Context: an optimization exercise on an open-source flow, tuned for small area, a short achievable clock period and few clock cycles per item. The choices shown serve that exercise and are no tape-out recipe. At most, simulation tests tie the RTL to the original design; equivalence was not proved. Some runs may be left out. An edit can pass the tests and still lose a function that they never use. The RTL of runs 10 and 11 was laid out without a check of its function.

==> run_1/layer_met1.png <==
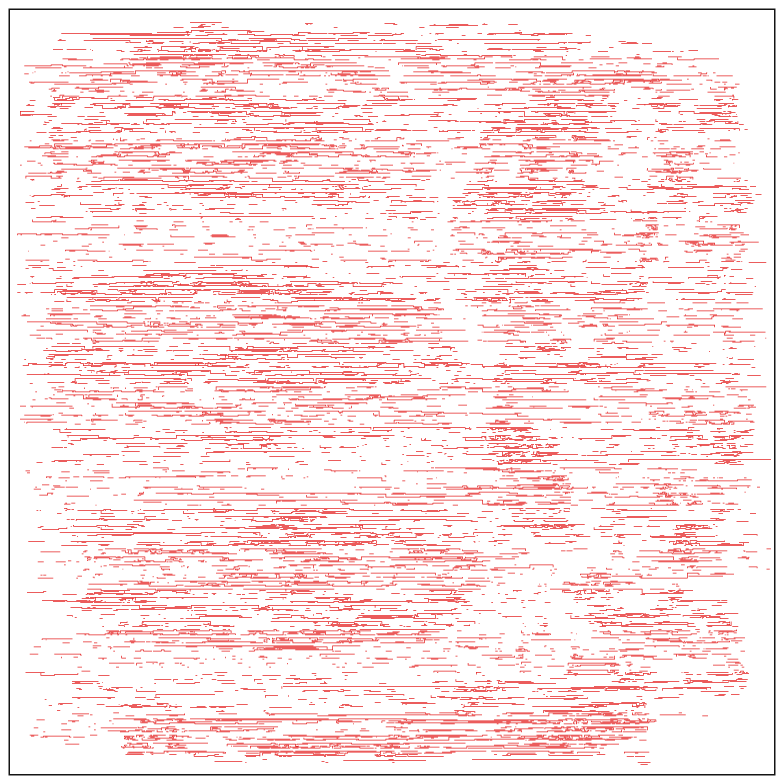
==> run_1/layer_met2.png <==
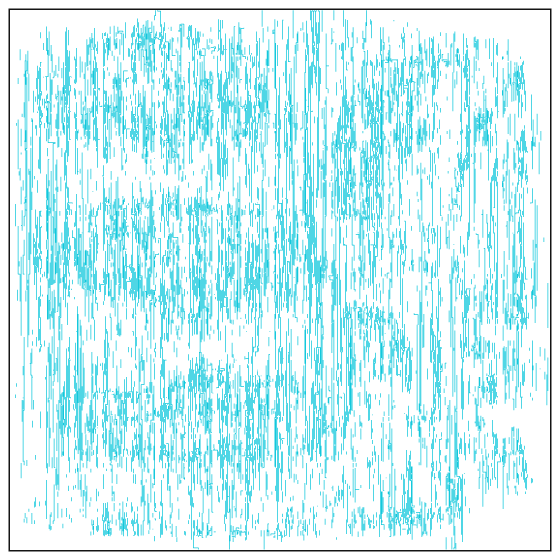
==> run_1/layer_met3.png <==
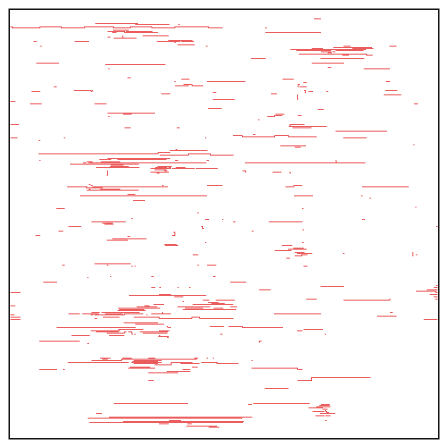
==> run_1/layer_met4.png <==
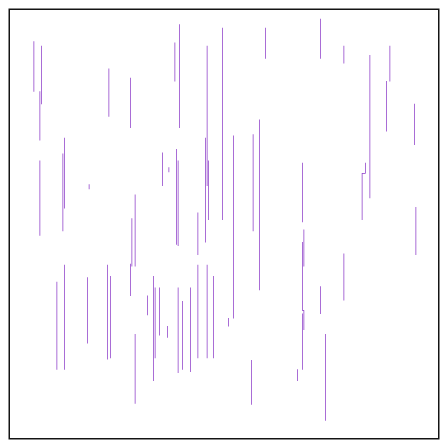
==> flow/design.v, too long to show whole: its modules and the start of the top module <==
// module SNN: 1555 lines
// module FA: 4 lines
module SNN(
	input clk,
	input rst_n,
	input in_valid,
	input [7:0] img,
	input [7:0] ker,
	input [7:0] weight,
	output reg out_valid,
	output reg [9:0] out_data
);
  // ...
==> flow/run.sh <==
#!/bin/bash
# synth_recipe.tcl (not shown) runs the flow's synth.tcl, then flattens the netlist and writes it again
# the make line also repeats each setting of config.mk as NAME=value (left out here)
make -C /OpenROAD-flow-scripts/flow DESIGN_CONFIG=/design/flow/config.mk WORK_HOME=/design/flow/orfs CLKGATE_MAP_FILE= SYNTH_SCRIPT=/design/flow/synth_recipe.tcl finish
==> flow/config.mk <==
export PLATFORM = sky130hd
export DESIGN_NAME = SNN
export DESIGN_NICKNAME = SNN
export VERILOG_FILES = /design/flow/design.v
export SDC_FILE = /design/flow/constraint.sdc
export NUM_CORES = 4
export LEC_CHECK = 0
export CAP_MARGIN = 20
export CORE_MARGIN = 2
export CORE_UTILIZATION = 55
export SLEW_MARGIN = 20
export SYNTH_HIERARCHICAL = 1
==> flow/constraint.sdc <==
create_clock -name core_clock -period 15.0 [get_ports {clk}]
set_input_delay 3.0000 -clock core_clock [delete_from_list [all_inputs] [get_ports {clk}]]
set_output_delay 3.0000 -clock core_clock [all_outputs]
set_load 0.01 [all_outputs]
==> impl_metrics.csv, run 1 <==
group,metric,value,unit
global_route,grt_overflow,0,
route,drc_errors,0,
sta,fin_tns_setup,0,ns
sta,hold_slack,0.324,ns
die,tapCellCount,846,
clock_network,root_buffer,"clkbuf_16",
logic_synthesis,ys_ff_latch,513,
layout,ff_latch_area,12000,um2
logic_synthesis,yosys.area.top_type,"fa_1",
logic_synthesis,synth_area_leaders,"fa_1, dfxtp_1, edfxtp_1",
logic_synthesis,synthAdderAreaFrac,45.1,%
die,core,63100,um2
logic_synthesis,syn_area,35100,um2
layout,fillers,5143,
sta,skew,0.0280,ns
route,via_count,20400,
placed_design,hpwl,61000,um
critical_path,crit_required,15.47,ns
critical_path,max_stage_delay,0.43,ns
min_path,hp-class,"reg -> reg",
clock_network,post_cts_buffers,0,
run_status,outcome,"timing/DRC/antenna clean",
critical_path,path_class,"reg -> reg",
critical_path,r2r_setup_slack,10.40,ns
logic_synthesis,synthCells,2920,
global_route,grt_usage,24.1,%
layout,finish.utilization,60.1,%
route,wl_met3,3940,um
sta,tightest_slew,1.09,ns
layout,diodes,0,
sta,setup-violations-final,0,
die,die-area,65800,um2
layout,multi_input_comb_cells,2108,
sta,final.period_utilization,30.6,%
sta,setup_slack,10.40,ns
layout,seq_cell_count,513,
die,ios,38,
sta,rsz0062_at_grt,"no",
global_route,grt_util_met1,32.6,%
die,die_y,257,um
layout,stdcell_count,3767,
clock_network,cts.sinks,513,
layout,dominant_cells,"multi-input combinational cells",
Testbench counts for the RTL of run 1, summed over its fixed seeds: cycles 26,560, items 320.
-- layer_met1.png (at the start) --
main direction: horizontal
longest straight run: 74.1 um

-- layer_met2.png (at the start) --
share of all routed wire: 50%
wire length on this layer: 37.8 mm

-- layer_met3.png (at the start) --
longest straight run: 92.5 um
share of all routed wire: 5.3%
wire length on this layer: 3940 um

-- layer_met4.png (at the start) --
longest straight run: 115 um
nets with wire on the layer: 45

--- run 2: outline of the changes from run 1 ---
flow/design.v: 1559 -> 2257 lines; modules unchanged: 1
  SNN: edited, 1555 -> 2253 lines
==> flow/flow/run.sh (new file) <==
#!/bin/bash
set -euo pipefail
export BUFFER_PORTS_ARGS="-buffer_cell sky130_fd_sc_hd__buf_4"
bash standard.sh > standard_flow.log 2>&1
==> flow/standard.sh (new file) <==
#!/bin/bash
# synth_recipe.tcl (not shown) runs the flow's synth.tcl, then flattens the netlist and writes it again
# the make line also repeats each setting of config.mk as NAME=value (left out here)
make -C /OpenROAD-flow-scripts/flow DESIGN_CONFIG=/design/flow/config.mk WORK_HOME=/design/flow/orfs CLKGATE_MAP_FILE= SYNTH_SCRIPT=/design/flow/synth_recipe.tcl "${@:-finish}"
removed: flow/run.sh
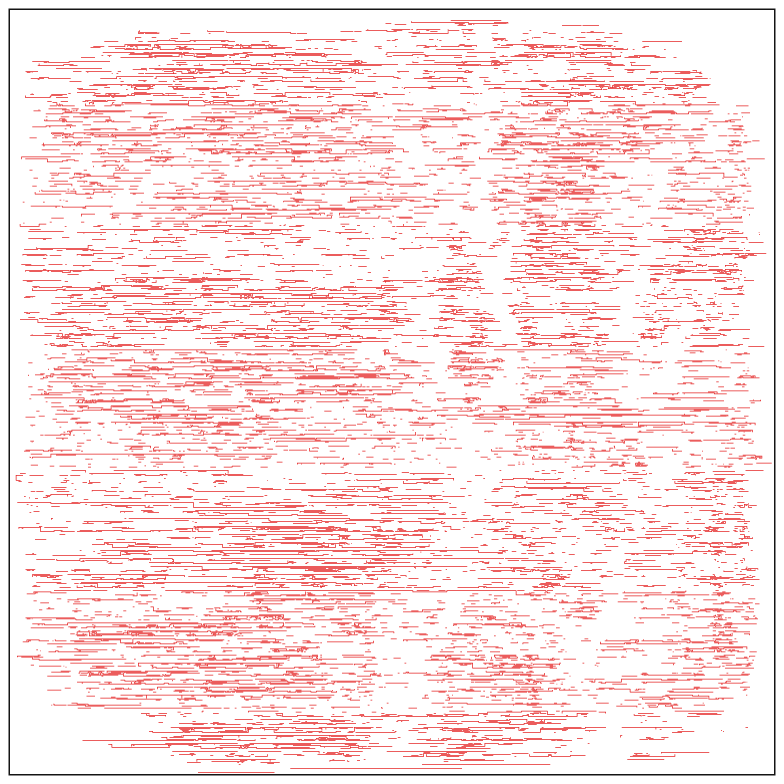
(run_2/layer_met1.png)
wire length on this layer: 31.2 mm
share of all routed wire: 39%

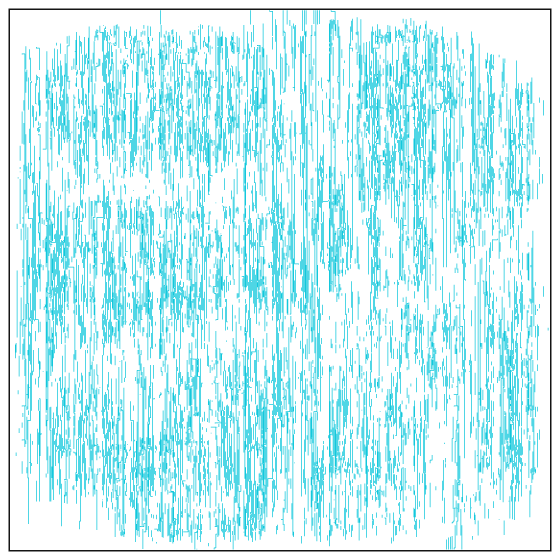
(run_2/layer_met2.png)
share of all routed wire: 52%
main direction: vertical

==> impl_metrics.csv, run 2 <==
group,metric,value,unit
critical_path,max_stage_delay,0.56,ns
layout,stdcell_count,3795,
die,die-area,66900,um2
route,wl_met3,4740,um
global_route,grt_util_met1,32.2,%
sta,hold_slack,0.313,ns
logic_synthesis,yosys.area.top_type,"fa_1",
sta,setup_slack,10.61,ns
layout,multi_input_comb_cells,2100,
sta,fin_tns_setup,0,ns
sta,final.period_utilization,29.3,%
run_status,outcome,"timing/DRC/antenna clean",
sta,setup-violations-final,0,
sta,tightest_slew,1.00,ns
logic_synthesis,synth_area_leaders,"fa_1, dfxtp_1, edfxtp_1",
sta,rsz0062_at_grt,"no",
layout,ff_latch_area,11300,um2
logic_synthesis,ys_ff_latch,476,
logic_synthesis,synthCells,2901,
die,tapCellCount,855,
min_path,hp-class,"reg -> reg",
die,ios,38,
route,drc_errors,0,
logic_synthesis,syn_area,35700,um2
logic_synthesis,synthAdderAreaFrac,49.7,%
critical_path,crit_required,15.56,ns
global_route,grt_usage,25.6,%
Testbench counts for the RTL of run 2, summed over its fixed seeds: cycles 25,920, items 320.
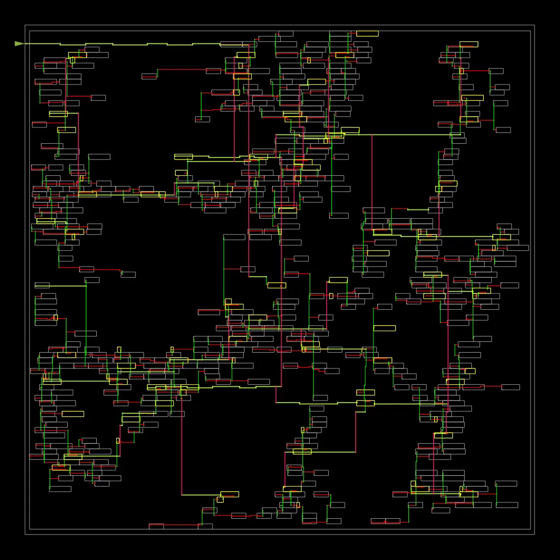
(run_2/clocks.png)
clkbuf count: 64
num sequential: 476
clock sinks: 476

==> inputs of run 3 (changes only) <==
==> flow/flow/run.sh (replaced) <==
#!/bin/bash
set -euo pipefail
export BUFFER_PORTS_ARGS="-buffer_cell sky130_fd_sc_hd__buf_4"
export SETUP_SLACK_MARGIN=11
bash standard.sh > standard_flow.log 2>&1
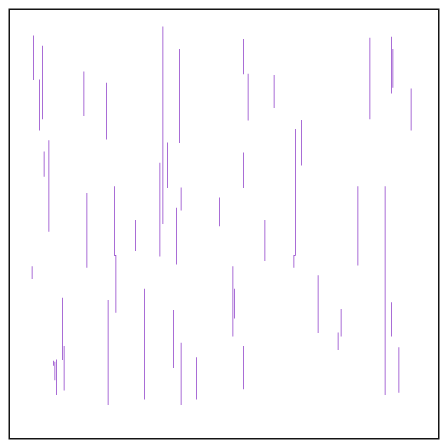
(run_3/layer_met4.png)
wire length on this layer: 1750 um
longest straight run: 126 um

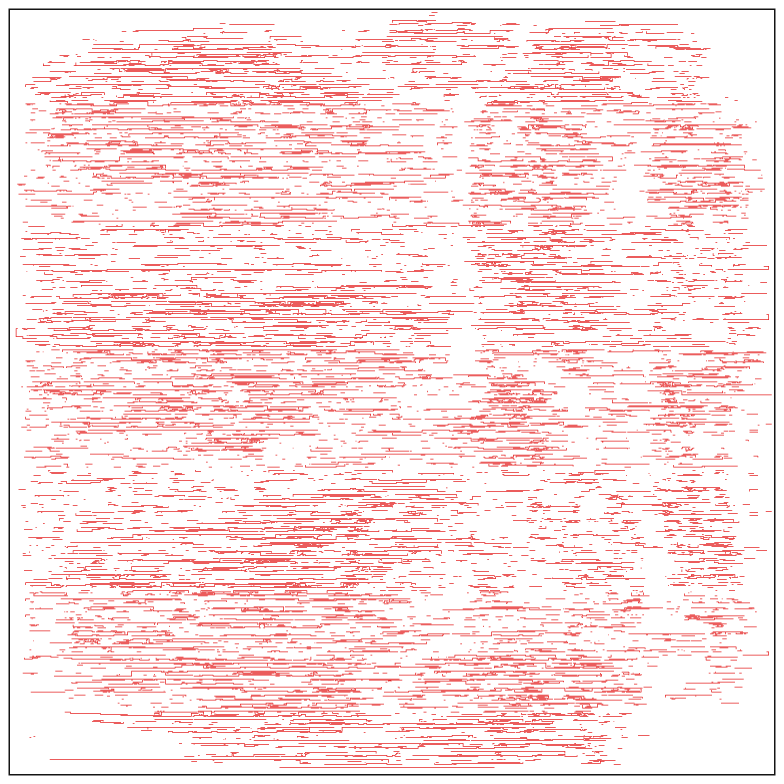
(run_3/layer_met1.png)
nets with wire on the layer: 3628
share of all routed wire: 40%
longest straight run: 115 um

==> impl_metrics.csv, run 3 <==
group,metric,value,unit
global_route,grt_usage,25.7,%
route,wl_met3,4520,um
die,die_x,259,um
sta,tightest_slew,1.07,ns
sta,hold_slack,0.325,ns
die,tapCellCount,855,
layout,seq-cell-share,28.2,%
layout,area_growth,13.4,%
logic_synthesis,yosys.area.top_type,"fa_1",
logic_synthesis,synth_area_leaders,"fa_1, dfxtp_1, edfxtp_1",
layout,signal_buffers,145,
clock_network,cts.sinks,476,
logic_synthesis,syn_area,35700,um2
logic_synthesis,synthAdderAreaFrac,49.7,%
layout,nClkBuffers,72,
clock_network,ctsResizeCount,237,
run_status,outcome,"timing/DRC/antenna clean",
layout,seq_cell_count,476,
critical_path,crit_fanout,5,
logic_synthesis,synthMuxAreaShare,0.817,%
layout,dominant_cells,"multi-input combinational cells",
logic_synthesis,synth_top_area_share,45.3,%
logic_synthesis,synthCells,2901,
layout,final_area,40500,um2
min_path,hp-class,"reg -> reg",
global_route,grt_util_met1,34.3,%
global_route,grt_max_degree,33,
sta,rsz0062_at_grt,"yes",
global_route,grt_overflow,0,
layout,ff_latch_area,11400,um2
sta,final.period_utilization,27.8,%
sta,final_hold_viol_count,0,
logic_synthesis,ys_ff_latch,476,
route,via_count,20900,
sta,fin_tns_setup,0,ns
route,drc_errors,0,
sta,setup-violations-final,0,
sta,fmax,240,MHz
die,die-area,66900,um2
sta,setup_slack,10.83,ns
layout,num-nonclk-inverters,226,
layout,stdcell_count,3900,
min_path,whs_path_depth,0,
layout,nets,3961,
layout,multi_input_area_share,59.2,%
critical_path,max_stage_delay,0.58,ns
global_route,grt_pass1_vias,23800,
layout,multi_input_comb_cells,2100,
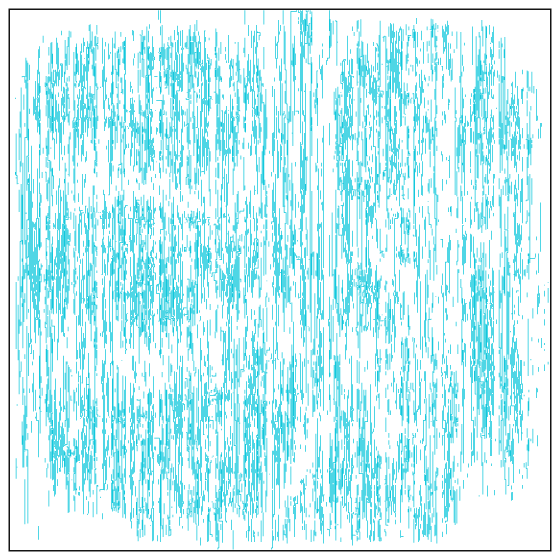
(run_3/layer_met2.png)
longest straight run: 106 um
nets with wire on the layer: 3562
share of all routed wire: 52%
main direction: vertical
wire length on this layer: 42.6 mm

==> inputs of run 4 (changes only) <==
==> flow/flow/run.sh (replaced) <==
#!/bin/bash
set -euo pipefail
export BUFFER_PORTS_ARGS="-buffer_cell sky130_fd_sc_hd__buf_4"
bash standard.sh > standard_flow.log 2>&1
--- a/flow/config.mk
+++ b/flow/config.mk
@@ -7,6 +7,6 @@
 export LEC_CHECK = 0
 export CAP_MARGIN = 20
 export CORE_MARGIN = 2
-export CORE_UTILIZATION = 55
+export CORE_UTILIZATION = 70
 export SLEW_MARGIN = 20
 export SYNTH_HIERARCHICAL = 1
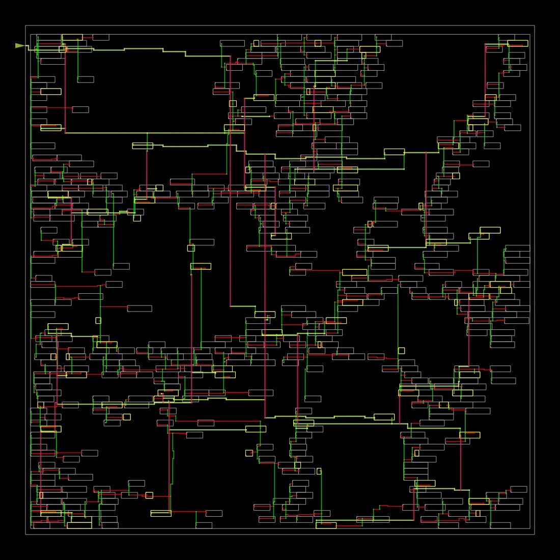
(run_4/clocks.png)
CTS Buf Count: 51
Clock Latency Late Sink: 0.61 ns
Worst Clk Skew: 0.0299 ns

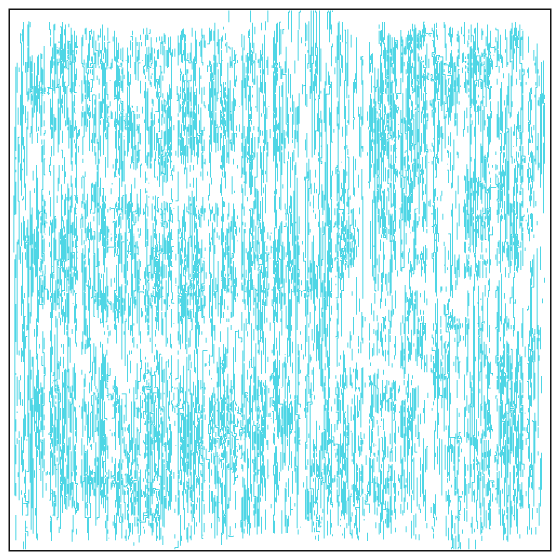
(run_4/layer_met2.png)
main direction: vertical
longest straight run: 100 um
wire length on this layer: 40.7 mm

==> impl_metrics.csv, run 4 <==
group,metric,value,unit
die,tapCellCount,672,
logic_synthesis,synthAdderAreaFrac,49.7,%
layout,num-nonclk-inverters,226,
layout,signal_buffers,39,
clock_network,ctsResizeCount,0,
layout,final_area,38200,um2
layout,multi_input_area_share,60.8,%
logic_synthesis,synth_area_leaders,"fa_1, dfxtp_1, edfxtp_1",
sta,rsz0062_at_grt,"no",
logic_synthesis,ys_ff_latch,476,
route,wl_met3,5360,um
critical_path,crit_fanout,4,
layout,ff_latch_area,11300,um2
sta,fin_tns_setup,0,ns
layout,nClkBuffers,64,
sta,hold_slack,0.312,ns
layout,stdcell_count,3607,
run_status,outcome,"timing/DRC/antenna clean",
layout,seq-cell-share,29.5,%
global_route,grt_pass1_vias,24000,
route,via_count,20900,
min_path,whs_path_depth,0,
layout,area_growth,6.95,%
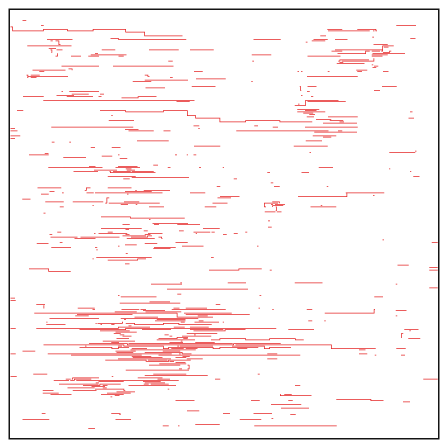
(run_4/layer_met3.png)
main direction: horizontal
share of all routed wire: 6.8%
nets with wire on the layer: 312

==> inputs of run 5 (changes only) <==
==> flow/flow/run.sh (replaced) <==
#!/bin/bash
set -euo pipefail
export BUFFER_PORTS_ARGS="-buffer_cell sky130_fd_sc_hd__buf_4"
export SETUP_SLACK_MARGIN=10.6
bash standard.sh > standard_flow.log 2>&1
--- a/flow/config.mk
+++ b/flow/config.mk
@@ -7,6 +7,6 @@
 export LEC_CHECK = 0
 export CAP_MARGIN = 20
 export CORE_MARGIN = 2
-export CORE_UTILIZATION = 70
+export CORE_UTILIZATION = 55
 export SLEW_MARGIN = 20
 export SYNTH_HIERARCHICAL = 1
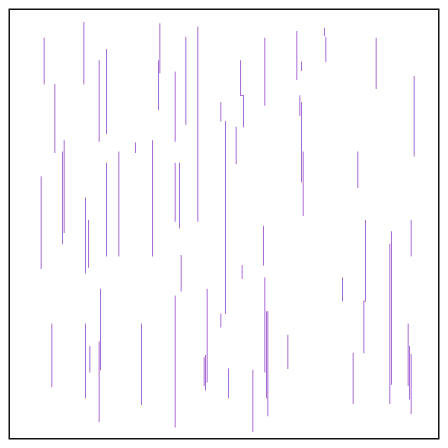
(run_5/layer_met4.png)
main direction: vertical
share of all routed wire: 3.3%
longest straight run: 118 um
nets with wire on the layer: 47
wire length on this layer: 2650 um

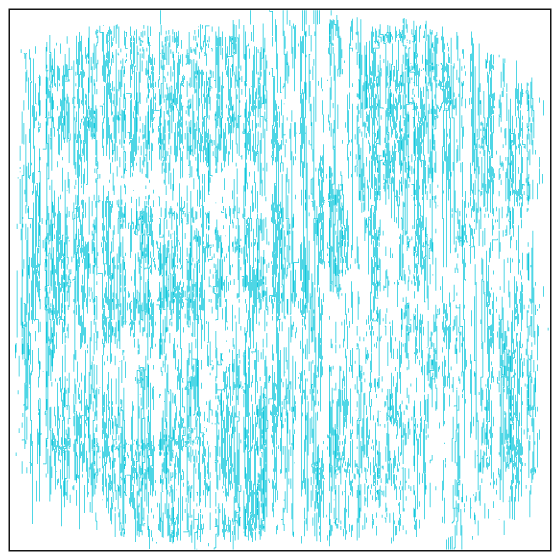
(run_5/layer_met2.png)
nets with wire on the layer: 3475
main direction: vertical

==> impl_metrics.csv, run 5 <==
group,metric,value,unit
sta,fin_tns_setup,0,ns
layout,final-clk-cell-share,4.63,%
sta,setup_slack,10.69,ns
route,via_count,20500,
sta,rsz0062_at_grt,"yes",
route,wl_met3,4530,um
layout,area_growth,8.54,%
die,die-area,66900,um2
die,fp-row-count,93,
sta,hold_slack,0.312,ns
critical_path,end_kind,"flip-flop",
route,ant_nets,0,
critical_path,critPathTopFamily,"adder cells",
placed_design,port_buffers,37,
die,tapCellCount,855,
logic_synthesis,ys_types,63,
logic_synthesis,synthAdderAreaFrac,49.7,%
layout,final_area,38700,um2
sta,final.period_utilization,28.7,%
layout,multi_input_area_share,59.9,%
logic_synthesis,ys_seq_area_share,31.6,%
logic_synthesis,yosys.area.top_type,"fa_1",
sta,finalMaxSlewViolations,0,
layout,multi_input_comb_cells,2100,
critical_path,crit_fanout,9,
logic_synthesis,synth_area_per_cell,12.3,um2
layout,stdcell_count,3819,
clock_network,ctsResizeCount,2,
logic_synthesis,synth_edf_count,162,
layout,num-nonclk-inverters,226,
logic_synthesis,ys.flop_type,"dfxtp_1",
layout,nClkBuffers,64,
global_route,antenna_found_initial,1,
layout,ff_latch_area,11300,um2
logic_synthesis,ys_ff_latch,476,
logic_synthesis,synth_area_leaders,"fa_1, dfxtp_1, edfxtp_1",
clock_network,clk_pin_slew,0.06,ns
min_path,whs_path_depth,0,
layout,seq-cell-share,29.2,%
global_route,grt_pass1_vias,23700,
run_status,outcome,"timing/DRC/antenna clean",
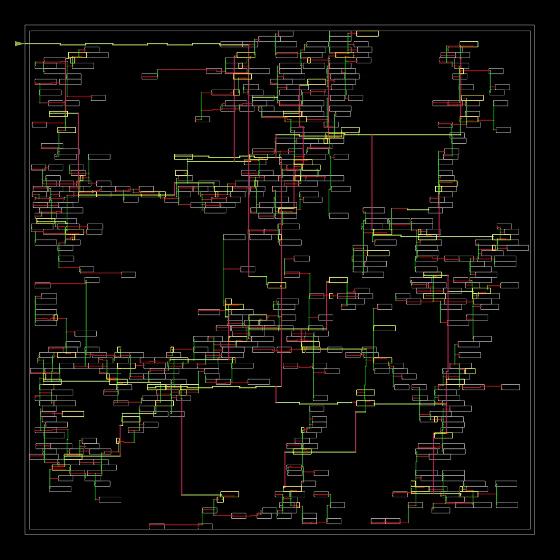
(run_5/clocks.png)
Worst Clk Skew: 0.0272 ns
CTS Buf Count: 52
Clock Latency Late Sink: 0.62 ns

==> inputs of run 6 (changes only) <==
==> flow/run.sh (new file) <==
#!/bin/bash
# synth_recipe.tcl (not shown) runs the flow's synth.tcl, then flattens the netlist and writes it again
# the make line also repeats each setting of config.mk as NAME=value (left out here)
make -C /OpenROAD-flow-scripts/flow DESIGN_CONFIG=/design/flow/config.mk WORK_HOME=/design/flow/orfs CLKGATE_MAP_FILE= SYNTH_SCRIPT=/design/flow/synth_recipe.tcl finish
removed: flow/flow/run.sh
removed: flow/standard.sh
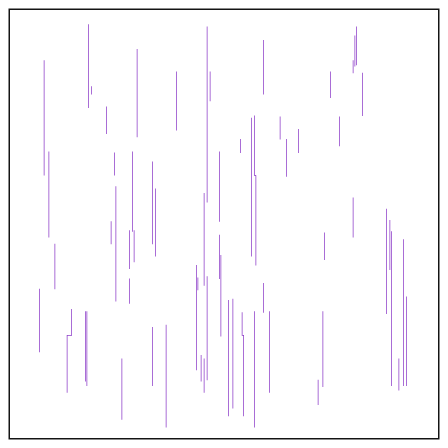
(run_6/layer_met4.png)
share of all routed wire: 3.1%
longest straight run: 106 um

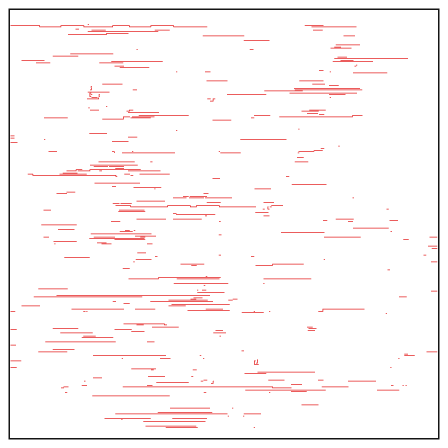
(run_6/layer_met3.png)
share of all routed wire: 4.7%
nets with wire on the layer: 209
main direction: horizontal
wire length on this layer: 3830 um

==> impl_metrics.csv, run 6 <==
group,metric,value,unit
route,ant_nets,0,
run_status,outcome,"timing/DRC/antenna clean",
layout,final-clk-cell-share,4.78,%
min_path,whs_path_depth,0,
sta,setup_slack,10.49,ns
route,via_count,20500,
sta,skew,0.0344,ns
layout,multi_input_area_share,60.0,%
layout,stdcell_count,3798,
route,wl_met3,3830,um
sta,rsz0062_at_grt,"no",
logic_synthesis,yosys.area.top_type,"fa_1",
logic_synthesis,ys_ff_latch,476,
die,tapCellCount,855,
logic_synthesis,ys_seq_area_share,31.6,%
sta,finalMaxSlewViolations,0,
clock_network,clk_pin_slew,0.07,ns
logic_synthesis,ys_types,63,
critical_path,critPathTopFamily,"adder cells",
die,fp-row-count,93,
clock_network,ctsResizeCount,0,
logic_synthesis,synth_area_per_cell,12.3,um2
critical_path,end_kind,"flip-flop",
clock_network,worstSkewPairLatency,0.61,ns
sta,fin_tns_setup,0,ns
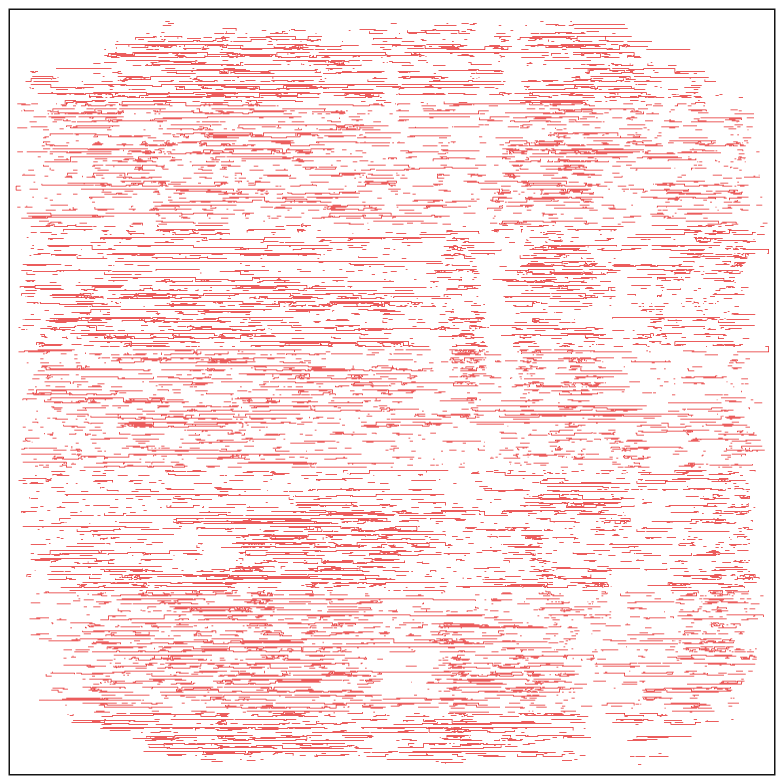
(run_6/layer_met1.png)
nets with wire on the layer: 3501
share of all routed wire: 40%
wire length on this layer: 32.5 mm
main direction: horizontal

--- run 7: outline of the changes from run 6 ---
flow/design.v: 2257 -> 2038 lines; modules unchanged: 1
  SNN: edited, 2253 -> 2034 lines
==> flow/flow/run.sh (new file) <==
#!/bin/bash
set -euo pipefail
export BUFFER_PORTS_ARGS="-buffer_cell sky130_fd_sc_hd__buf_4"
export SETUP_SLACK_MARGIN=11
bash standard.sh > standard_flow.log 2>&1
==> flow/standard.sh (new file) <==
#!/bin/bash
# synth_recipe.tcl (not shown) runs the flow's synth.tcl, then flattens the netlist and writes it again
# the make line also repeats each setting of config.mk as NAME=value (left out here)
make -C /OpenROAD-flow-scripts/flow DESIGN_CONFIG=/design/flow/config.mk WORK_HOME=/design/flow/orfs CLKGATE_MAP_FILE= SYNTH_SCRIPT=/design/flow/synth_recipe.tcl "${@:-finish}"
removed: flow/run.sh
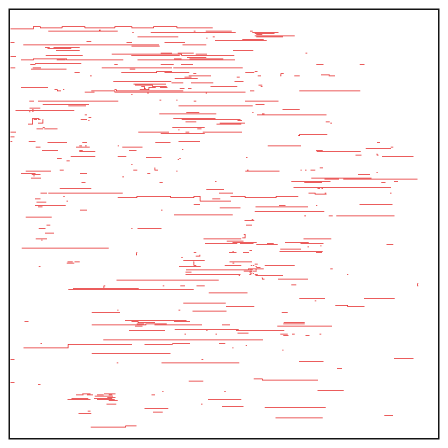
(run_7/layer_met3.png)
longest straight run: 94.3 um
share of all routed wire: 5.4%
main direction: horizontal
wire length on this layer: 4720 um
nets with wire on the layer: 253

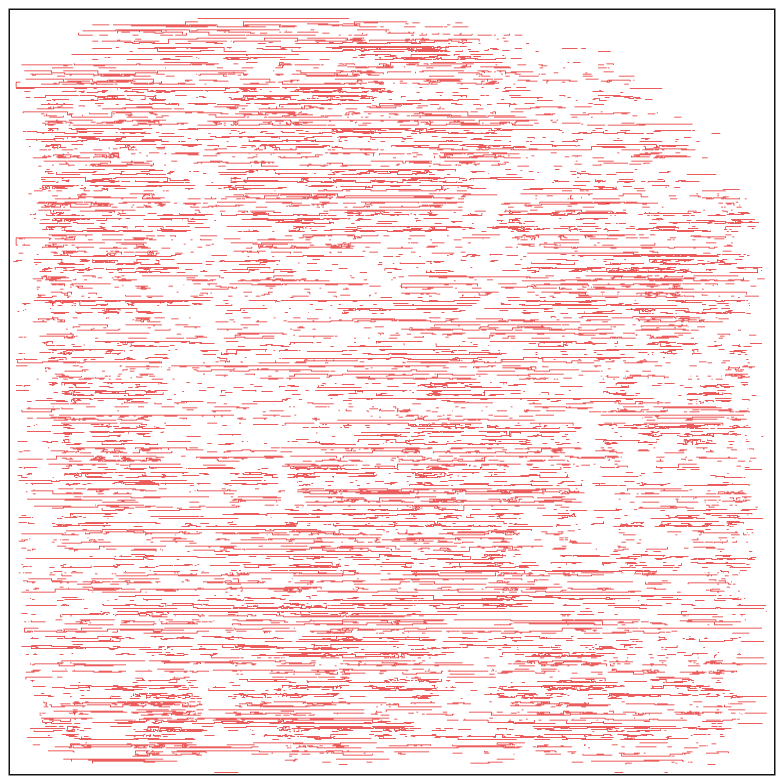
(run_7/layer_met1.png)
nets with wire on the layer: 3453
main direction: horizontal
wire length on this layer: 34.3 mm
longest straight run: 101 um
share of all routed wire: 39%

==> impl_metrics.csv, run 7 <==
group,metric,value,unit
logic_synthesis,yosys.area.top_type,"fa_1",
clock_network,worstSkewPairLatency,0.65,ns
sta,tightest_slew,1.09,ns
logic_synthesis,ys_seq_area_share,33.6,%
critical_path,end_kind,"flip-flop",
route,wl_met3,4720,um
layout,final-clk-cell-share,4.76,%
route,ant_nets,0,
die,tapCellCount,837,
die,fp-row-count,91,
run_status,outcome,"timing/DRC/antenna clean",
logic_synthesis,ys_types,65,
clock_network,ctsResizeCount,293,
critical_path,critPathTopFamily,"adder cells",
route,via_count,20800,
sta,finalMaxSlewViolations,0,
sta,fin_tns_setup,0,ns
sta,skew,0.0643,ns
logic_synthesis,ys_ff_latch,488,
sta,rsz0062_at_grt,"yes",
min_path,whs_path_depth,0,
global_route,grt_pass1_vias,23500,
logic_synthesis,synth_area_per_cell,12.1,um2
sta,hold_slack,0.321,ns
layout,ff_latch_area,11800,um2
sta,setup_slack,10.79,ns
Testbench counts for the RTL of run 7, summed over its fixed seeds: cycles 25,920, items 320.
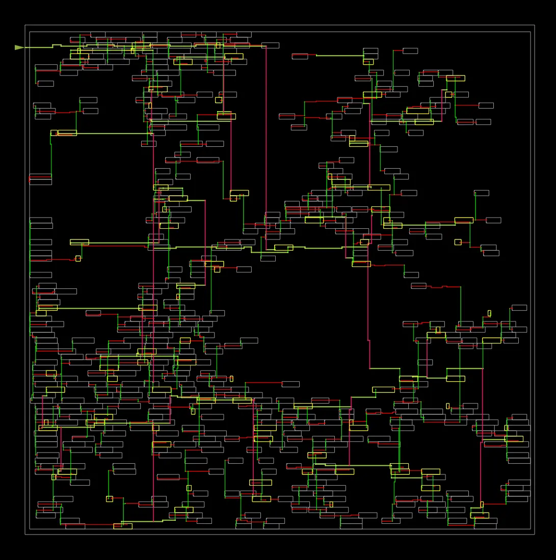
(run_7/clocks.png)
CTS Buf Count: 53
clkbuf count: 71
num sequential: 488

==> inputs of run 8 (changes only) <==
==> flow/flow/run.sh (replaced) <==
#!/bin/bash
set -euo pipefail
export BUFFER_PORTS_ARGS="-buffer_cell sky130_fd_sc_hd__buf_4"
export SETUP_SLACK_MARGIN=10.6
bash standard.sh > standard_flow.log 2>&1
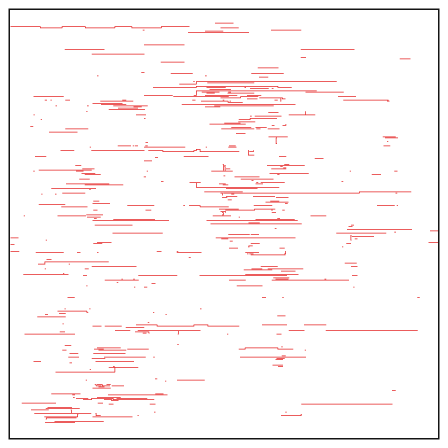
(run_8/layer_met3.png)
share of all routed wire: 5.4%
nets with wire on the layer: 240

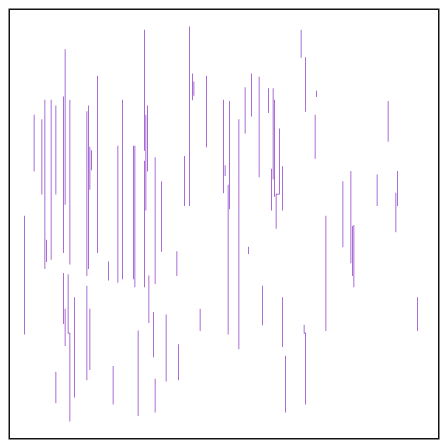
(run_8/layer_met4.png)
nets with wire on the layer: 60
main direction: vertical
longest straight run: 136 um
share of all routed wire: 4.5%
wire length on this layer: 3730 um

==> impl_metrics.csv, run 8 <==
group,metric,value,unit
clock_network,cts_made_buffers,56,
logic_synthesis,yosys.area.top_type,"fa_1",
route,topRoutingLayerUsed,"met5",
clock_network,ctsResizeCount,1,
sta,hold_slack,0.315,ns
sta,tightest_slew,1.05,ns
sta,rsz0062_at_grt,"yes",
run_status,outcome,"timing/DRC/antenna clean",
layout,seq_cell_count,488,
critical_path,end_kind,"flip-flop",
layout,ff_latch_area,11600,um2
logic_synthesis,yosys.area_share.simple,10.4,%
die,ios,38,
logic_synthesis,ys_seq_area_share,33.6,%
clock_network,worstSkewPairLatency,0.65,ns
logic_synthesis,ys_types,65,
global_route,grt_pass1_vias,22700,
die,fp-row-count,91,
sta,skew,0.0614,ns
layout,nets,3715,
logic_synthesis,synth-compound-area-share,3.52,%
layout,final-clk-cell-share,5.05,%
logic_synthesis,yosys_warnings,7,
logic_synthesis,ys_ff_latch,488,
critical_path,crit_path_start_kind,"flip-flop",
layout,multiInputGateArea,21500,um2
die,die_y,254,um
route,via_count,20300,
sta,setup_slack,10.68,ns
die,tapCellCount,837,
sta,finalMaxSlewViolations,0,
placed_design,hpwl,65600,um
layout,nClkBuffers,82,
clock_network,post_cts_buffers,0,
route,wl_met3,4440,um
logic_synthesis,synth_area_per_cell,12.1,um2
critical_path,critPathTopFamily,"adder cells",
logic_synthesis,ys.flop_type,"dfxtp_1",
critical_path,cp_num_cells,8,
sta,fin_tns_setup,0,ns
layout,diodes,2,
placed_design,place_inst,3613,
min_path,whs_path_depth,0,
route,ant_nets,0,
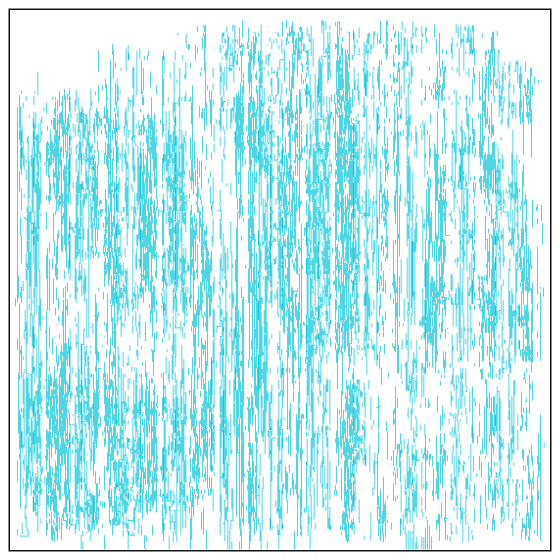
(run_8/layer_met2.png)
share of all routed wire: 51%
longest straight run: 143 um
wire length on this layer: 41.9 mm
nets with wire on the layer: 3276
main direction: vertical

==> inputs of run 9 (changes only) <==
--- a/flow/design.v
+++ b/flow/design.v
@@ -47,11 +47,13 @@
 	if (s == 7'd1) w2 <= weight;
 	if (s == 7'd2) w3 <= weight;
 end
-reg [19:0] r1a, r1b, r2a, r2b, r3a, r3b;
+reg [17:0] r1a, r1b;
+reg [18:0] r2a, r2b;
+reg [19:0] r3a, r3b;
 reg [7:0] opa, opb, ka, kb, kc;
 reg fcz;
-wire [19:0] r2ga = {r2a[19:1] | {19{fcz}}, r2a[0] & ~fcz};
-wire [19:0] r2gb = r2b | {20{fcz}};
+wire [18:0] r2ga = {r2a[18:1] | {18{fcz}}, r2a[0] & ~fcz};
+wire [18:0] r2gb = r2b | {19{fcz}};
 wire t1_pp0_0_0 = ~(sr12[0] & k0[0]);
 wire t1_pp0_0_1 = ~(sr12[0] & k0[1]);
 wire t1_pp0_0_2 = ~(sr12[0] & k0[2]);
@@ -412,8 +414,8 @@
 wire t1_331, t1_332; FA ut1_331 (t1_302, t1_303, t1_271, t1_331, t1_332);
 wire t1_333, t1_334; FA ut1_333 (t1_304, t1_305, t1_275, t1_333, t1_334);
 wire t1_335, t1_336; FA ut1_335 (t1_306, t1_274, t1_276, t1_335, t1_336);
-wire [19:0] t1_a = {1'b1, 1'b1, 1'b1, t1_336, t1_334, t1_332, t1_330, t1_328, t1_326, t1_324, t1_322, t1_320, t1_318, t1_316, t1_314, t1_312, t1_310, t1_308, t1_307, t1_277};
-wire [19:0] t1_b = {1'b1, 1'b1, 1'b1, 1'b1, t1_335, t1_333, t1_331, t1_329, t1_327, t1_325, t1_323, t1_321, t1_319, t1_317, t1_315, t1_313, t1_311, t1_309, 1'b1, 1'b0};
+wire [17:0] t1_a = {1'b1, t1_336, t1_334, t1_332, t1_330, t1_328, t1_326, t1_324, t1_322, t1_320, t1_318, t1_316, t1_314, t1_312, t1_310, t1_308, t1_307, t1_277};
+wire [17:0] t1_b = {1'b1, 1'b1, t1_335, t1_333, t1_331, t1_329, t1_327, t1_325, t1_323, t1_321, t1_319, t1_317, t1_315, t1_313, t1_311, t1_309, 1'b1, 1'b0};
 wire t2_pp0_0_0 = ~(sr7[0] & k3[0]);
 wire t2_pp0_0_1 = ~(sr7[0] & k3[1]);
 wire t2_pp0_0_2 = ~(sr7[0] & k3[2]);
@@ -807,10 +809,8 @@
 wire t2_397, t2_398; FA ut2_397 (t2_362, t2_363, r1b[15], t2_397, t2_398);
 wire t2_399, t2_400; FA ut2_399 (t2_364, t2_365, 1'b1, t2_399, t2_400);
 wire t2_401, t2_402; FA ut2_401 (t2_366, r1a[17], r1b[17], t2_401, t2_402);
-wire t2_403, t2_404; FA ut2_403 (r1a[18], r1b[18], 1'b1, t2_403, t2_404);
-wire t2_405, t2_406; FA ut2_405 (r1a[19], r1b[19], 1'b1, t2_405, t2_406);
-wire [19:0] t2_a = {t2_404, t2_402, t2_400, t2_398, t2_396, t2_394, t2_392, t2_390, t2_388, t2_386, t2_384, t2_382, t2_380, t2_378, t2_376, t2_374, t2_372, t2_370, t2_368, t2_367};
-wire [19:0] t2_b = {t2_405, t2_403, t2_401, t2_399, t2_397, t2_395, t2_393, t2_391, t2_389, t2_387, t2_385, t2_383, t2_381, t2_379, t2_377, t2_375, t2_373, t2_371, t2_369, 1'b1};
+wire [18:0] t2_a = {t2_402, t2_400, t2_398, t2_396, t2_394, t2_392, t2_390, t2_388, t2_386, t2_384, t2_382, t2_380, t2_378, t2_376, t2_374, t2_372, t2_370, t2_368, t2_367};
+wire [18:0] t2_b = {1'b1, t2_401, t2_399, t2_397, t2_395, t2_393, t2_391, t2_389, t2_387, t2_385, t2_383, t2_381, t2_379, t2_377, t2_375, t2_373, t2_371, t2_369, 1'b1};
 wire t3_pp0_0_0 = ~(opa[0] & ka[0]);
 wire t3_pp0_0_1 = ~(opa[0] & ka[1]);
 wire t3_pp0_0_2 = ~(opa[0] & ka[2]);
@@ -1205,9 +1205,8 @@
 wire t3_399, t3_400; FA ut3_399 (t3_364, t3_365, 1'b1, t3_399, t3_400);
 wire t3_401, t3_402; FA ut3_401 (t3_366, r2ga[17], r2gb[17], t3_401, t3_402);
 wire t3_403, t3_404; FA ut3_403 (r2ga[18], r2gb[18], 1'b1, t3_403, t3_404);
-wire t3_405, t3_406; FA ut3_405 (r2ga[19], r2gb[19], 1'b1, t3_405, t3_406);
 wire [19:0] t3_a = {t3_404, t3_402, t3_400, t3_398, t3_396, t3_394, t3_392, t3_390, t3_388, t3_386, t3_384, t3_382, t3_380, t3_378, t3_376, t3_374, t3_372, t3_370, t3_368, t3_367};
-wire [19:0] t3_b = {t3_405, t3_403, t3_401, t3_399, t3_397, t3_395, t3_393, t3_391, t3_389, t3_387, t3_385, t3_383, t3_381, t3_379, t3_377, t3_375, t3_373, t3_371, t3_369, 1'b1};
+wire [19:0] t3_b = {1'b1, t3_403, t3_401, t3_399, t3_397, t3_395, t3_393, t3_391, t3_389, t3_387, t3_385, t3_383, t3_381, t3_379, t3_377, t3_375, t3_373, t3_371, t3_369, 1'b1};
 always @(posedge clk) begin
 	r1a <= t1_a; r1b <= t1_b;
 	r2a <= t2_a; r2b <= t2_b;
@@ -1973,10 +1972,10 @@
 	if (pv2) pm2 <= (pfirst || qs > pm2) ? qs : pm2;
 	pm3 <= pm3_nx;
 end
-wire fcl = (s == 7'd29) || (s == 7'd30) || (s == 7'd38) || (s == 7'd39) ||
-           (s == 7'd65) || (s == 7'd66) || (s == 7'd74) || (s == 7'd75);
+wire fcl = (s == 7'd29) || (s == 7'd36) || (s == 7'd38) || (s == 7'd39) ||
+           (s == 7'd65) || (s == 7'd72) || (s == 7'd74) || (s == 7'd75);
 wire fc_row1 = (s == 7'd38) || (s == 7'd39) || (s == 7'd74) || (s == 7'd75);
-wire fc_odd = (s == 7'd30) || (s == 7'd39) || (s == 7'd66) || (s == 7'd75);
+wire fc_odd = (s == 7'd36) || (s == 7'd39) || (s == 7'd72) || (s == 7'd75);
 always @(posedge clk) begin
 	fcz <= fcl;
 	if (fcl) begin
@@ -1995,15 +1994,15 @@
 end
 reg [7:0] gq0, gq1, gq2, gq3;
 reg [9:0] dacc;
-wire g_v_n = (s == 7'd31) || (s == 7'd32) || (s == 7'd40) || (s == 7'd41) ||
-             (s == 7'd67) || (s == 7'd68) || (s == 7'd76) || (s == 7'd77);
-reg g_v, g_img1, g_first, fin;
+wire ins_n = (s == 7'd31) || (s == 7'd38) || (s == 7'd40) || (s == 7'd41);
+wire acc_n = (s == 7'd67) || (s == 7'd74) || (s == 7'd76) || (s == 7'd77);
+reg g_ins, g_img1, g_first, fin;
 always @(posedge clk or negedge rst_n) begin
 	if (!rst_n) begin
-		g_v <= 1'b0; g_img1 <= 1'b0; g_first <= 1'b0; fin <= 1'b0;
+		g_ins <= 1'b0; g_img1 <= 1'b0; g_first <= 1'b0; fin <= 1'b0;
 	end else begin
-		g_v <= g_v_n;
-		g_img1 <= g_v_n && (s >= 7'd67) && (s != IDLE);
+		g_ins <= ins_n;
+		g_img1 <= acc_n;
 		g_first <= (s == 7'd67);
 		fin <= (s == 7'd77);
 	end
@@ -2017,9 +2016,7 @@
 wire big_m = dm[9:4] != 6'd0;
 wire dbig = dge ? big_p : big_m;
 always @(posedge clk) begin
-	if (g_v) begin
-		gq0 <= gq1; gq1 <= gq2; gq2 <= gq3; gq3 <= gs;
-	end
+	gq0 <= gq1; gq1 <= gq2; gq2 <= gq3; gq3 <= g_ins ? gs : gq0;
 	if (g_img1) dacc <= dnew;
 end
 always @(posedge clk or negedge rst_n) begin
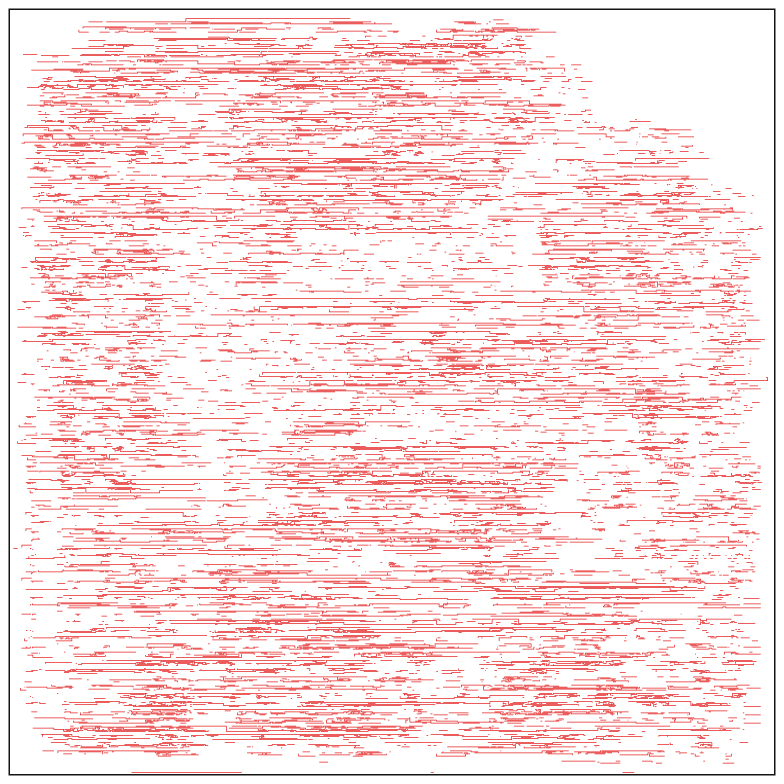
(run_9/layer_met1.png)
share of all routed wire: 41%
nets with wire on the layer: 3464
main direction: horizontal

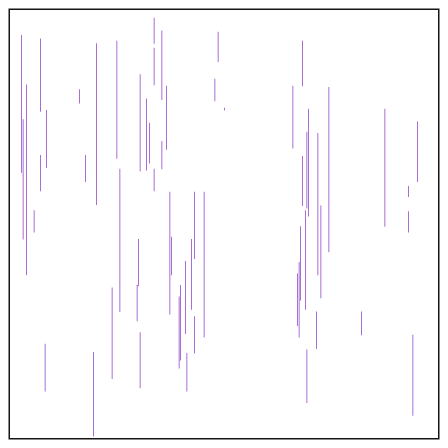
(run_9/layer_met4.png)
longest straight run: 112 um
share of all routed wire: 2.9%

==> impl_metrics.csv, run 9 <==
group,metric,value,unit
run_status,outcome,"timing/DRC/antenna clean",
die,fp-row-count,91,
clock_network,ctsResizeCount,7,
layout,nets,3721,
logic_synthesis,ys_seq_area_share,32.7,%
global_route,grt_pass1_vias,22700,
logic_synthesis,synth-compound-area-share,4.08,%
sta,setup_slack,10.68,ns
sta,fin_tns_setup,0,ns
logic_synthesis,ys_ff_latch,484,
die,ios,38,
critical_path,crit_path_start_kind,"flip-flop",
clock_network,cts_made_buffers,54,
critical_path,critPathTopFamily,"adder cells",
layout,final-clk-cell-share,5.21,%
logic_synthesis,yosys.area_share.simple,10.8,%
layout,multiInputGateArea,21700,um2
route,via_count,20300,
die,die_y,253,um
sta,skew,0.0521,ns
sta,hold_slack,0.325,ns
die,tapCellCount,790,
logic_synthesis,yosys.area.top_type,"fa_1",
sta,finalMaxSlewViolations,0,
route,topRoutingLayerUsed,"met4",
placed_design,place_inst,3578,
placed_design,hpwl,67300,um
clock_network,post_cts_buffers,0,
layout,ff_latch_area,11200,um2
layout,diodes,0,
layout,nClkBuffers,76,
Testbench counts for the RTL of run 9, summed over its fixed seeds: cycles 25,920, items 320.
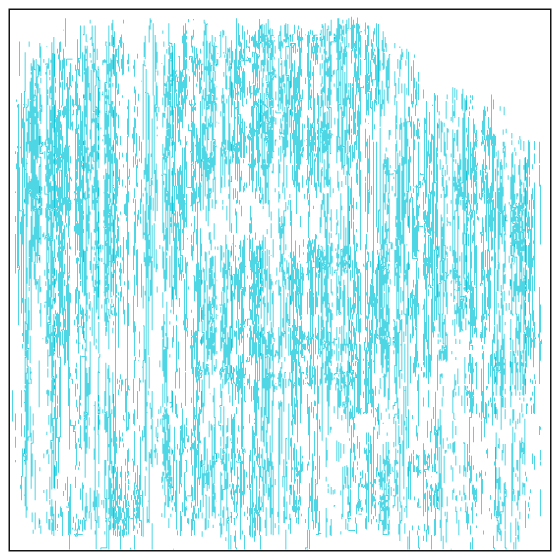
(run_9/layer_met2.png)
share of all routed wire: 52%
main direction: vertical
nets with wire on the layer: 3305
longest straight run: 184 um

==> run 10: too many edits to list; what changed since run 9 <==
flow/design.v: 2035 -> 2051 lines; modules unchanged: 1
  SNN: edited, 2031 -> 2035 lines
  XNM: new, 3 lines
  ORM: new, 3 lines
  XRM: new, 3 lines
  ANM: new, 3 lines
==> module XRM as of run 10 <==
module XRM(input a, input b, output y);
  assign y = a ^ b;
endmodule
==> module ANM as of run 10 <==
module ANM(input a, input b, output y);
  assign y = a & b;
endmodule
==> module ORM as of run 10 <==
module ORM(input a, input b, output y);
  assign y = a | b;
endmodule
==> module XNM as of run 10 <==
module XNM(input a, input b, output y);
  assign y = ~(a ^ b);
endmodule
--- a/flow/config.mk
+++ b/flow/config.mk
@@ -9,4 +9,7 @@
 export CORE_MARGIN = 2
 export CORE_UTILIZATION = 55
+export CTS_BUF_LIST = sky130_fd_sc_hd__clkbuf_8 sky130_fd_sc_hd__clkbuf_16
+export CTS_CLUSTER_DIAMETER = 80
+export CTS_CLUSTER_SIZE = 25
 export SLEW_MARGIN = 20
 export SYNTH_HIERARCHICAL = 1
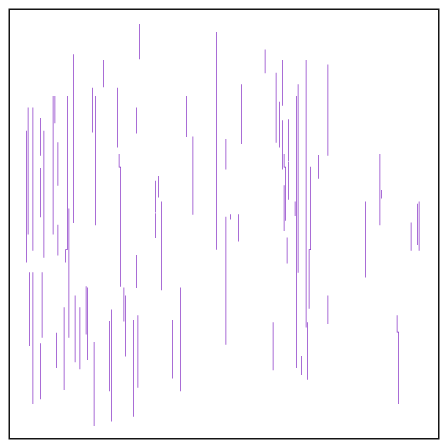
(run_10/layer_met4.png)
main direction: vertical
wire length on this layer: 3450 um
nets with wire on the layer: 57
share of all routed wire: 4.3%

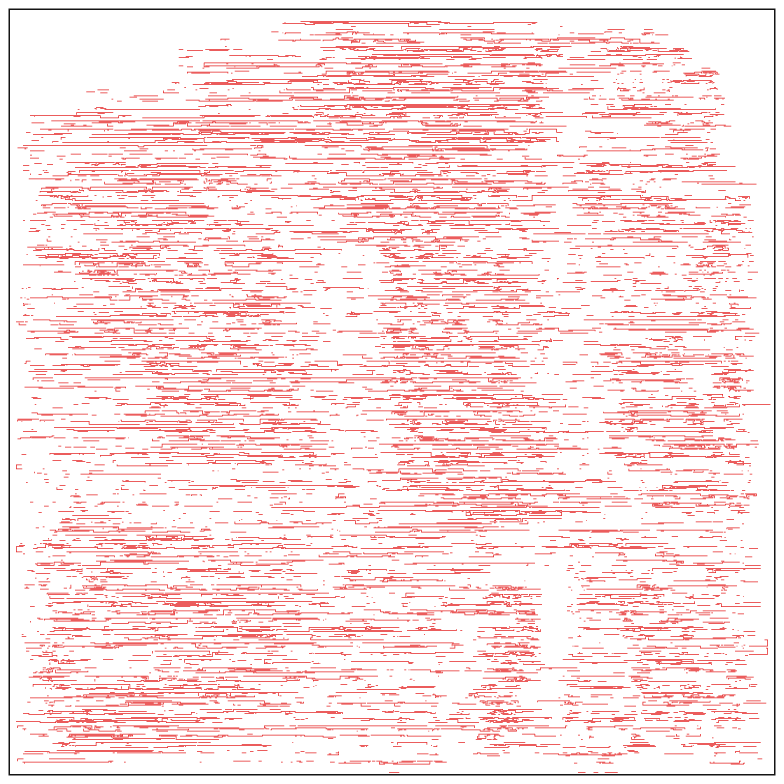
(run_10/layer_met1.png)
wire length on this layer: 32.8 mm
main direction: horizontal
share of all routed wire: 41%

==> impl_metrics.csv, run 10 <==
group,metric,value,unit
logic_synthesis,yosys.area_share.simple,12.0,%
layout,final-clk-cell-share,3.59,%
sta,finalMaxSlewViolations,0,
placed_design,place_inst,3528,
route,topRoutingLayerUsed,"met4",
logic_synthesis,synth-compound-area-share,4.00,%
route,via_count,20000,
min_path,whs_path_depth,0,
global_route,grt-busiest-layer,"met2",
run,drv_cap,0,
global_route,grtUsageMet2,46.9,%
critical_path,cp_num_cells,8,
die,tapCellCount,782,
global_route,grt_pass1_vias,22300,
clock_network,ctsResizeCount,3,
critical_path,critPathTopFamily,"adder cells",
sta,skew,0.0453,ns
sta,fin_tns_setup,0,ns
layout,seq_cell_count,483,
clock_network,post_cts_buffers,0,
die,fp-row-count,90,
logic_synthesis,ys_ff_latch,483,
logic_synthesis,ys_seq_area_share,33.1,%
placed_design,gp_congestion,0.931,
layout,multiInputGateArea,21000,um2
layout,diodes,1,
die,die_y,251,um
critical_path,crit_path_start_kind,"flip-flop",
layout,ff_latch_area,11100,um2
sta,hold_slack,0.328,ns
layout,nets,3564,
logic_synthesis,synth_top_family_by_area,"adder cells",
logic_synthesis,yosys.area.top_type,"fa_1",
placed_design,hpwl,65100,um
run_status,outcome,"timing/DRC/antenna clean",
global_route,grt_overflow,0,
layout,nClkBuffers,36,
critical_path,crit_arrival,4.77,ns
sta,setup_slack,10.67,ns
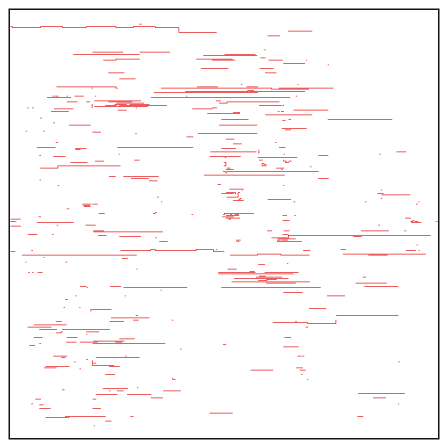
(run_10/layer_met3.png)
longest straight run: 83.3 um
wire length on this layer: 3420 um
share of all routed wire: 4.3%

==> inputs of run 11 (changes only) <==
--- a/flow/config.mk
+++ b/flow/config.mk
@@ -8,8 +8,8 @@
 export CAP_MARGIN = 20
 export CORE_MARGIN = 2
 export CORE_UTILIZATION = 55
-export CTS_BUF_LIST = sky130_fd_sc_hd__clkbuf_8 sky130_fd_sc_hd__clkbuf_16
-export CTS_CLUSTER_DIAMETER = 80
-export CTS_CLUSTER_SIZE = 25
+export CTS_BUF_LIST = sky130_fd_sc_hd__clkbuf_8
+export CTS_CLUSTER_DIAMETER = 60
+export CTS_CLUSTER_SIZE = 20
 export SLEW_MARGIN = 20
 export SYNTH_HIERARCHICAL = 1
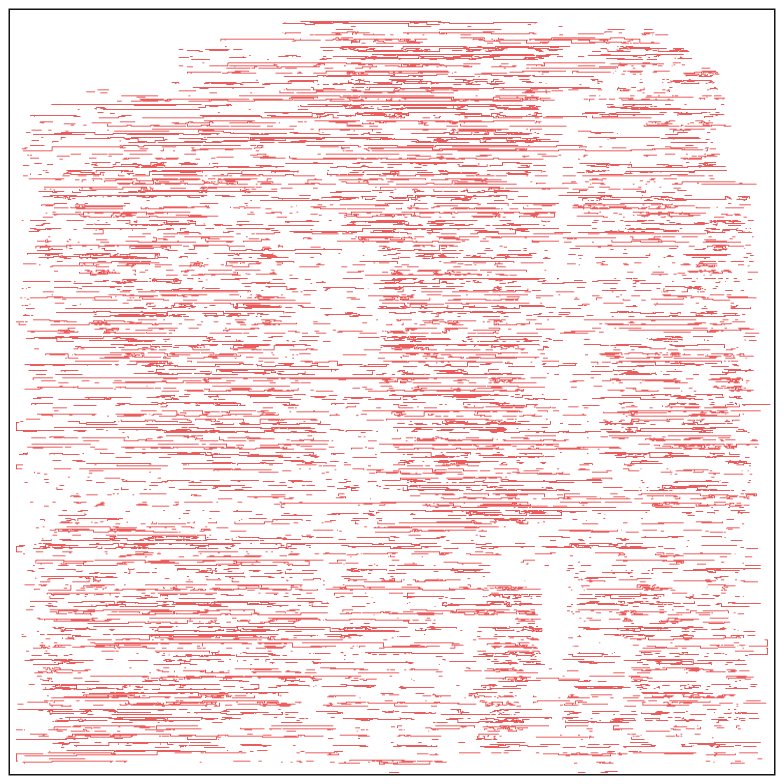
(run_11/layer_met1.png)
longest straight run: 139 um
share of all routed wire: 41%

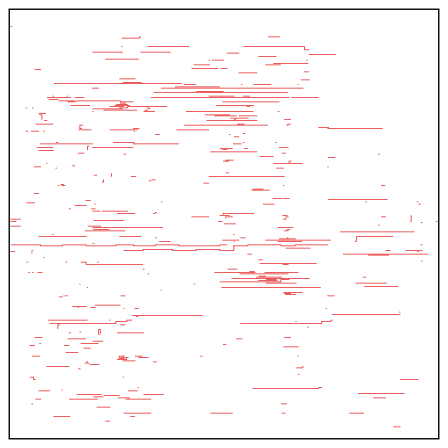
(run_11/layer_met3.png)
longest straight run: 83.3 um
nets with wire on the layer: 211

==> impl_metrics.csv, run 11 <==
group,metric,value,unit
run_status,outcome,"timing/DRC/antenna clean",
layout,multiInputGateArea,21000,um2
die,die_y,251,um
sta,setup_slack,10.66,ns
clock_network,ctsResizeCount,2,
placed_design,hpwl,65100,um
sta,fin_tns_setup,0,ns
die,tapCellCount,782,
critical_path,crit_path_start_kind,"flip-flop",
logic_synthesis,yosys.area.top_type,"fa_1",
critical_path,crit_arrival,4.80,ns
global_route,grt_overflow,0,
clock_network,post_cts_buffers,0,
logic_synthesis,ys_ff_latch,483,
sta,hold_slack,0.333,ns
global_route,grt-busiest-layer,"met2",
layout,ff_latch_area,11100,um2
logic_synthesis,synth-compound-area-share,4.00,%
layout,nClkBuffers,43,
logic_synthesis,yosys.area_share.simple,12.0,%
layout,nets,3570,
layout,final-clk-cell-share,2.68,%
run,drv_cap,0,
placed_design,gp_congestion,0.931,
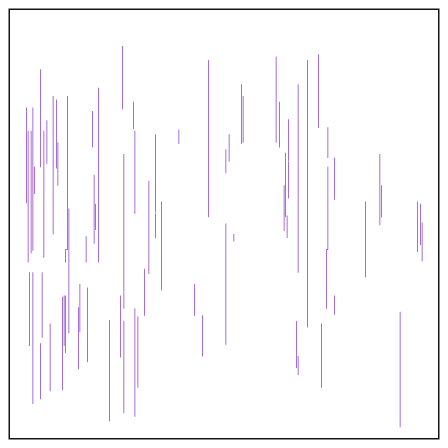
(run_11/layer_met4.png)
share of all routed wire: 4.2%
wire length on this layer: 3340 um
longest straight run: 156 um

--- run 12: outline of the changes from run 11 ---
flow/design.v: 2051 -> 2051 lines; modules unchanged: 5
  SNN: edited, 2035 -> 2035 lines
==> flow/flow/run.sh (replaced) <==
#!/bin/bash
set -euo pipefail
export BUFFER_PORTS_ARGS="-buffer_cell sky130_fd_sc_hd__buf_4"
export SETUP_SLACK_MARGIN=10.85
bash standard.sh > standard_flow.log 2>&1
--- a/flow/config.mk
+++ b/flow/config.mk
@@ -9,7 +9,7 @@
 export CORE_MARGIN = 2
 export CORE_UTILIZATION = 55
-export CTS_BUF_LIST = sky130_fd_sc_hd__clkbuf_8
-export CTS_CLUSTER_DIAMETER = 60
-export CTS_CLUSTER_SIZE = 20
+export CTS_BUF_LIST = sky130_fd_sc_hd__clkbuf_8 sky130_fd_sc_hd__clkbuf_16
+export CTS_CLUSTER_DIAMETER = 80
+export CTS_CLUSTER_SIZE = 25
 export SLEW_MARGIN = 20
 export SYNTH_HIERARCHICAL = 1
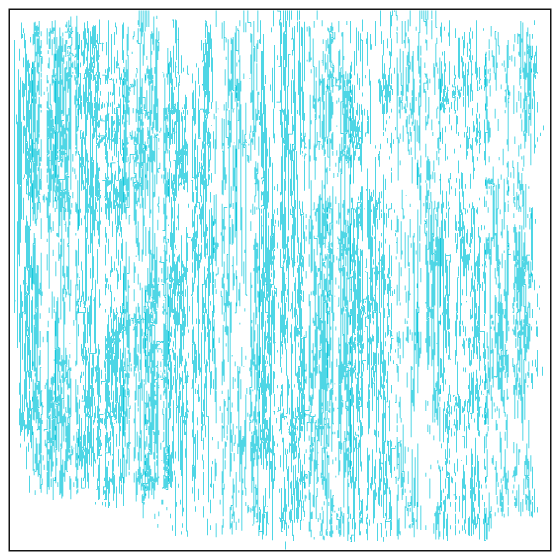
(run_12/layer_met2.png)
share of all routed wire: 52%
wire length on this layer: 42.9 mm
nets with wire on the layer: 3161
longest straight run: 130 um
main direction: vertical

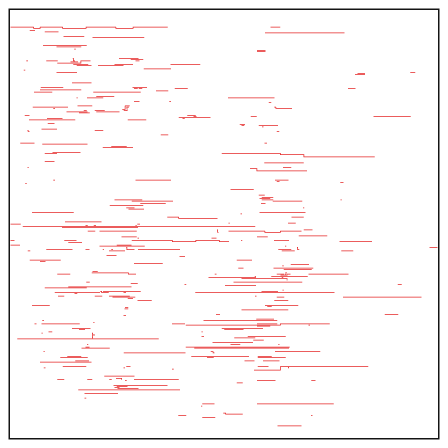
(run_12/layer_met3.png)
main direction: horizontal
longest straight run: 136 um
wire length on this layer: 3680 um

==> impl_metrics.csv, run 12 <==
group,metric,value,unit
route,via_count,20000,
logic_synthesis,ys_ff_latch,484,
layout,stdcell_count,3610,
route,wire_per_inst,22.8,um
critical_path,cp_cell_sequence,"buf_6",
logic_synthesis,synth-compound-area-share,3.85,%
die,ios,38,
layout,seq-cell-share,31.2,%
run,drv_cap,0,
layout,multi_input_area_share,58.9,%
sta,hold_slack,0.327,ns
sta,rsz0062_at_grt,"yes",
route,wirelength,82400,um
layout,nets,3572,
sta,setup_slack,10.86,ns
layout,multi_input_comb_cells,2002,
layout,fillers,4970,
clock_network,cts_tree,"built",
die,die_x,251,um
clock_network,ctsResizeCount,17,
logic_synthesis,yosys.area_share.simple,11.9,%
placed_design,hpwl,66200,um
route,drt_iter0_markers,1224,
logic_synthesis,yosys_warnings,7,
die,die_y,251,um
logic_synthesis,ys_types,80,
global_route,grt_overflow,0,
sta,setup-violations-final,0,
layout,final-clk-cell-share,3.10,%
global_route,grt-busiest-layer,"met2",
die,tapCellCount,782,
logic_synthesis,yosys.area.top_type,"fa_1",
sta,fin_tns_setup,0,ns
placed_design,gp_congestion,0.932,
layout,largest_register_ffs,20,
global_route,grtUsageMet2,48.5,%
clock_network,worstSkewPairLatency,0.63,ns
layout,buf_share,1.93,%
clock_network,cts.sinks,484,
critical_path,path_class,"reg -> out",
critical_path,crit_path_start_kind,"flip-flop",
logic_synthesis,syn_area,33600,um2
layout,seq_cell_count,484,
clock_network,clk_pin_slew,0.10,ns
critical_path,crit_arrival,1.14,ns
clock_network,post_cts_buffers,6,
run_status,outcome,"timing/DRC/antenna clean",
layout,nClkBuffers,32,
layout,ff_latch_area,11200,um2
placed_design,dpl_cell_area,34300,um2
layout,multiInputGateArea,21100,um2
sta,skew,0.0346,ns
Testbench counts for the RTL of run 12, summed over its fixed seeds: cycles 25,920, items 320.
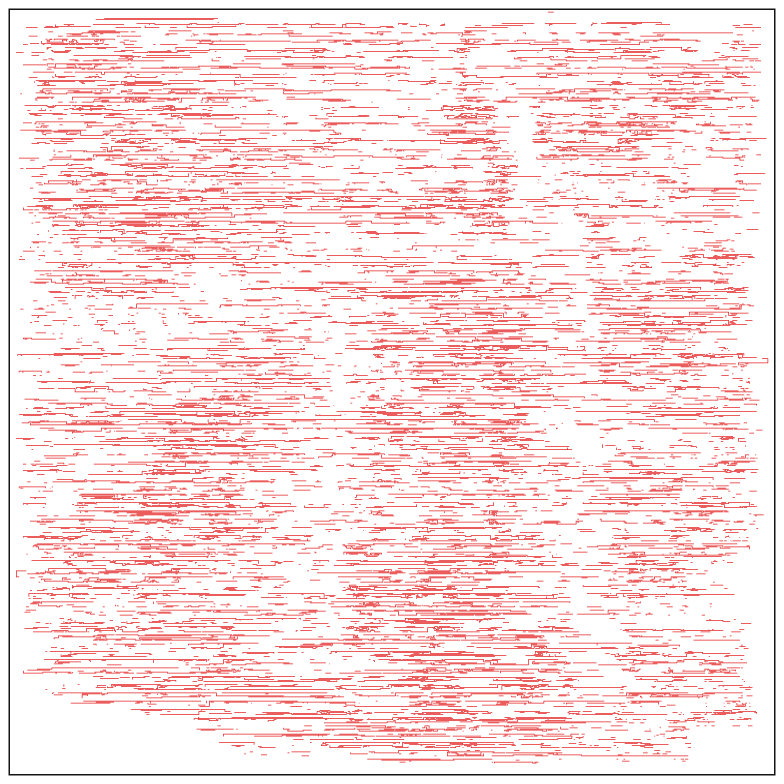
(run_12/layer_met1.png)
wire length on this layer: 33.3 mm
longest straight run: 85.6 um
main direction: horizontal
share of all routed wire: 40%
nets with wire on the layer: 3316

==> inputs of run 13 (changes only) <==
==> flow/flow/run.sh (replaced) <==
#!/bin/bash
set -euo pipefail
export BUFFER_PORTS_ARGS="-buffer_cell sky130_fd_sc_hd__buf_4"
export SETUP_SLACK_MARGIN=10.6
bash standard.sh > standard_flow.log 2>&1
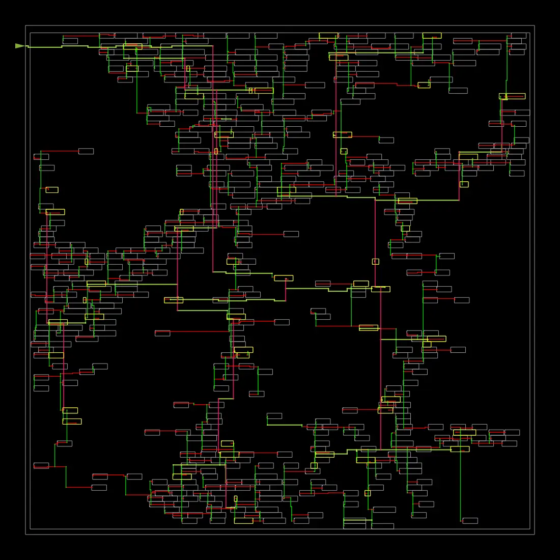
(run_13/clocks.png)
clock sinks: 484
Worst Clk Skew: 0.0353 ns

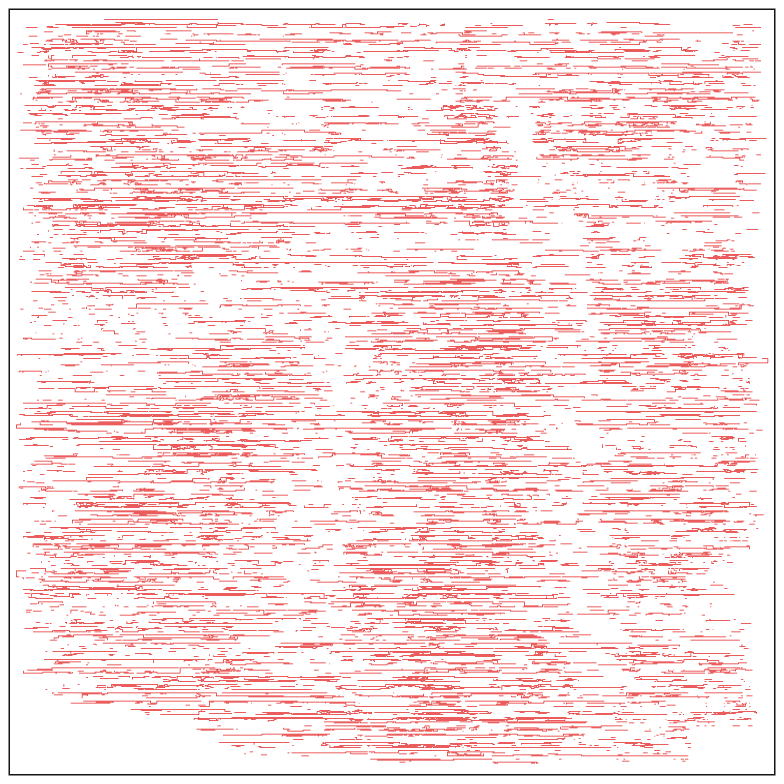
(run_13/layer_met1.png)
wire length on this layer: 33.3 mm
nets with wire on the layer: 3265
share of all routed wire: 41%
main direction: horizontal

==> impl_metrics.csv, run 13 <==
group,metric,value,unit
run_status,outcome,"timing/DRC/antenna clean",
layout,buf_share,0.870,%
layout,multiInputGateArea,21100,um2
placed_design,dpl_cell_area,34300,um2
layout,seq_cell_count,484,
clock_network,worstSkewPairLatency,0.63,ns
layout,fillers,4994,
clock_network,post_cts_buffers,0,
sta,hold_slack,0.326,ns
global_route,grt_overflow,0,
layout,ff_latch_area,11100,um2
logic_synthesis,ys_types,80,
sta,fin_tns_setup,0,ns
layout,multi_input_area_share,59.7,%
route,via_count,19900,
critical_path,path_class,"reg -> reg",
clock_network,ctsResizeCount,0,
logic_synthesis,syn_area,33600,um2
route,wire_per_inst,23.0,um
layout,nClkBuffers,32,
layout,stdcell_count,3569,
layout,multi_input_comb_cells,2002,
placed_design,gp_congestion,0.932,
run,drv_cap,0,
layout,final-clk-cell-share,3.14,%
clock_network,clk_pin_slew,0.10,ns
sta,setup_slack,10.77,ns
logic_synthesis,yosys.area_share.simple,11.9,%
route,drt_iter0_markers,1219,
sta,rsz0062_at_grt,"no",
clock_network,cts_tree,"built",
die,die_x,251,um
layout,largest_register_ffs,20,
global_route,grtUsageMet2,48.6,%
critical_path,crit_path_start_kind,"flip-flop",
global_route,grt-busiest-layer,"met2",
logic_synthesis,yosys_warnings,7,
logic_synthesis,yosys.area.top_type,"fa_1",
logic_synthesis,ys_ff_latch,484,
layout,seq-cell-share,31.4,%
die,tapCellCount,782,
critical_path,crit_arrival,4.73,ns
layout,nets,3531,
logic_synthesis,synth-compound-area-share,3.85,%
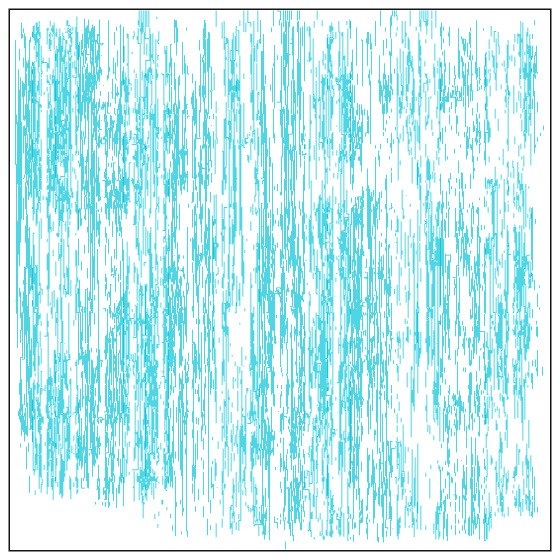
(run_13/layer_met2.png)
share of all routed wire: 52%
longest straight run: 161 um
main direction: vertical

## Run 14: large edit since run 13, in outline
flow/design.v: 2051 -> 2062 lines; modules unchanged: 5
  SNN: edited, 2035 -> 2046 lines
==> flow/flow/run.sh (replaced) <==
#!/bin/bash
set -euo pipefail
export BUFFER_PORTS_ARGS="-buffer_cell sky130_fd_sc_hd__buf_4"
export SETUP_SLACK_MARGIN=11.05
export CTS_ARGS="-sink_clustering_enable -repair_clock_nets -dont_use_dummy_load -sink_clustering_size 25 -sink_clustering_max_diameter 80 -buf_list {sky130_fd_sc_hd__clkbuf_8 sky130_fd_sc_hd__clkbuf_16}"
bash standard.sh > standard_flow.log 2>&1
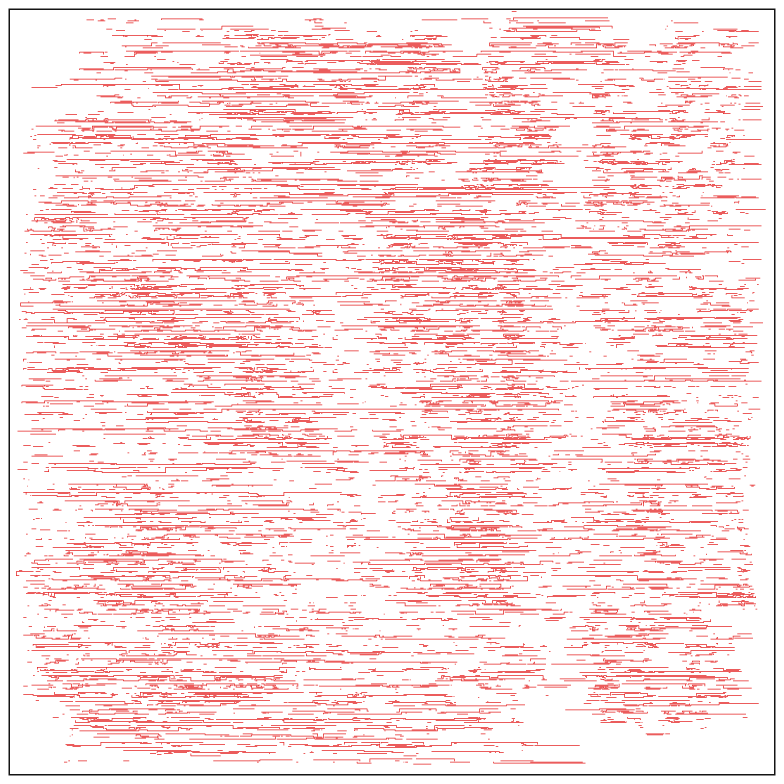
(run_14/layer_met1.png)
longest straight run: 82.3 um
share of all routed wire: 39%
wire length on this layer: 33.6 mm

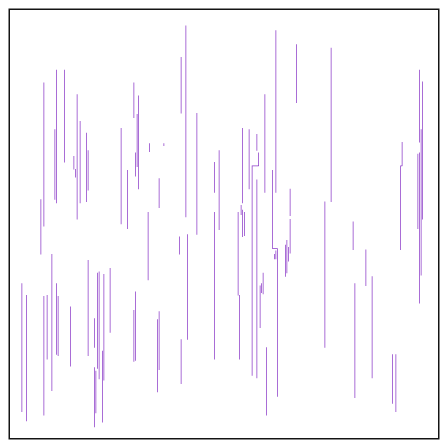
(run_14/layer_met4.png)
longest straight run: 122 um
nets with wire on the layer: 73
wire length on this layer: 3950 um
main direction: vertical

==> impl_metrics.csv, run 14 <==
group,metric,value,unit
die,die_x,250,um
clock_network,cts_tree,"built",
clock_network,post_cts_buffers,71,
layout,stdcell_count,3575,
layout,seq_cell_count,484,
logic_synthesis,yosys.area_share.simple,11.8,%
logic_synthesis,yosys.area.top_type,"fa_1",
logic_synthesis,ys.flop_type,"dfxtp_1",
logic_synthesis,ys_ff_latch,484,
layout,multi_input_area_share,59.1,%
route,wire_per_inst,23.9,um
die,ios,38,
layout,seq-cell-share,31.3,%
route,drt_iter0_markers,1246,
sta,skew,0.0924,ns
clock_network,clk_pin_slew,0.09,ns
clock_network,ctsResizeCount,178,
global_route,grt_overflow,0,
critical_path,crit_path_start_kind,"flip-flop",
sta,fin_tns_setup,0,ns
global_route,grtUsageMet2,50.0,%
clock_network,cts.sinks,484,
die,core,60000,um2
run,drv_cap,0,
layout,buf_share,3.53,%
clock_network,worstSkewPairLatency,0.64,ns
logic_synthesis,syn_area,33200,um2
sta,hold_slack,0.317,ns
layout,fillers,4754,
sta,rsz0062_at_grt,"yes",
placed_design,gp_congestion,0.951,
run_status,outcome,"timing/DRC/antenna clean",
layout,dominant_cells,"multi-input combinational cells",
logic_synthesis,yosys_warnings,7,
layout,multi_input_comb_cells,2002,
layout,ff_latch_area,11300,um2
layout,largest_register_ffs,20,
sta,final.period_utilization,27.5,%
die,tapCellCount,782,
sta,setup_slack,10.87,ns
route,via_count,20200,
layout,multiInputGateArea,21500,um2
layout,final-clk-cell-share,2.14,%
layout,nets,3562,
layout,nClkBuffers,31,
global_route,grt-busiest-layer,"met2",
critical_path,crit_arrival,4.58,ns
Testbench counts for the RTL of run 14, summed over its fixed seeds: cycles 25,920, items 320.
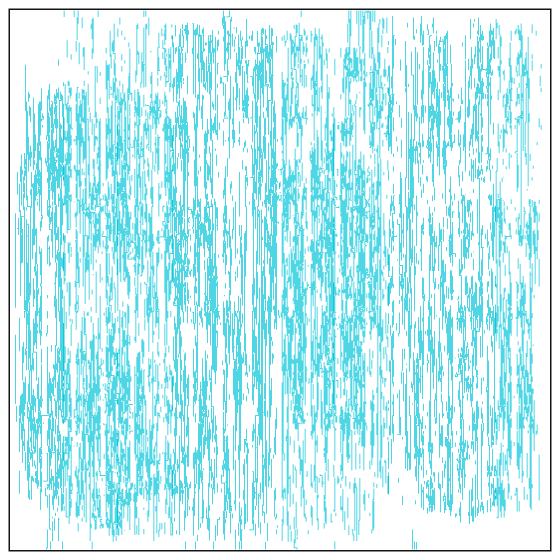
(run_14/layer_met2.png)
nets with wire on the layer: 3196
longest straight run: 154 um

==> inputs of run 15 (changes only) <==
==> flow/flow/run.sh (replaced) <==
#!/bin/bash
set -euo pipefail
export BUFFER_PORTS_ARGS="-buffer_cell sky130_fd_sc_hd__buf_4"
export SETUP_SLACK_MARGIN=10.85
export CTS_ARGS="-sink_clustering_enable -repair_clock_nets -dont_use_dummy_load -sink_clustering_size 25 -sink_clustering_max_diameter 80 -buf_list {sky130_fd_sc_hd__clkbuf_8 sky130_fd_sc_hd__clkbuf_16}"
bash standard.sh > standard_flow.log 2>&1
--- a/flow/config.mk
+++ b/flow/config.mk
@@ -7,7 +7,7 @@
 export LEC_CHECK = 0
 export CAP_MARGIN = 20
 export CORE_MARGIN = 2
-export CORE_UTILIZATION = 55
+export CORE_UTILIZATION = 45
 export CTS_BUF_LIST = sky130_fd_sc_hd__clkbuf_8 sky130_fd_sc_hd__clkbuf_16
 export CTS_CLUSTER_DIAMETER = 80
 export CTS_CLUSTER_SIZE = 25
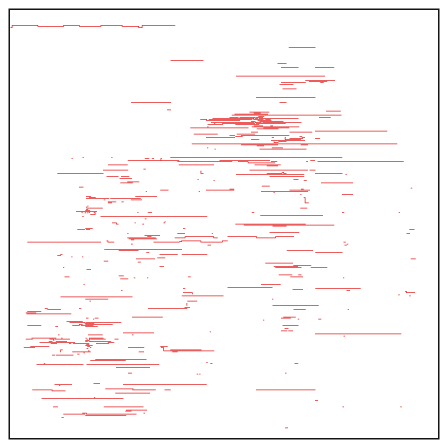
(run_15/layer_met3.png)
longest straight run: 132 um
main direction: horizontal
nets with wire on the layer: 213

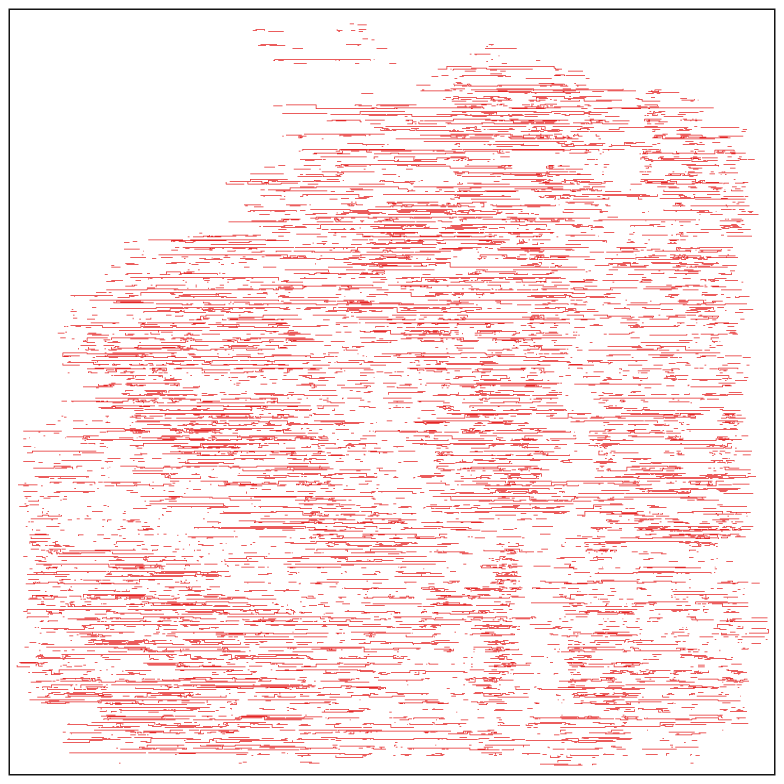
(run_15/layer_met1.png)
wire length on this layer: 31.4 mm
nets with wire on the layer: 3189
main direction: horizontal

==> impl_metrics.csv, run 15 <==
group,metric,value,unit
route,via_count,19700,
die,tapCellCount,959,
layout,final_area,35400,um2
logic_synthesis,yosys.area_share.simple,11.8,%
layout,multiInputGateArea,21100,um2
layout,ff_latch_area,11200,um2
global_route,grt-busiest-layer,"met2",
clock_network,cts.sinks,484,
global_route,grt_overflow,0,
logic_synthesis,yosys_warnings,7,
route,wire_per_inst,22.0,um
layout,fillers,6451,
critical_path,r2r_setup_slack,10.91,ns
layout,stdcell_count,3673,
run,drv_cap,0,
layout,largest_register_ffs,20,
layout,nets,3485,
die,ios,38,
clock_network,ctsResizeCount,21,
layout,nClkBuffers,35,
clock_network,cts_tree,"built",
sta,fin_tns_setup,0,ns
die,core,73000,um2
die,die_x,275,um
layout,multi_input_comb_cells,2002,
layout,final-clk-cell-share,2.47,%
global_route,grtUsageMet2,39.9,%
layout,seq-cell-share,31.7,%
logic_synthesis,ys.flop_type,"dfxtp_1",
sta,hold_slack,0.273,ns
layout,dominant_cells,"multi-input combinational cells",
clock_network,clk_pin_slew,0.10,ns
critical_path,crit_path_start_kind,"flip-flop",
clock_network,post_cts_buffers,9,
sta,rsz0062_at_grt,"yes",
layout,buf_share,1.59,%
logic_synthesis,yosys.area.top_type,"fa_1",
placed_design,gp_congestion,0.907,
route,drt_iter0_markers,1408,
layout,multi_input_area_share,59.6,%
run_status,outcome,"timing/DRC/antenna clean",
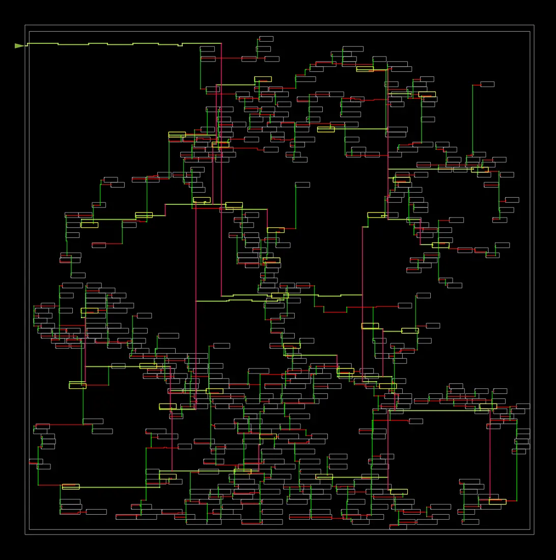
(run_15/clocks.png)
num sequential: 484
Worst Clk Skew: 0.0761 ns

==> inputs of run 16 (changes only) <==
--- a/flow/config.mk
+++ b/flow/config.mk
@@ -7,7 +7,7 @@
 export LEC_CHECK = 0
 export CAP_MARGIN = 20
 export CORE_MARGIN = 2
-export CORE_UTILIZATION = 45
+export CORE_UTILIZATION = 65
 export CTS_BUF_LIST = sky130_fd_sc_hd__clkbuf_8 sky130_fd_sc_hd__clkbuf_16
 export CTS_CLUSTER_DIAMETER = 80
 export CTS_CLUSTER_SIZE = 25
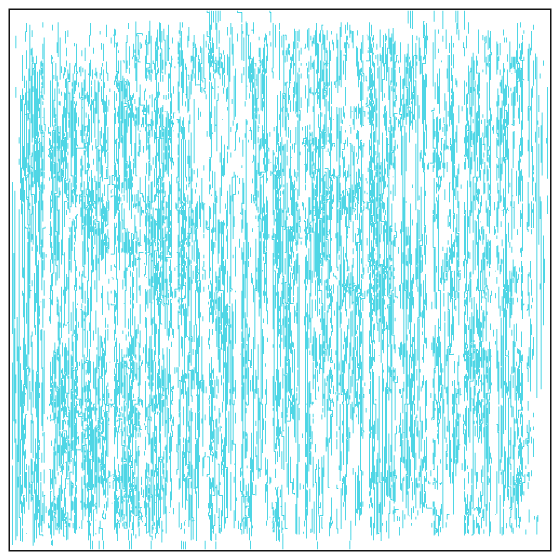
(run_16/layer_met2.png)
longest straight run: 145 um
share of all routed wire: 51%

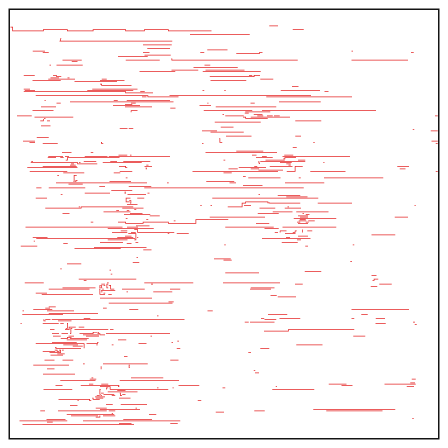
(run_16/layer_met3.png)
share of all routed wire: 6.3%
main direction: horizontal
longest straight run: 85.3 um

==> impl_metrics.csv, run 16 <==
group,metric,value,unit
die,ios,38,
critical_path,crit_path_start_kind,"flip-flop",
layout,stdcell_count,3401,
logic_synthesis,yosys_warnings,7,
layout,multi_input_area_share,60.2,%
run_status,outcome,"timing/DRC/antenna clean",
layout,largest_register_ffs,20,
clock_network,clk_pin_slew,0.09,ns
layout,buf_share,2.11,%
layout,multi_input_comb_cells,2002,
layout,final-clk-cell-share,2.07,%
layout,nClkBuffers,29,
logic_synthesis,ys.flop_type,"dfxtp_1",
layout,dominant_cells,"multi-input combinational cells",
route,via_count,20200,
die,tapCellCount,672,
clock_network,cts_tree,"built",
layout,multiInputGateArea,21100,um2
critical_path,r2r_setup_slack,10.89,ns
sta,rsz0062_at_grt,"yes",
global_route,grt-busiest-layer,"met2",
layout,seq_cell_count,484,
route,wire_per_inst,24.4,um
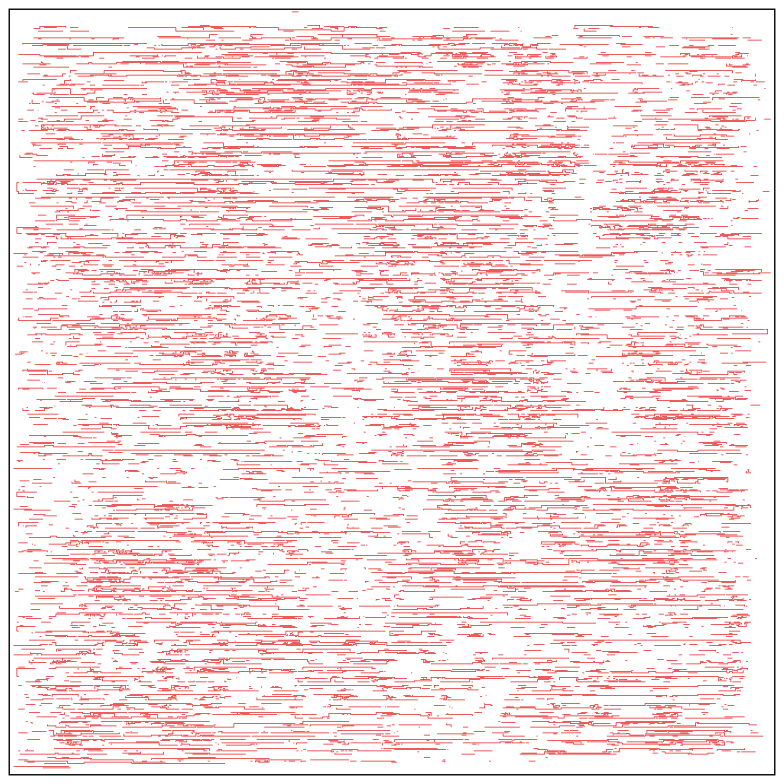
(run_16/layer_met1.png)
wire length on this layer: 31.0 mm
share of all routed wire: 37%
nets with wire on the layer: 3265
main direction: horizontal
longest straight run: 102 um

==> inputs of run 17 (changes only) <==
--- a/flow/config.mk
+++ b/flow/config.mk
@@ -7,7 +7,7 @@
 export LEC_CHECK = 0
 export CAP_MARGIN = 20
 export CORE_MARGIN = 2
-export CORE_UTILIZATION = 65
+export CORE_UTILIZATION = 55
 export CTS_BUF_LIST = sky130_fd_sc_hd__clkbuf_8 sky130_fd_sc_hd__clkbuf_16
 export CTS_CLUSTER_DIAMETER = 80
 export CTS_CLUSTER_SIZE = 25
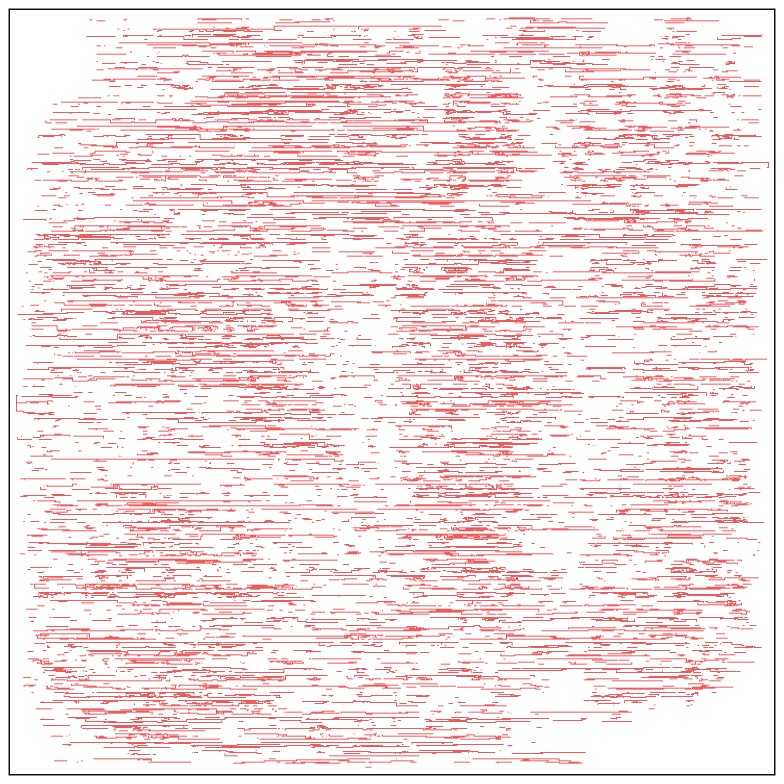
(run_17/layer_met1.png)
longest straight run: 91.1 um
share of all routed wire: 39%

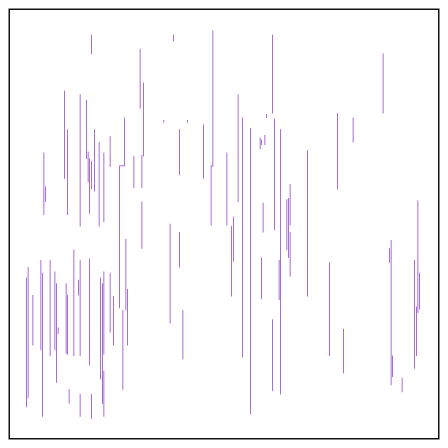
(run_17/layer_met4.png)
longest straight run: 167 um
share of all routed wire: 4.4%
wire length on this layer: 3710 um

==> impl_metrics.csv, run 17 <==
group,metric,value,unit
logic_synthesis,yosys_warnings,7,
logic_synthesis,ys.flop_type,"dfxtp_1",
critical_path,r2r_setup_slack,10.93,ns
run_status,outcome,"timing/DRC/antenna clean",
placed_design,dpl_cell_area,33900,um2
die,tapCellCount,782,
route,via_count,19700,
clock_network,clk_pin_slew,0.09,ns
layout,final_area,35200,um2
layout,buf_share,1.64,%
layout,multiInputGateArea,21100,um2
layout,final-clk-cell-share,2.42,%
route,wire_per_inst,24.2,um
layout,stdcell_count,3494,
die,ios,38,
layout,multi_input_comb_cells,2002,
layout,largest_register_ffs,20,
layout,nClkBuffers,34,
sta,rsz0062_at_grt,"yes",
layout,dominant_cells,"multi-input combinational cells",
layout,multi_input_area_share,60.0,%
global_route,grt-busiest-layer,"met2",
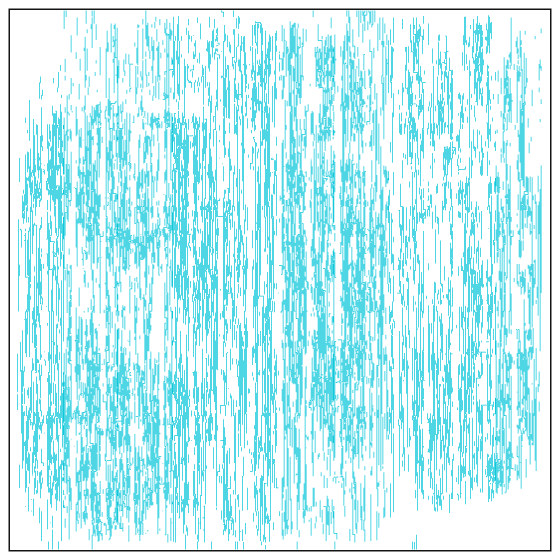
(run_17/layer_met2.png)
longest straight run: 150 um
nets with wire on the layer: 3083
wire length on this layer: 43.5 mm

==> inputs of run 18 (changes only) <==
==> flow/run.sh (new file) <==
#!/bin/bash
# synth_recipe.tcl (not shown) runs the flow's synth.tcl, then flattens the netlist and writes it again
# the make line also repeats each setting of config.mk as NAME=value (left out here)
make -C /OpenROAD-flow-scripts/flow DESIGN_CONFIG=/design/flow/config.mk WORK_HOME=/design/flow/orfs CLKGATE_MAP_FILE= SYNTH_SCRIPT=/design/flow/synth_recipe.tcl finish
removed: flow/flow/run.sh
removed: flow/standard.sh
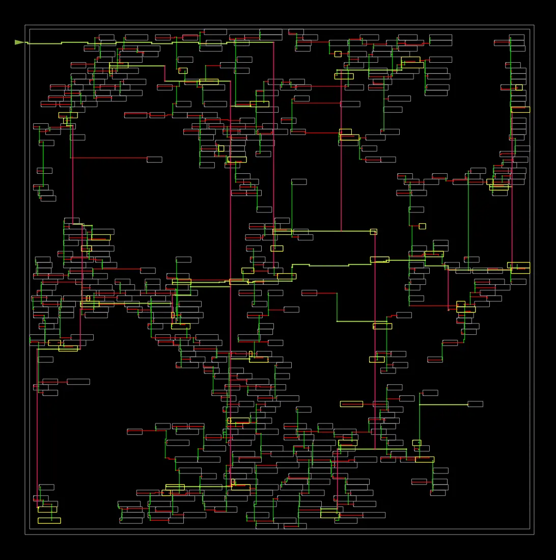
(run_18/clocks.png)
Worst Clk Skew: 0.0381 ns
CTS Buf Count: 31
Clock Latency Late Sink: 0.64 ns

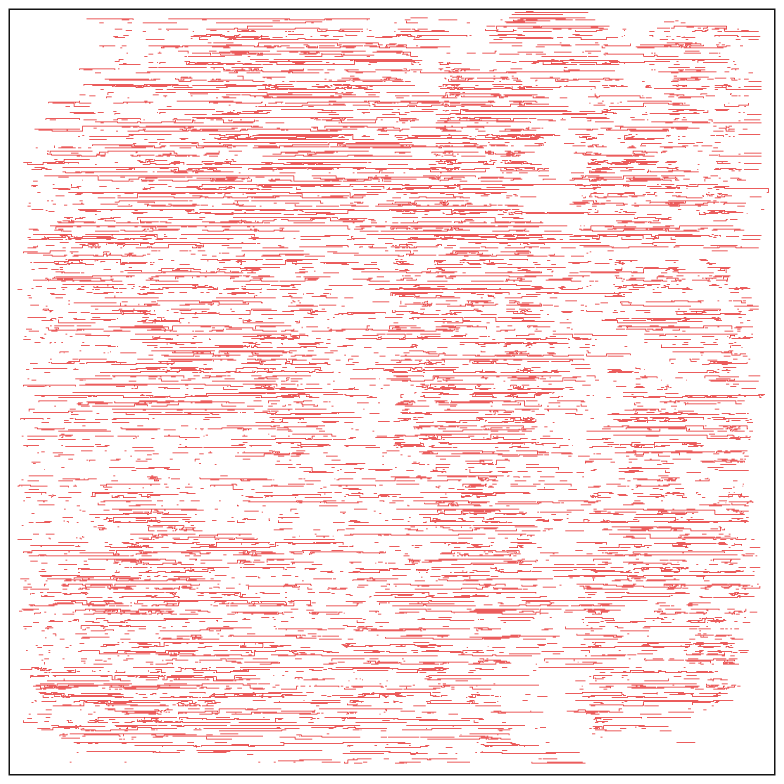
(run_18/layer_met1.png)
nets with wire on the layer: 3219
main direction: horizontal
wire length on this layer: 32.6 mm

==> impl_metrics.csv, run 18 <==
group,metric,value,unit
route,topRoutingLayerUsed,"met4",
run_status,outcome,"timing/DRC/antenna clean",
layout,largest_register_ffs,20,
critical_path,cp_cell_sequence,"clkdlybuf4s50_1",
critical_path,critPathSlowestCell,"clkdlybuf4s50_1",
clock_network,clk_pin_slew,0.10,ns
logic_synthesis,yosys-top-cells-count,"fa_1, nand2_1, dfxtp_1, clkbuf_1, edfxtp_1",
route,via_count,19700,
layout,final-clk-cell-share,3.19,%
layout,stdcell_count,3488,
sta,rsz0062_at_grt,"no",
layout,buf_share,1.21,%
logic_synthesis,synthAdderAreaFrac,42.5,%
logic_synthesis,yosys_warnings,7,
layout,multiInputGateArea,21000,um2
sta,final.period_utilization,30.1,%
layout,dominant_cells,"multi-input combinational cells",
logic_synthesis,synth-compound-area-share,3.67,%
layout,nClkBuffers,32,
critical_path,r2r_setup_slack,10.57,ns
layout,multi_input_area_share,59.9,%
layout,seq_cell_count,484,
die,tapCellCount,782,
global_route,grt-busiest-layer,"met2",
run,drv_cap,0,
layout,multi_input_comb_cells,2002,
logic_synthesis,ys.flop_type,"dfxtp_1",
die,ios,38,
layout,diodes,0,
sta,setup_slack,10.48,ns
route,wire_per_inst,24.2,um
layout,final_cell_mix,"fa_1, nand2_1, dfxtp_1",
placed_design,dpl_cell_area,34000,um2
critical_path,path_class,"reg -> out",
layout,final_area,35100,um2
logic_synthesis,synth_top_family_by_area,"adder cells",
clock_network,ctsResizeCount,0,
placed_design,hpwl,68200,um
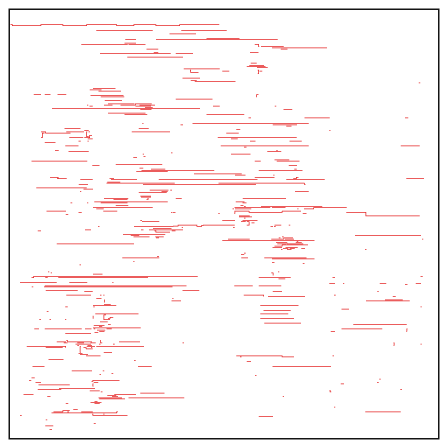
(run_18/layer_met3.png)
nets with wire on the layer: 240
longest straight run: 95.5 um

==> inputs of run 19 (changes only) <==
--- a/flow/design.v
+++ b/flow/design.v
@@ -8,7 +8,7 @@
 	output reg out_valid,
 	output reg [9:0] out_data
 );
-localparam [6:0] IDLE = 7'd127;
+localparam [6:0] IDLE = 7'd0;
 localparam [6:0] LAST = 7'd79;    
 reg [6:0] s;
 reg vld_r;
@@ -2023,13 +2023,11 @@
 	end
 end
 wire [9:0] dbase = g_first ? 10'd0 : dacc;
-wire [9:0] dp = dbase + {2'd0, gq0} - {2'd0, gs};
-wire [9:0] dm = dbase + {2'd0, gs} - {2'd0, gq0};
-wire dge = gq0 >= gs;
-wire [9:0] dnew = dge ? dp : dm;
-wire big_p = dp[9:4] != 6'd0;
-wire big_m = dm[9:4] != 6'd0;
-wire dbig = dge ? big_p : big_m;
+wire [8:0] de = {1'b0, gq0} - {1'b0, gs};
+wire dneg = de[8];
+wire [7:0] dmag = de[7:0] ^ {8{dneg}};
+wire [9:0] dnew = dbase + {2'd0, dmag} + {9'd0, dneg};
+wire dbig = dnew[9:4] != 6'd0;
 always @(posedge clk) begin
 	gq0 <= gq1; gq1 <= gq2; gq2 <= gq3; gq3 <= g_ins ? gs : gq0;
 	if (g_img1) dacc <= dnew;
==> flow/flow/run.sh (new file) <==
#!/bin/bash
set -euo pipefail
export BUFFER_PORTS_ARGS="-buffer_cell sky130_fd_sc_hd__buf_4"
export SETUP_SLACK_MARGIN=10.85
export CTS_ARGS="-sink_clustering_enable -repair_clock_nets -dont_use_dummy_load -sink_clustering_size 25 -sink_clustering_max_diameter 80 -buf_list {sky130_fd_sc_hd__clkbuf_8 sky130_fd_sc_hd__clkbuf_16}"
bash standard.sh > standard_flow.log 2>&1
==> flow/standard.sh (new file) <==
#!/bin/bash
# synth_recipe.tcl (not shown) runs the flow's synth.tcl, then flattens the netlist and writes it again
# the make line also repeats each setting of config.mk as NAME=value (left out here)
make -C /OpenROAD-flow-scripts/flow DESIGN_CONFIG=/design/flow/config.mk WORK_HOME=/design/flow/orfs CLKGATE_MAP_FILE= SYNTH_SCRIPT=/design/flow/synth_recipe.tcl "${@:-finish}"
removed: flow/run.sh
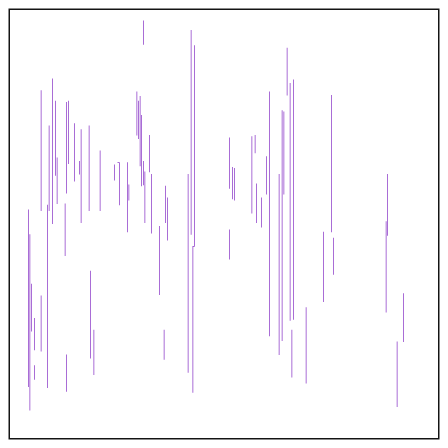
(run_19/layer_met4.png)
wire length on this layer: 3210 um
share of all routed wire: 4.0%
nets with wire on the layer: 54

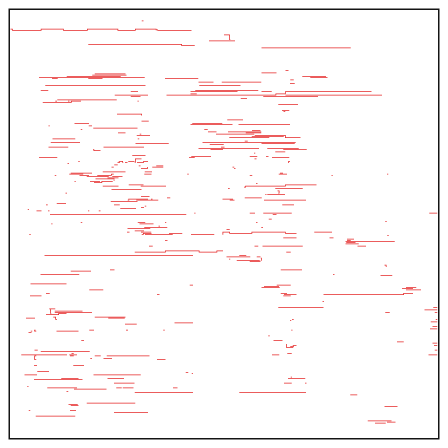
(run_19/layer_met3.png)
share of all routed wire: 4.1%
longest straight run: 85.3 um
main direction: horizontal
wire length on this layer: 3300 um
nets with wire on the layer: 222

==> impl_metrics.csv, run 19 <==
group,metric,value,unit
die,tapCellCount,765,
placed_design,hpwl,63500,um
clock_network,clk_pin_slew,0.09,ns
run,drv_cap,0,
layout,stdcell_count,3410,
sta,final.period_utilization,27.4,%
logic_synthesis,ys_ff_latch,484,
clock_network,ctsResizeCount,65,
layout,multi_input_area_share,59.3,%
layout,diodes,0,
sta,setup_slack,10.88,ns
placed_design,dpl_cell_area,33100,um2
route,topRoutingLayerUsed,"met4",
layout,final-clk-cell-share,2.09,%
layout,buf_share,2.47,%
layout,seq_cell_count,484,
critical_path,path_class,"reg -> reg",
die,ios,38,
route,via_count,19100,
run_status,outcome,"timing/DRC/antenna clean",
route,wire_per_inst,23.4,um
clock_network,cts_made_buffers,29,
logic_synthesis,ys.flop_type,"dfxtp_1",
critical_path,cp_cell_sequence,"nand2_1 -> fa_1 -> fa_1 -> fa_1 -> fa_1 -> fa_1 -> fa_1 -> fa_1",
logic_synthesis,yosys-top-cells-count,"nand2_1, fa_1, dfxtp_1, clkbuf_1, edfxtp_1",
layout,final_area,34700,um2
logic_synthesis,synth_top_family_by_area,"adder cells",
layout,largest_register_ffs,20,
sta,final_hold_viol_count,0,
layout,dominant_cells,"multi-input combinational cells",
sta,rsz0062_at_grt,"yes",
layout,multi_input_comb_cells,1934,
Testbench counts for the RTL of run 19, summed over its fixed seeds: cycles 25,920, items 320.
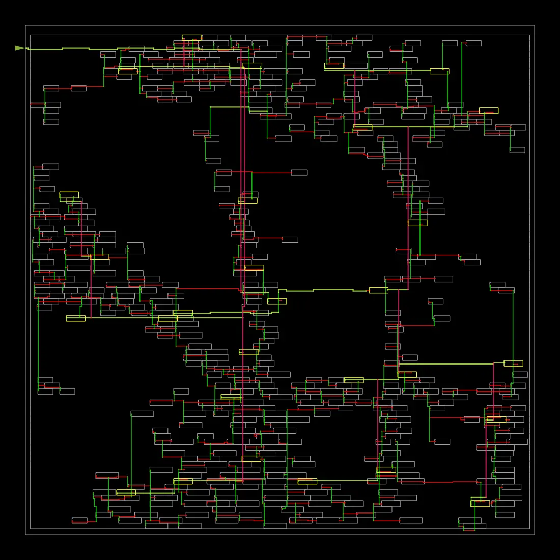
(run_19/clocks.png)
Clock Latency Late Sink: 0.60 ns
clkbuf count: 29

## Run 20: large edit since run 19, in outline
flow/design.v: 2060 -> 1801 lines; modules unchanged: 5
  SNN: edited, 2044 -> 1785 lines
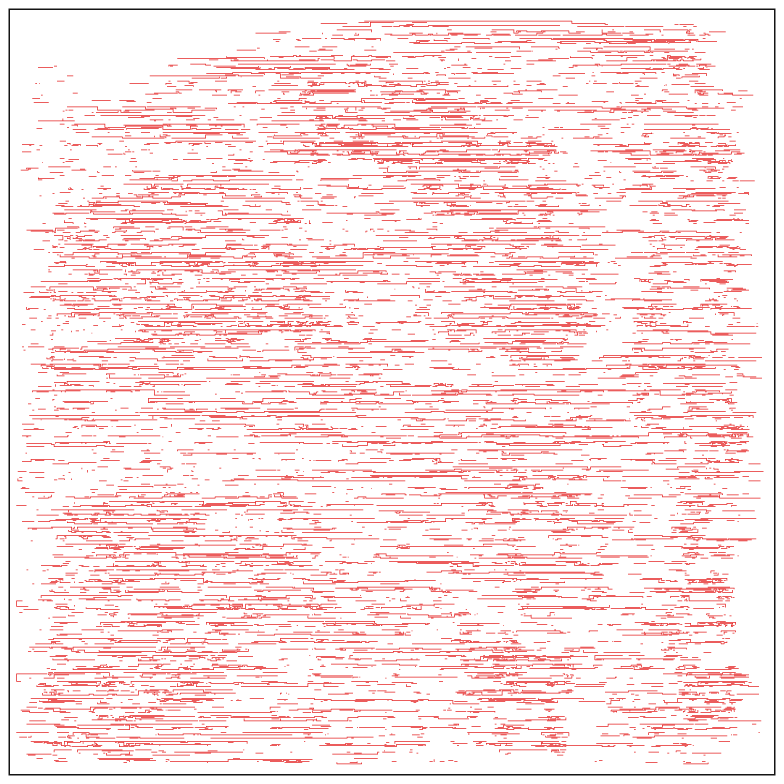
(run_20/layer_met1.png)
main direction: horizontal
wire length on this layer: 29.7 mm
nets with wire on the layer: 3027
share of all routed wire: 38%
longest straight run: 65.8 um

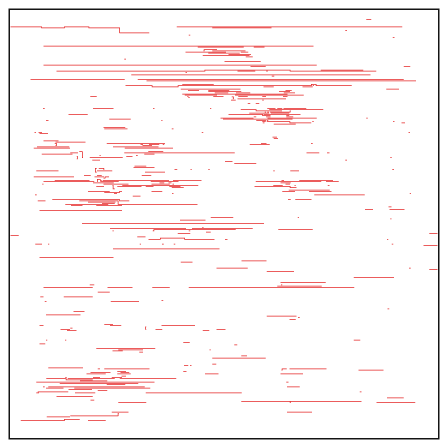
(run_20/layer_met3.png)
wire length on this layer: 5200 um
nets with wire on the layer: 215
main direction: horizontal
share of all routed wire: 6.7%

==> impl_metrics.csv, run 20 <==
group,metric,value,unit
run_status,outcome,"timing/DRC/antenna clean",
route,wirelength,78300,um
route,drt_iter0_markers,1450,
die,die-area,58800,um2
sta,final_hold_viol_count,0,
critical_path,path_class,"reg -> reg",
placed_design,hpwl,61900,um
logic_synthesis,synth_most_common_cell,"nand2_1",
clock_network,clk_pin_slew,0.09,ns
global_route,grt_util_met1,34.4,%
layout,multi_input_comb_cells,1876,
logic_synthesis,ys_ff_latch,476,
layout,final_area,33500,um2
die,tapCellCount,756,
clock_network,worstSkewPairLatency,0.62,ns
route,wire_per_inst,23.6,um
die,ios,38,
critical_path,rr_worst_depth,17,
sta,setup_slack,10.79,ns
layout,final_common_cell,"nand2_1",
layout,buf_share,2.49,%
layout,stdcell_count,3318,
layout,nClkBuffers,29,
clock_network,clockBufferDepth,3,
critical_path,crit_buf_inv,3,
layout,drive_gt1_share,12.8,%
layout,multi_input_area_share,58.6,%
layout,num-nonclk-inverters,77,
logic_synthesis,yosys-top-cells-count,"nand2_1, fa_1, dfxtp_1, clkbuf_1, edfxtp_1",
layout,diodes,0,
clock_network,ctsResizeCount,36,
critical_path,critPathTopFamily,"compound AO/OA/AOI/OAI gates",
layout,dominant_cells,"multi-input combinational cells",
layout,largest_register_ffs,20,
route,via_count,18500,
sta,final.period_utilization,28.1,%
critical_path,critPathSlowestCell,"or4_4",
route,topRoutingLayerUsed,"met4",
global_route,grt_util_met3,5.32,%
min_path,hp-class,"reg -> reg",
critical_path,crit_path_start_kind,"flip-flop",
die,core,56300,um2
placed_design,pre_cts_slack,10.54,ns
layout,final-clk-cell-share,2.17,%
logic_synthesis,ys.flop_type,"dfxtp_1",
logic_synthesis,synth_area_per_cell,12.1,um2
placed_design,dpl_cell_area,31900,um2
critical_path,cp_cell_sequence,"inv_4 -> ha_4 -> inv_2 -> fa_2 -> a211oi_2 -> o21ai_1 -> o211ai_1 -> buf_4 -> xnor2_1 -> ha_1 -> a21oi_2 -> o21bai_2 -> a2111oi_4 -> or4_4 -> a2111o_1 -> a211o_1 -> and3_1",
sta,rsz0062_at_grt,"yes",
critical_path,crit_required,15.52,ns
logic_synthesis,synthMuxAreaShare,2.39,%
route,viasPerCell,5.57,
run,drv_cap,0,
logic_synthesis,synth_top_family_by_area,"adder cells",
global_route,antenna_found_initial,1,
Testbench counts for the RTL of run 20, summed over its fixed seeds: cycles 25,920, items 320.
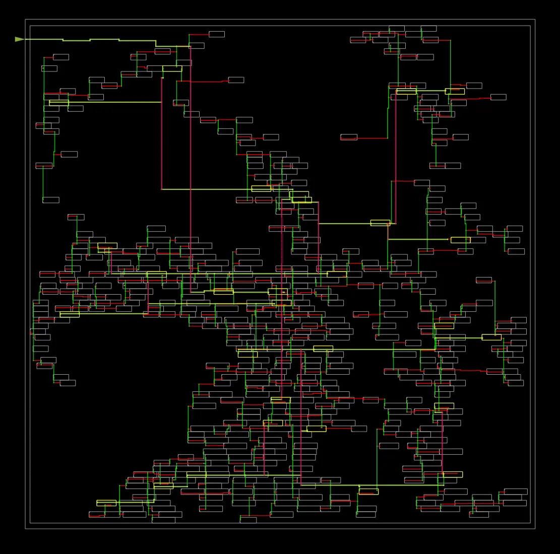
(run_20/clocks.png)
Worst Clk Skew: 0.0718 ns
num sequential: 476
CTS Buf Count: 29
clock sinks: 476

--- run 21: outline of the changes from run 20 ---
flow/design.v: 1801 -> 1907 lines; modules unchanged: 5
  SNN: edited, 1785 -> 1887 lines
  PGN: new, 4 lines
==> module PGN as of run 21 <==
module PGN(input g, input p, input gl, input pl, output go, output po);
  assign go = g | (p & gl);
  assign po = p & pl;
endmodule
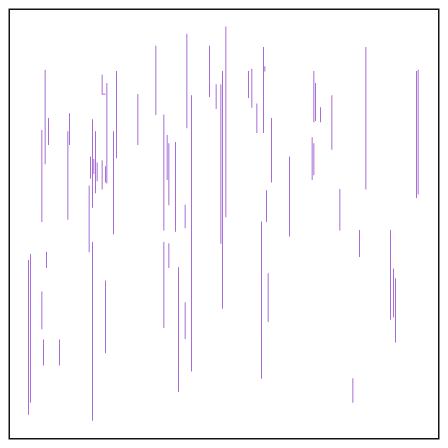
(run_21/layer_met4.png)
main direction: vertical
share of all routed wire: 3.5%

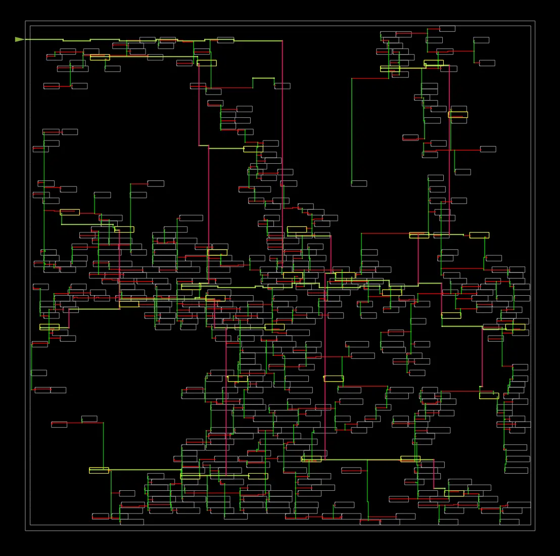
(run_21/clocks.png)
CTS Buf Count: 31
clkbuf count: 31
Worst Clk Skew: 0.0495 ns

==> impl_metrics.csv, run 21 <==
group,metric,value,unit
critical_path,crit_buf_inv,1,
layout,seq_cell_count,476,
sta,setup_slack,10.89,ns
critical_path,crit_path_start_kind,"flip-flop",
critical_path,critPathTopFamily,"flip-flops",
clock_network,clk_pin_slew,0.09,ns
route,via_count,18300,
clock_network,worstSkewPairLatency,0.62,ns
sta,final_hold_viol_count,0,
clock_network,clockBufferDepth,3,
die,tapCellCount,756,
min_path,hp-class,"reg -> reg",
sta,final.period_utilization,27.4,%
logic_synthesis,synth_area_per_cell,12.2,um2
sta,rsz0062_at_grt,"no",
critical_path,rr_worst_depth,8,
layout,final-clk-cell-share,2.35,%
global_route,antenna_found_initial,1,
layout,dominant_cells,"multi-input combinational cells",
layout,stdcell_count,3266,
layout,drive_gt1_share,10.7,%
run_status,outcome,"timing/DRC/antenna clean",
critical_path,crit_required,12.00,ns
route,wirelength,79200,um
run,drv_cap,0,
layout,multi_input_area_share,58.4,%
layout,final_common_cell,"nand2_1",
critical_path,critPathSlowestCell,"dfrtp_1",
placed_design,dpl_cell_area,31700,um2
route,viasPerCell,5.60,
die,core,56200,um2
critical_path,path_class,"reg -> out",
layout,multi_input_comb_cells,1841,
route,topRoutingLayerUsed,"met4",
die,ios,38,
Testbench counts for the RTL of run 21, summed over its fixed seeds: cycles 25,920, items 320.
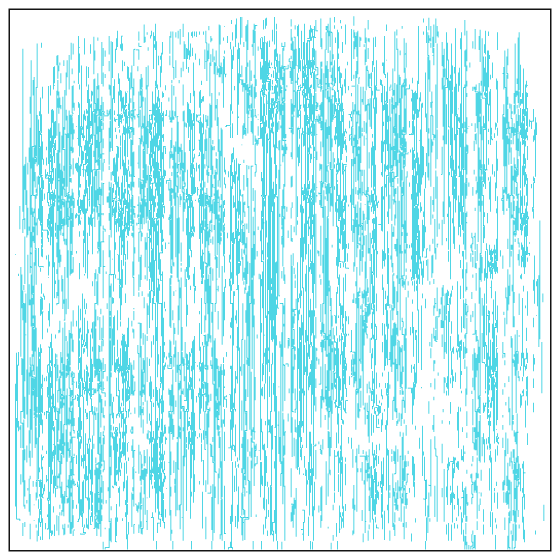
(run_21/layer_met2.png)
wire length on this layer: 41.9 mm
longest straight run: 111 um


==> layout pictures side by side <==
The metal 3 layer.
picture 1
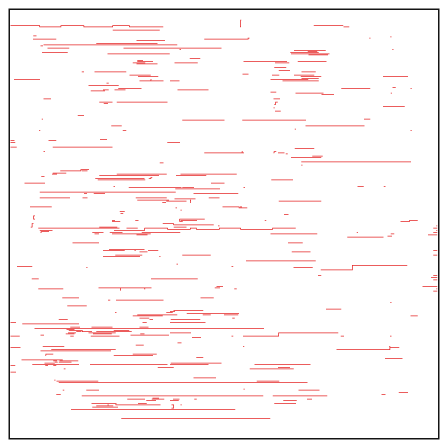
picture 2
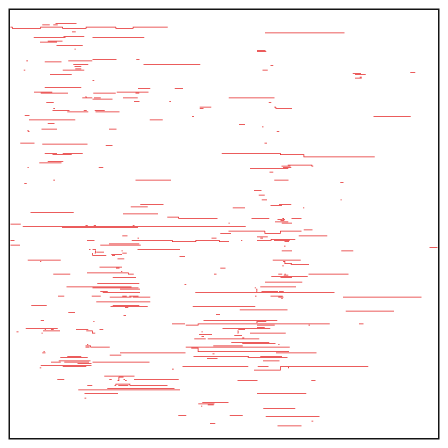
picture 3
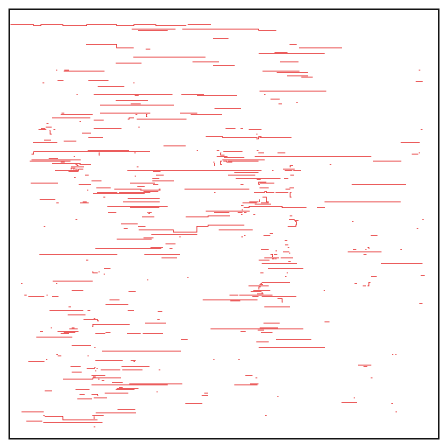
picture 4
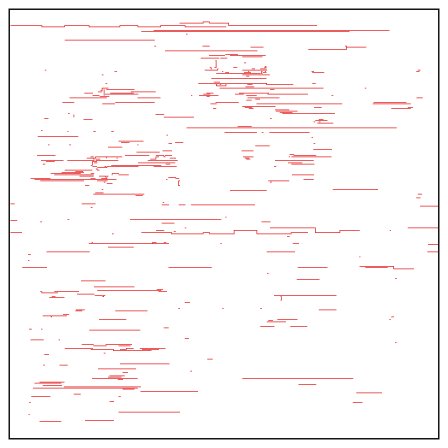
picture 5
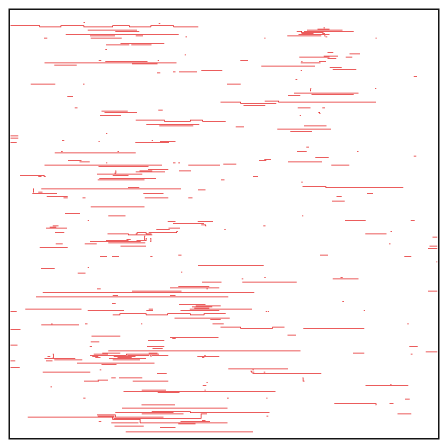
picture 6
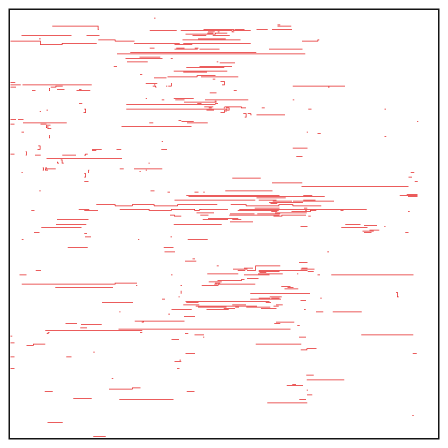
- run 9 = picture 6
- run 13 = picture 2
- run 3 = picture 1
- run 5 = picture 5
- run 14 = picture 3
- run 21 = picture 4

Key to picture 6:
wire length on this layer: 3850 um
nets with wire on the layer: 224
share of all routed wire: 4.6%
longest straight run: 111 um
main direction: horizontal


==> screenshots <==
Metal 2.
image #1
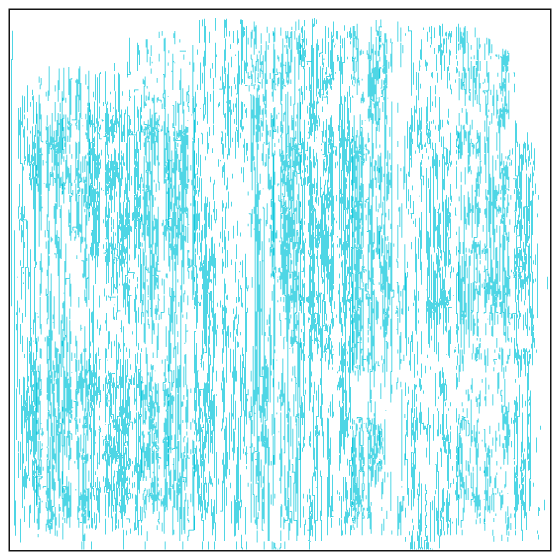
image #2
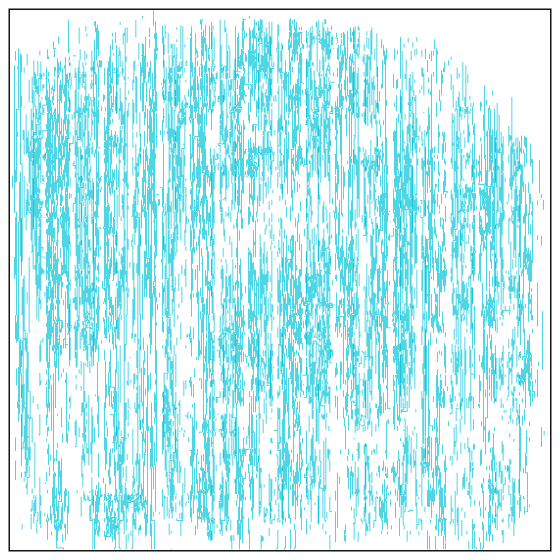
image #3
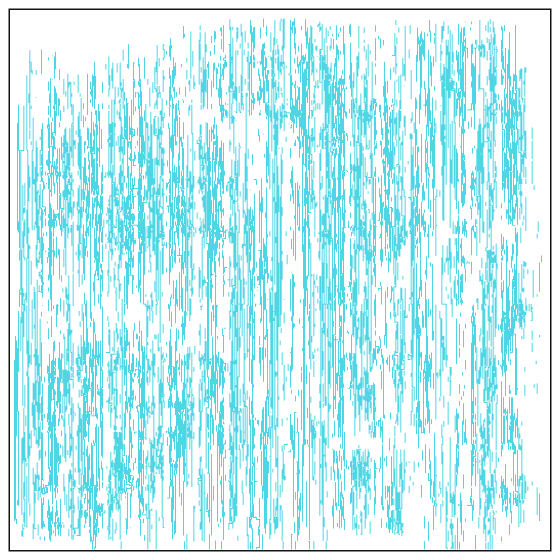
image #4
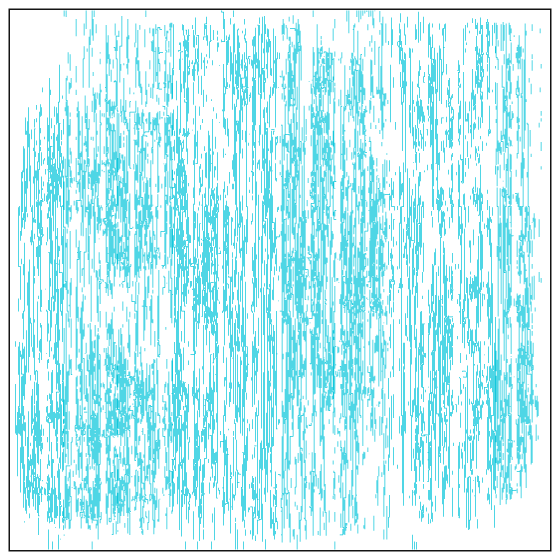
image #5
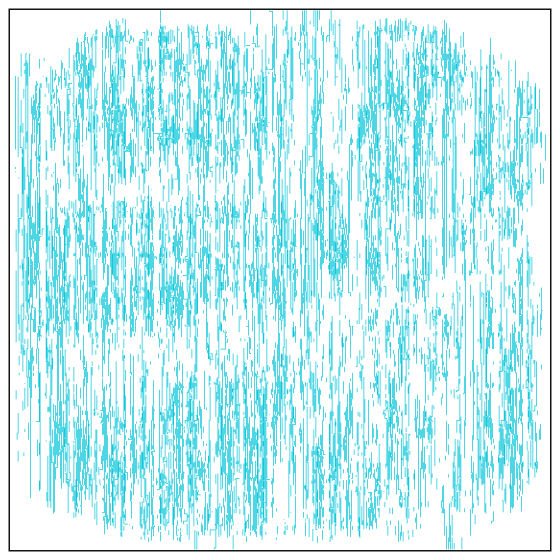
image #6
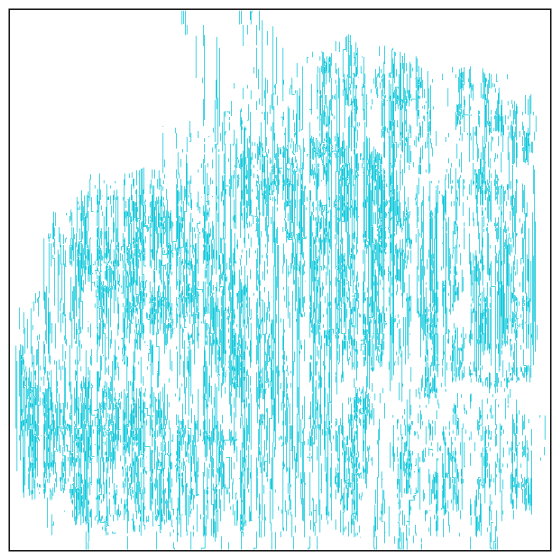
image #3 -> run 20
image #4 -> run 18
image #6 -> run 15
image #1 -> run 11
image #2 -> run 7
image #5 -> run 6

Key to image #2:
nets with wire on the layer: 3387
share of all routed wire: 51%
main direction: vertical
longest straight run: 165 um

[port drivers added, routing unchanged]
The flow's constraints put no driver on any port. The routed layouts listed below were extracted and timed again, unchanged, in two steps. Step 1 assumes that a clkbuf_16 drives the clock port and a buf_2 every other input. Step 2, shift: input delay + t, output delay - t, t = (earliest + latest rising clock arrival at the registers) / 2. This alone moves slack from input paths to output paths. Three values: no drivers, after step 1, after step 2; two values: the first two.
run	t (ns)	setup WS [ns]	worst setup path after step 2	latest minus earliest clock arrival (ns)	worst slew at a driven data input, ns
run 1	0.679	10.404 / 10.397 / 10.404	register to register	0.030 / 0.030	0.07
run 2	0.669	10.609 / 10.609 / 10.609	register to register	0.029 / 0.029	0.06
run 3	0.669	10.835 / 10.835 / 10.835	register to register	0.026 / 0.026	0.07
run 4	0.661	10.394 / 10.394 / 10.394	register to register	0.033 / 0.033	0.06
run 5	0.669	10.689 / 10.689 / 10.689	register to register	0.028 / 0.029	0.06
run 6	0.659	10.495 / 10.440 / 10.495	register to register	0.041 / 0.041	0.06
run 7	0.685	10.794 / 10.794 / 10.794	register to register	0.064 / 0.065	0.09
run 8	0.677	10.678 / 10.678 / 10.678	register to register	0.073 / 0.074	0.05
run 9	0.682	10.679 / 10.679 / 10.679	register to register	0.055 / 0.055	0.08
run 10	0.639	10.670 / 10.670 / 10.670	register to register	0.048 / 0.049	0.04
run 11	0.699	10.660 / 10.660 / 10.660	register to register	0.081 / 0.080	0.04
run 12	0.677	10.864 / 10.798 / 10.924	register to register	0.036 / 0.036	0.04
run 13	0.676	10.771 / 10.771 / 10.771	register to register	0.035 / 0.035	0.04
run 14	0.656	10.870 / 10.839 / 10.870	register to register	0.093 / 0.092	0.05
run 15	0.611	10.907 / 10.846 / 10.907	register to register	0.077 / 0.077	0.03
run 16	0.654	10.878 / 10.818 / 10.888	register to register	0.066 / 0.066	0.03
run 17	0.614	10.908 / 10.842 / 10.934	register to register	0.107 / 0.108	0.04
run 18	0.683	10.479 / 10.417 / 10.568	register to register	0.043 / 0.043	0.04
run 19	0.641	10.883 / 10.831 / 10.883	register to register	0.047 / 0.047	0.07
run 20	0.649	10.791 / 10.791 / 10.791	register to register	0.072 / 0.072	0.04
run 21	0.654	10.890 / 10.830 / 10.934	register to register	0.050 / 0.050	0.04
After both steps every run listed still meets setup and hold.
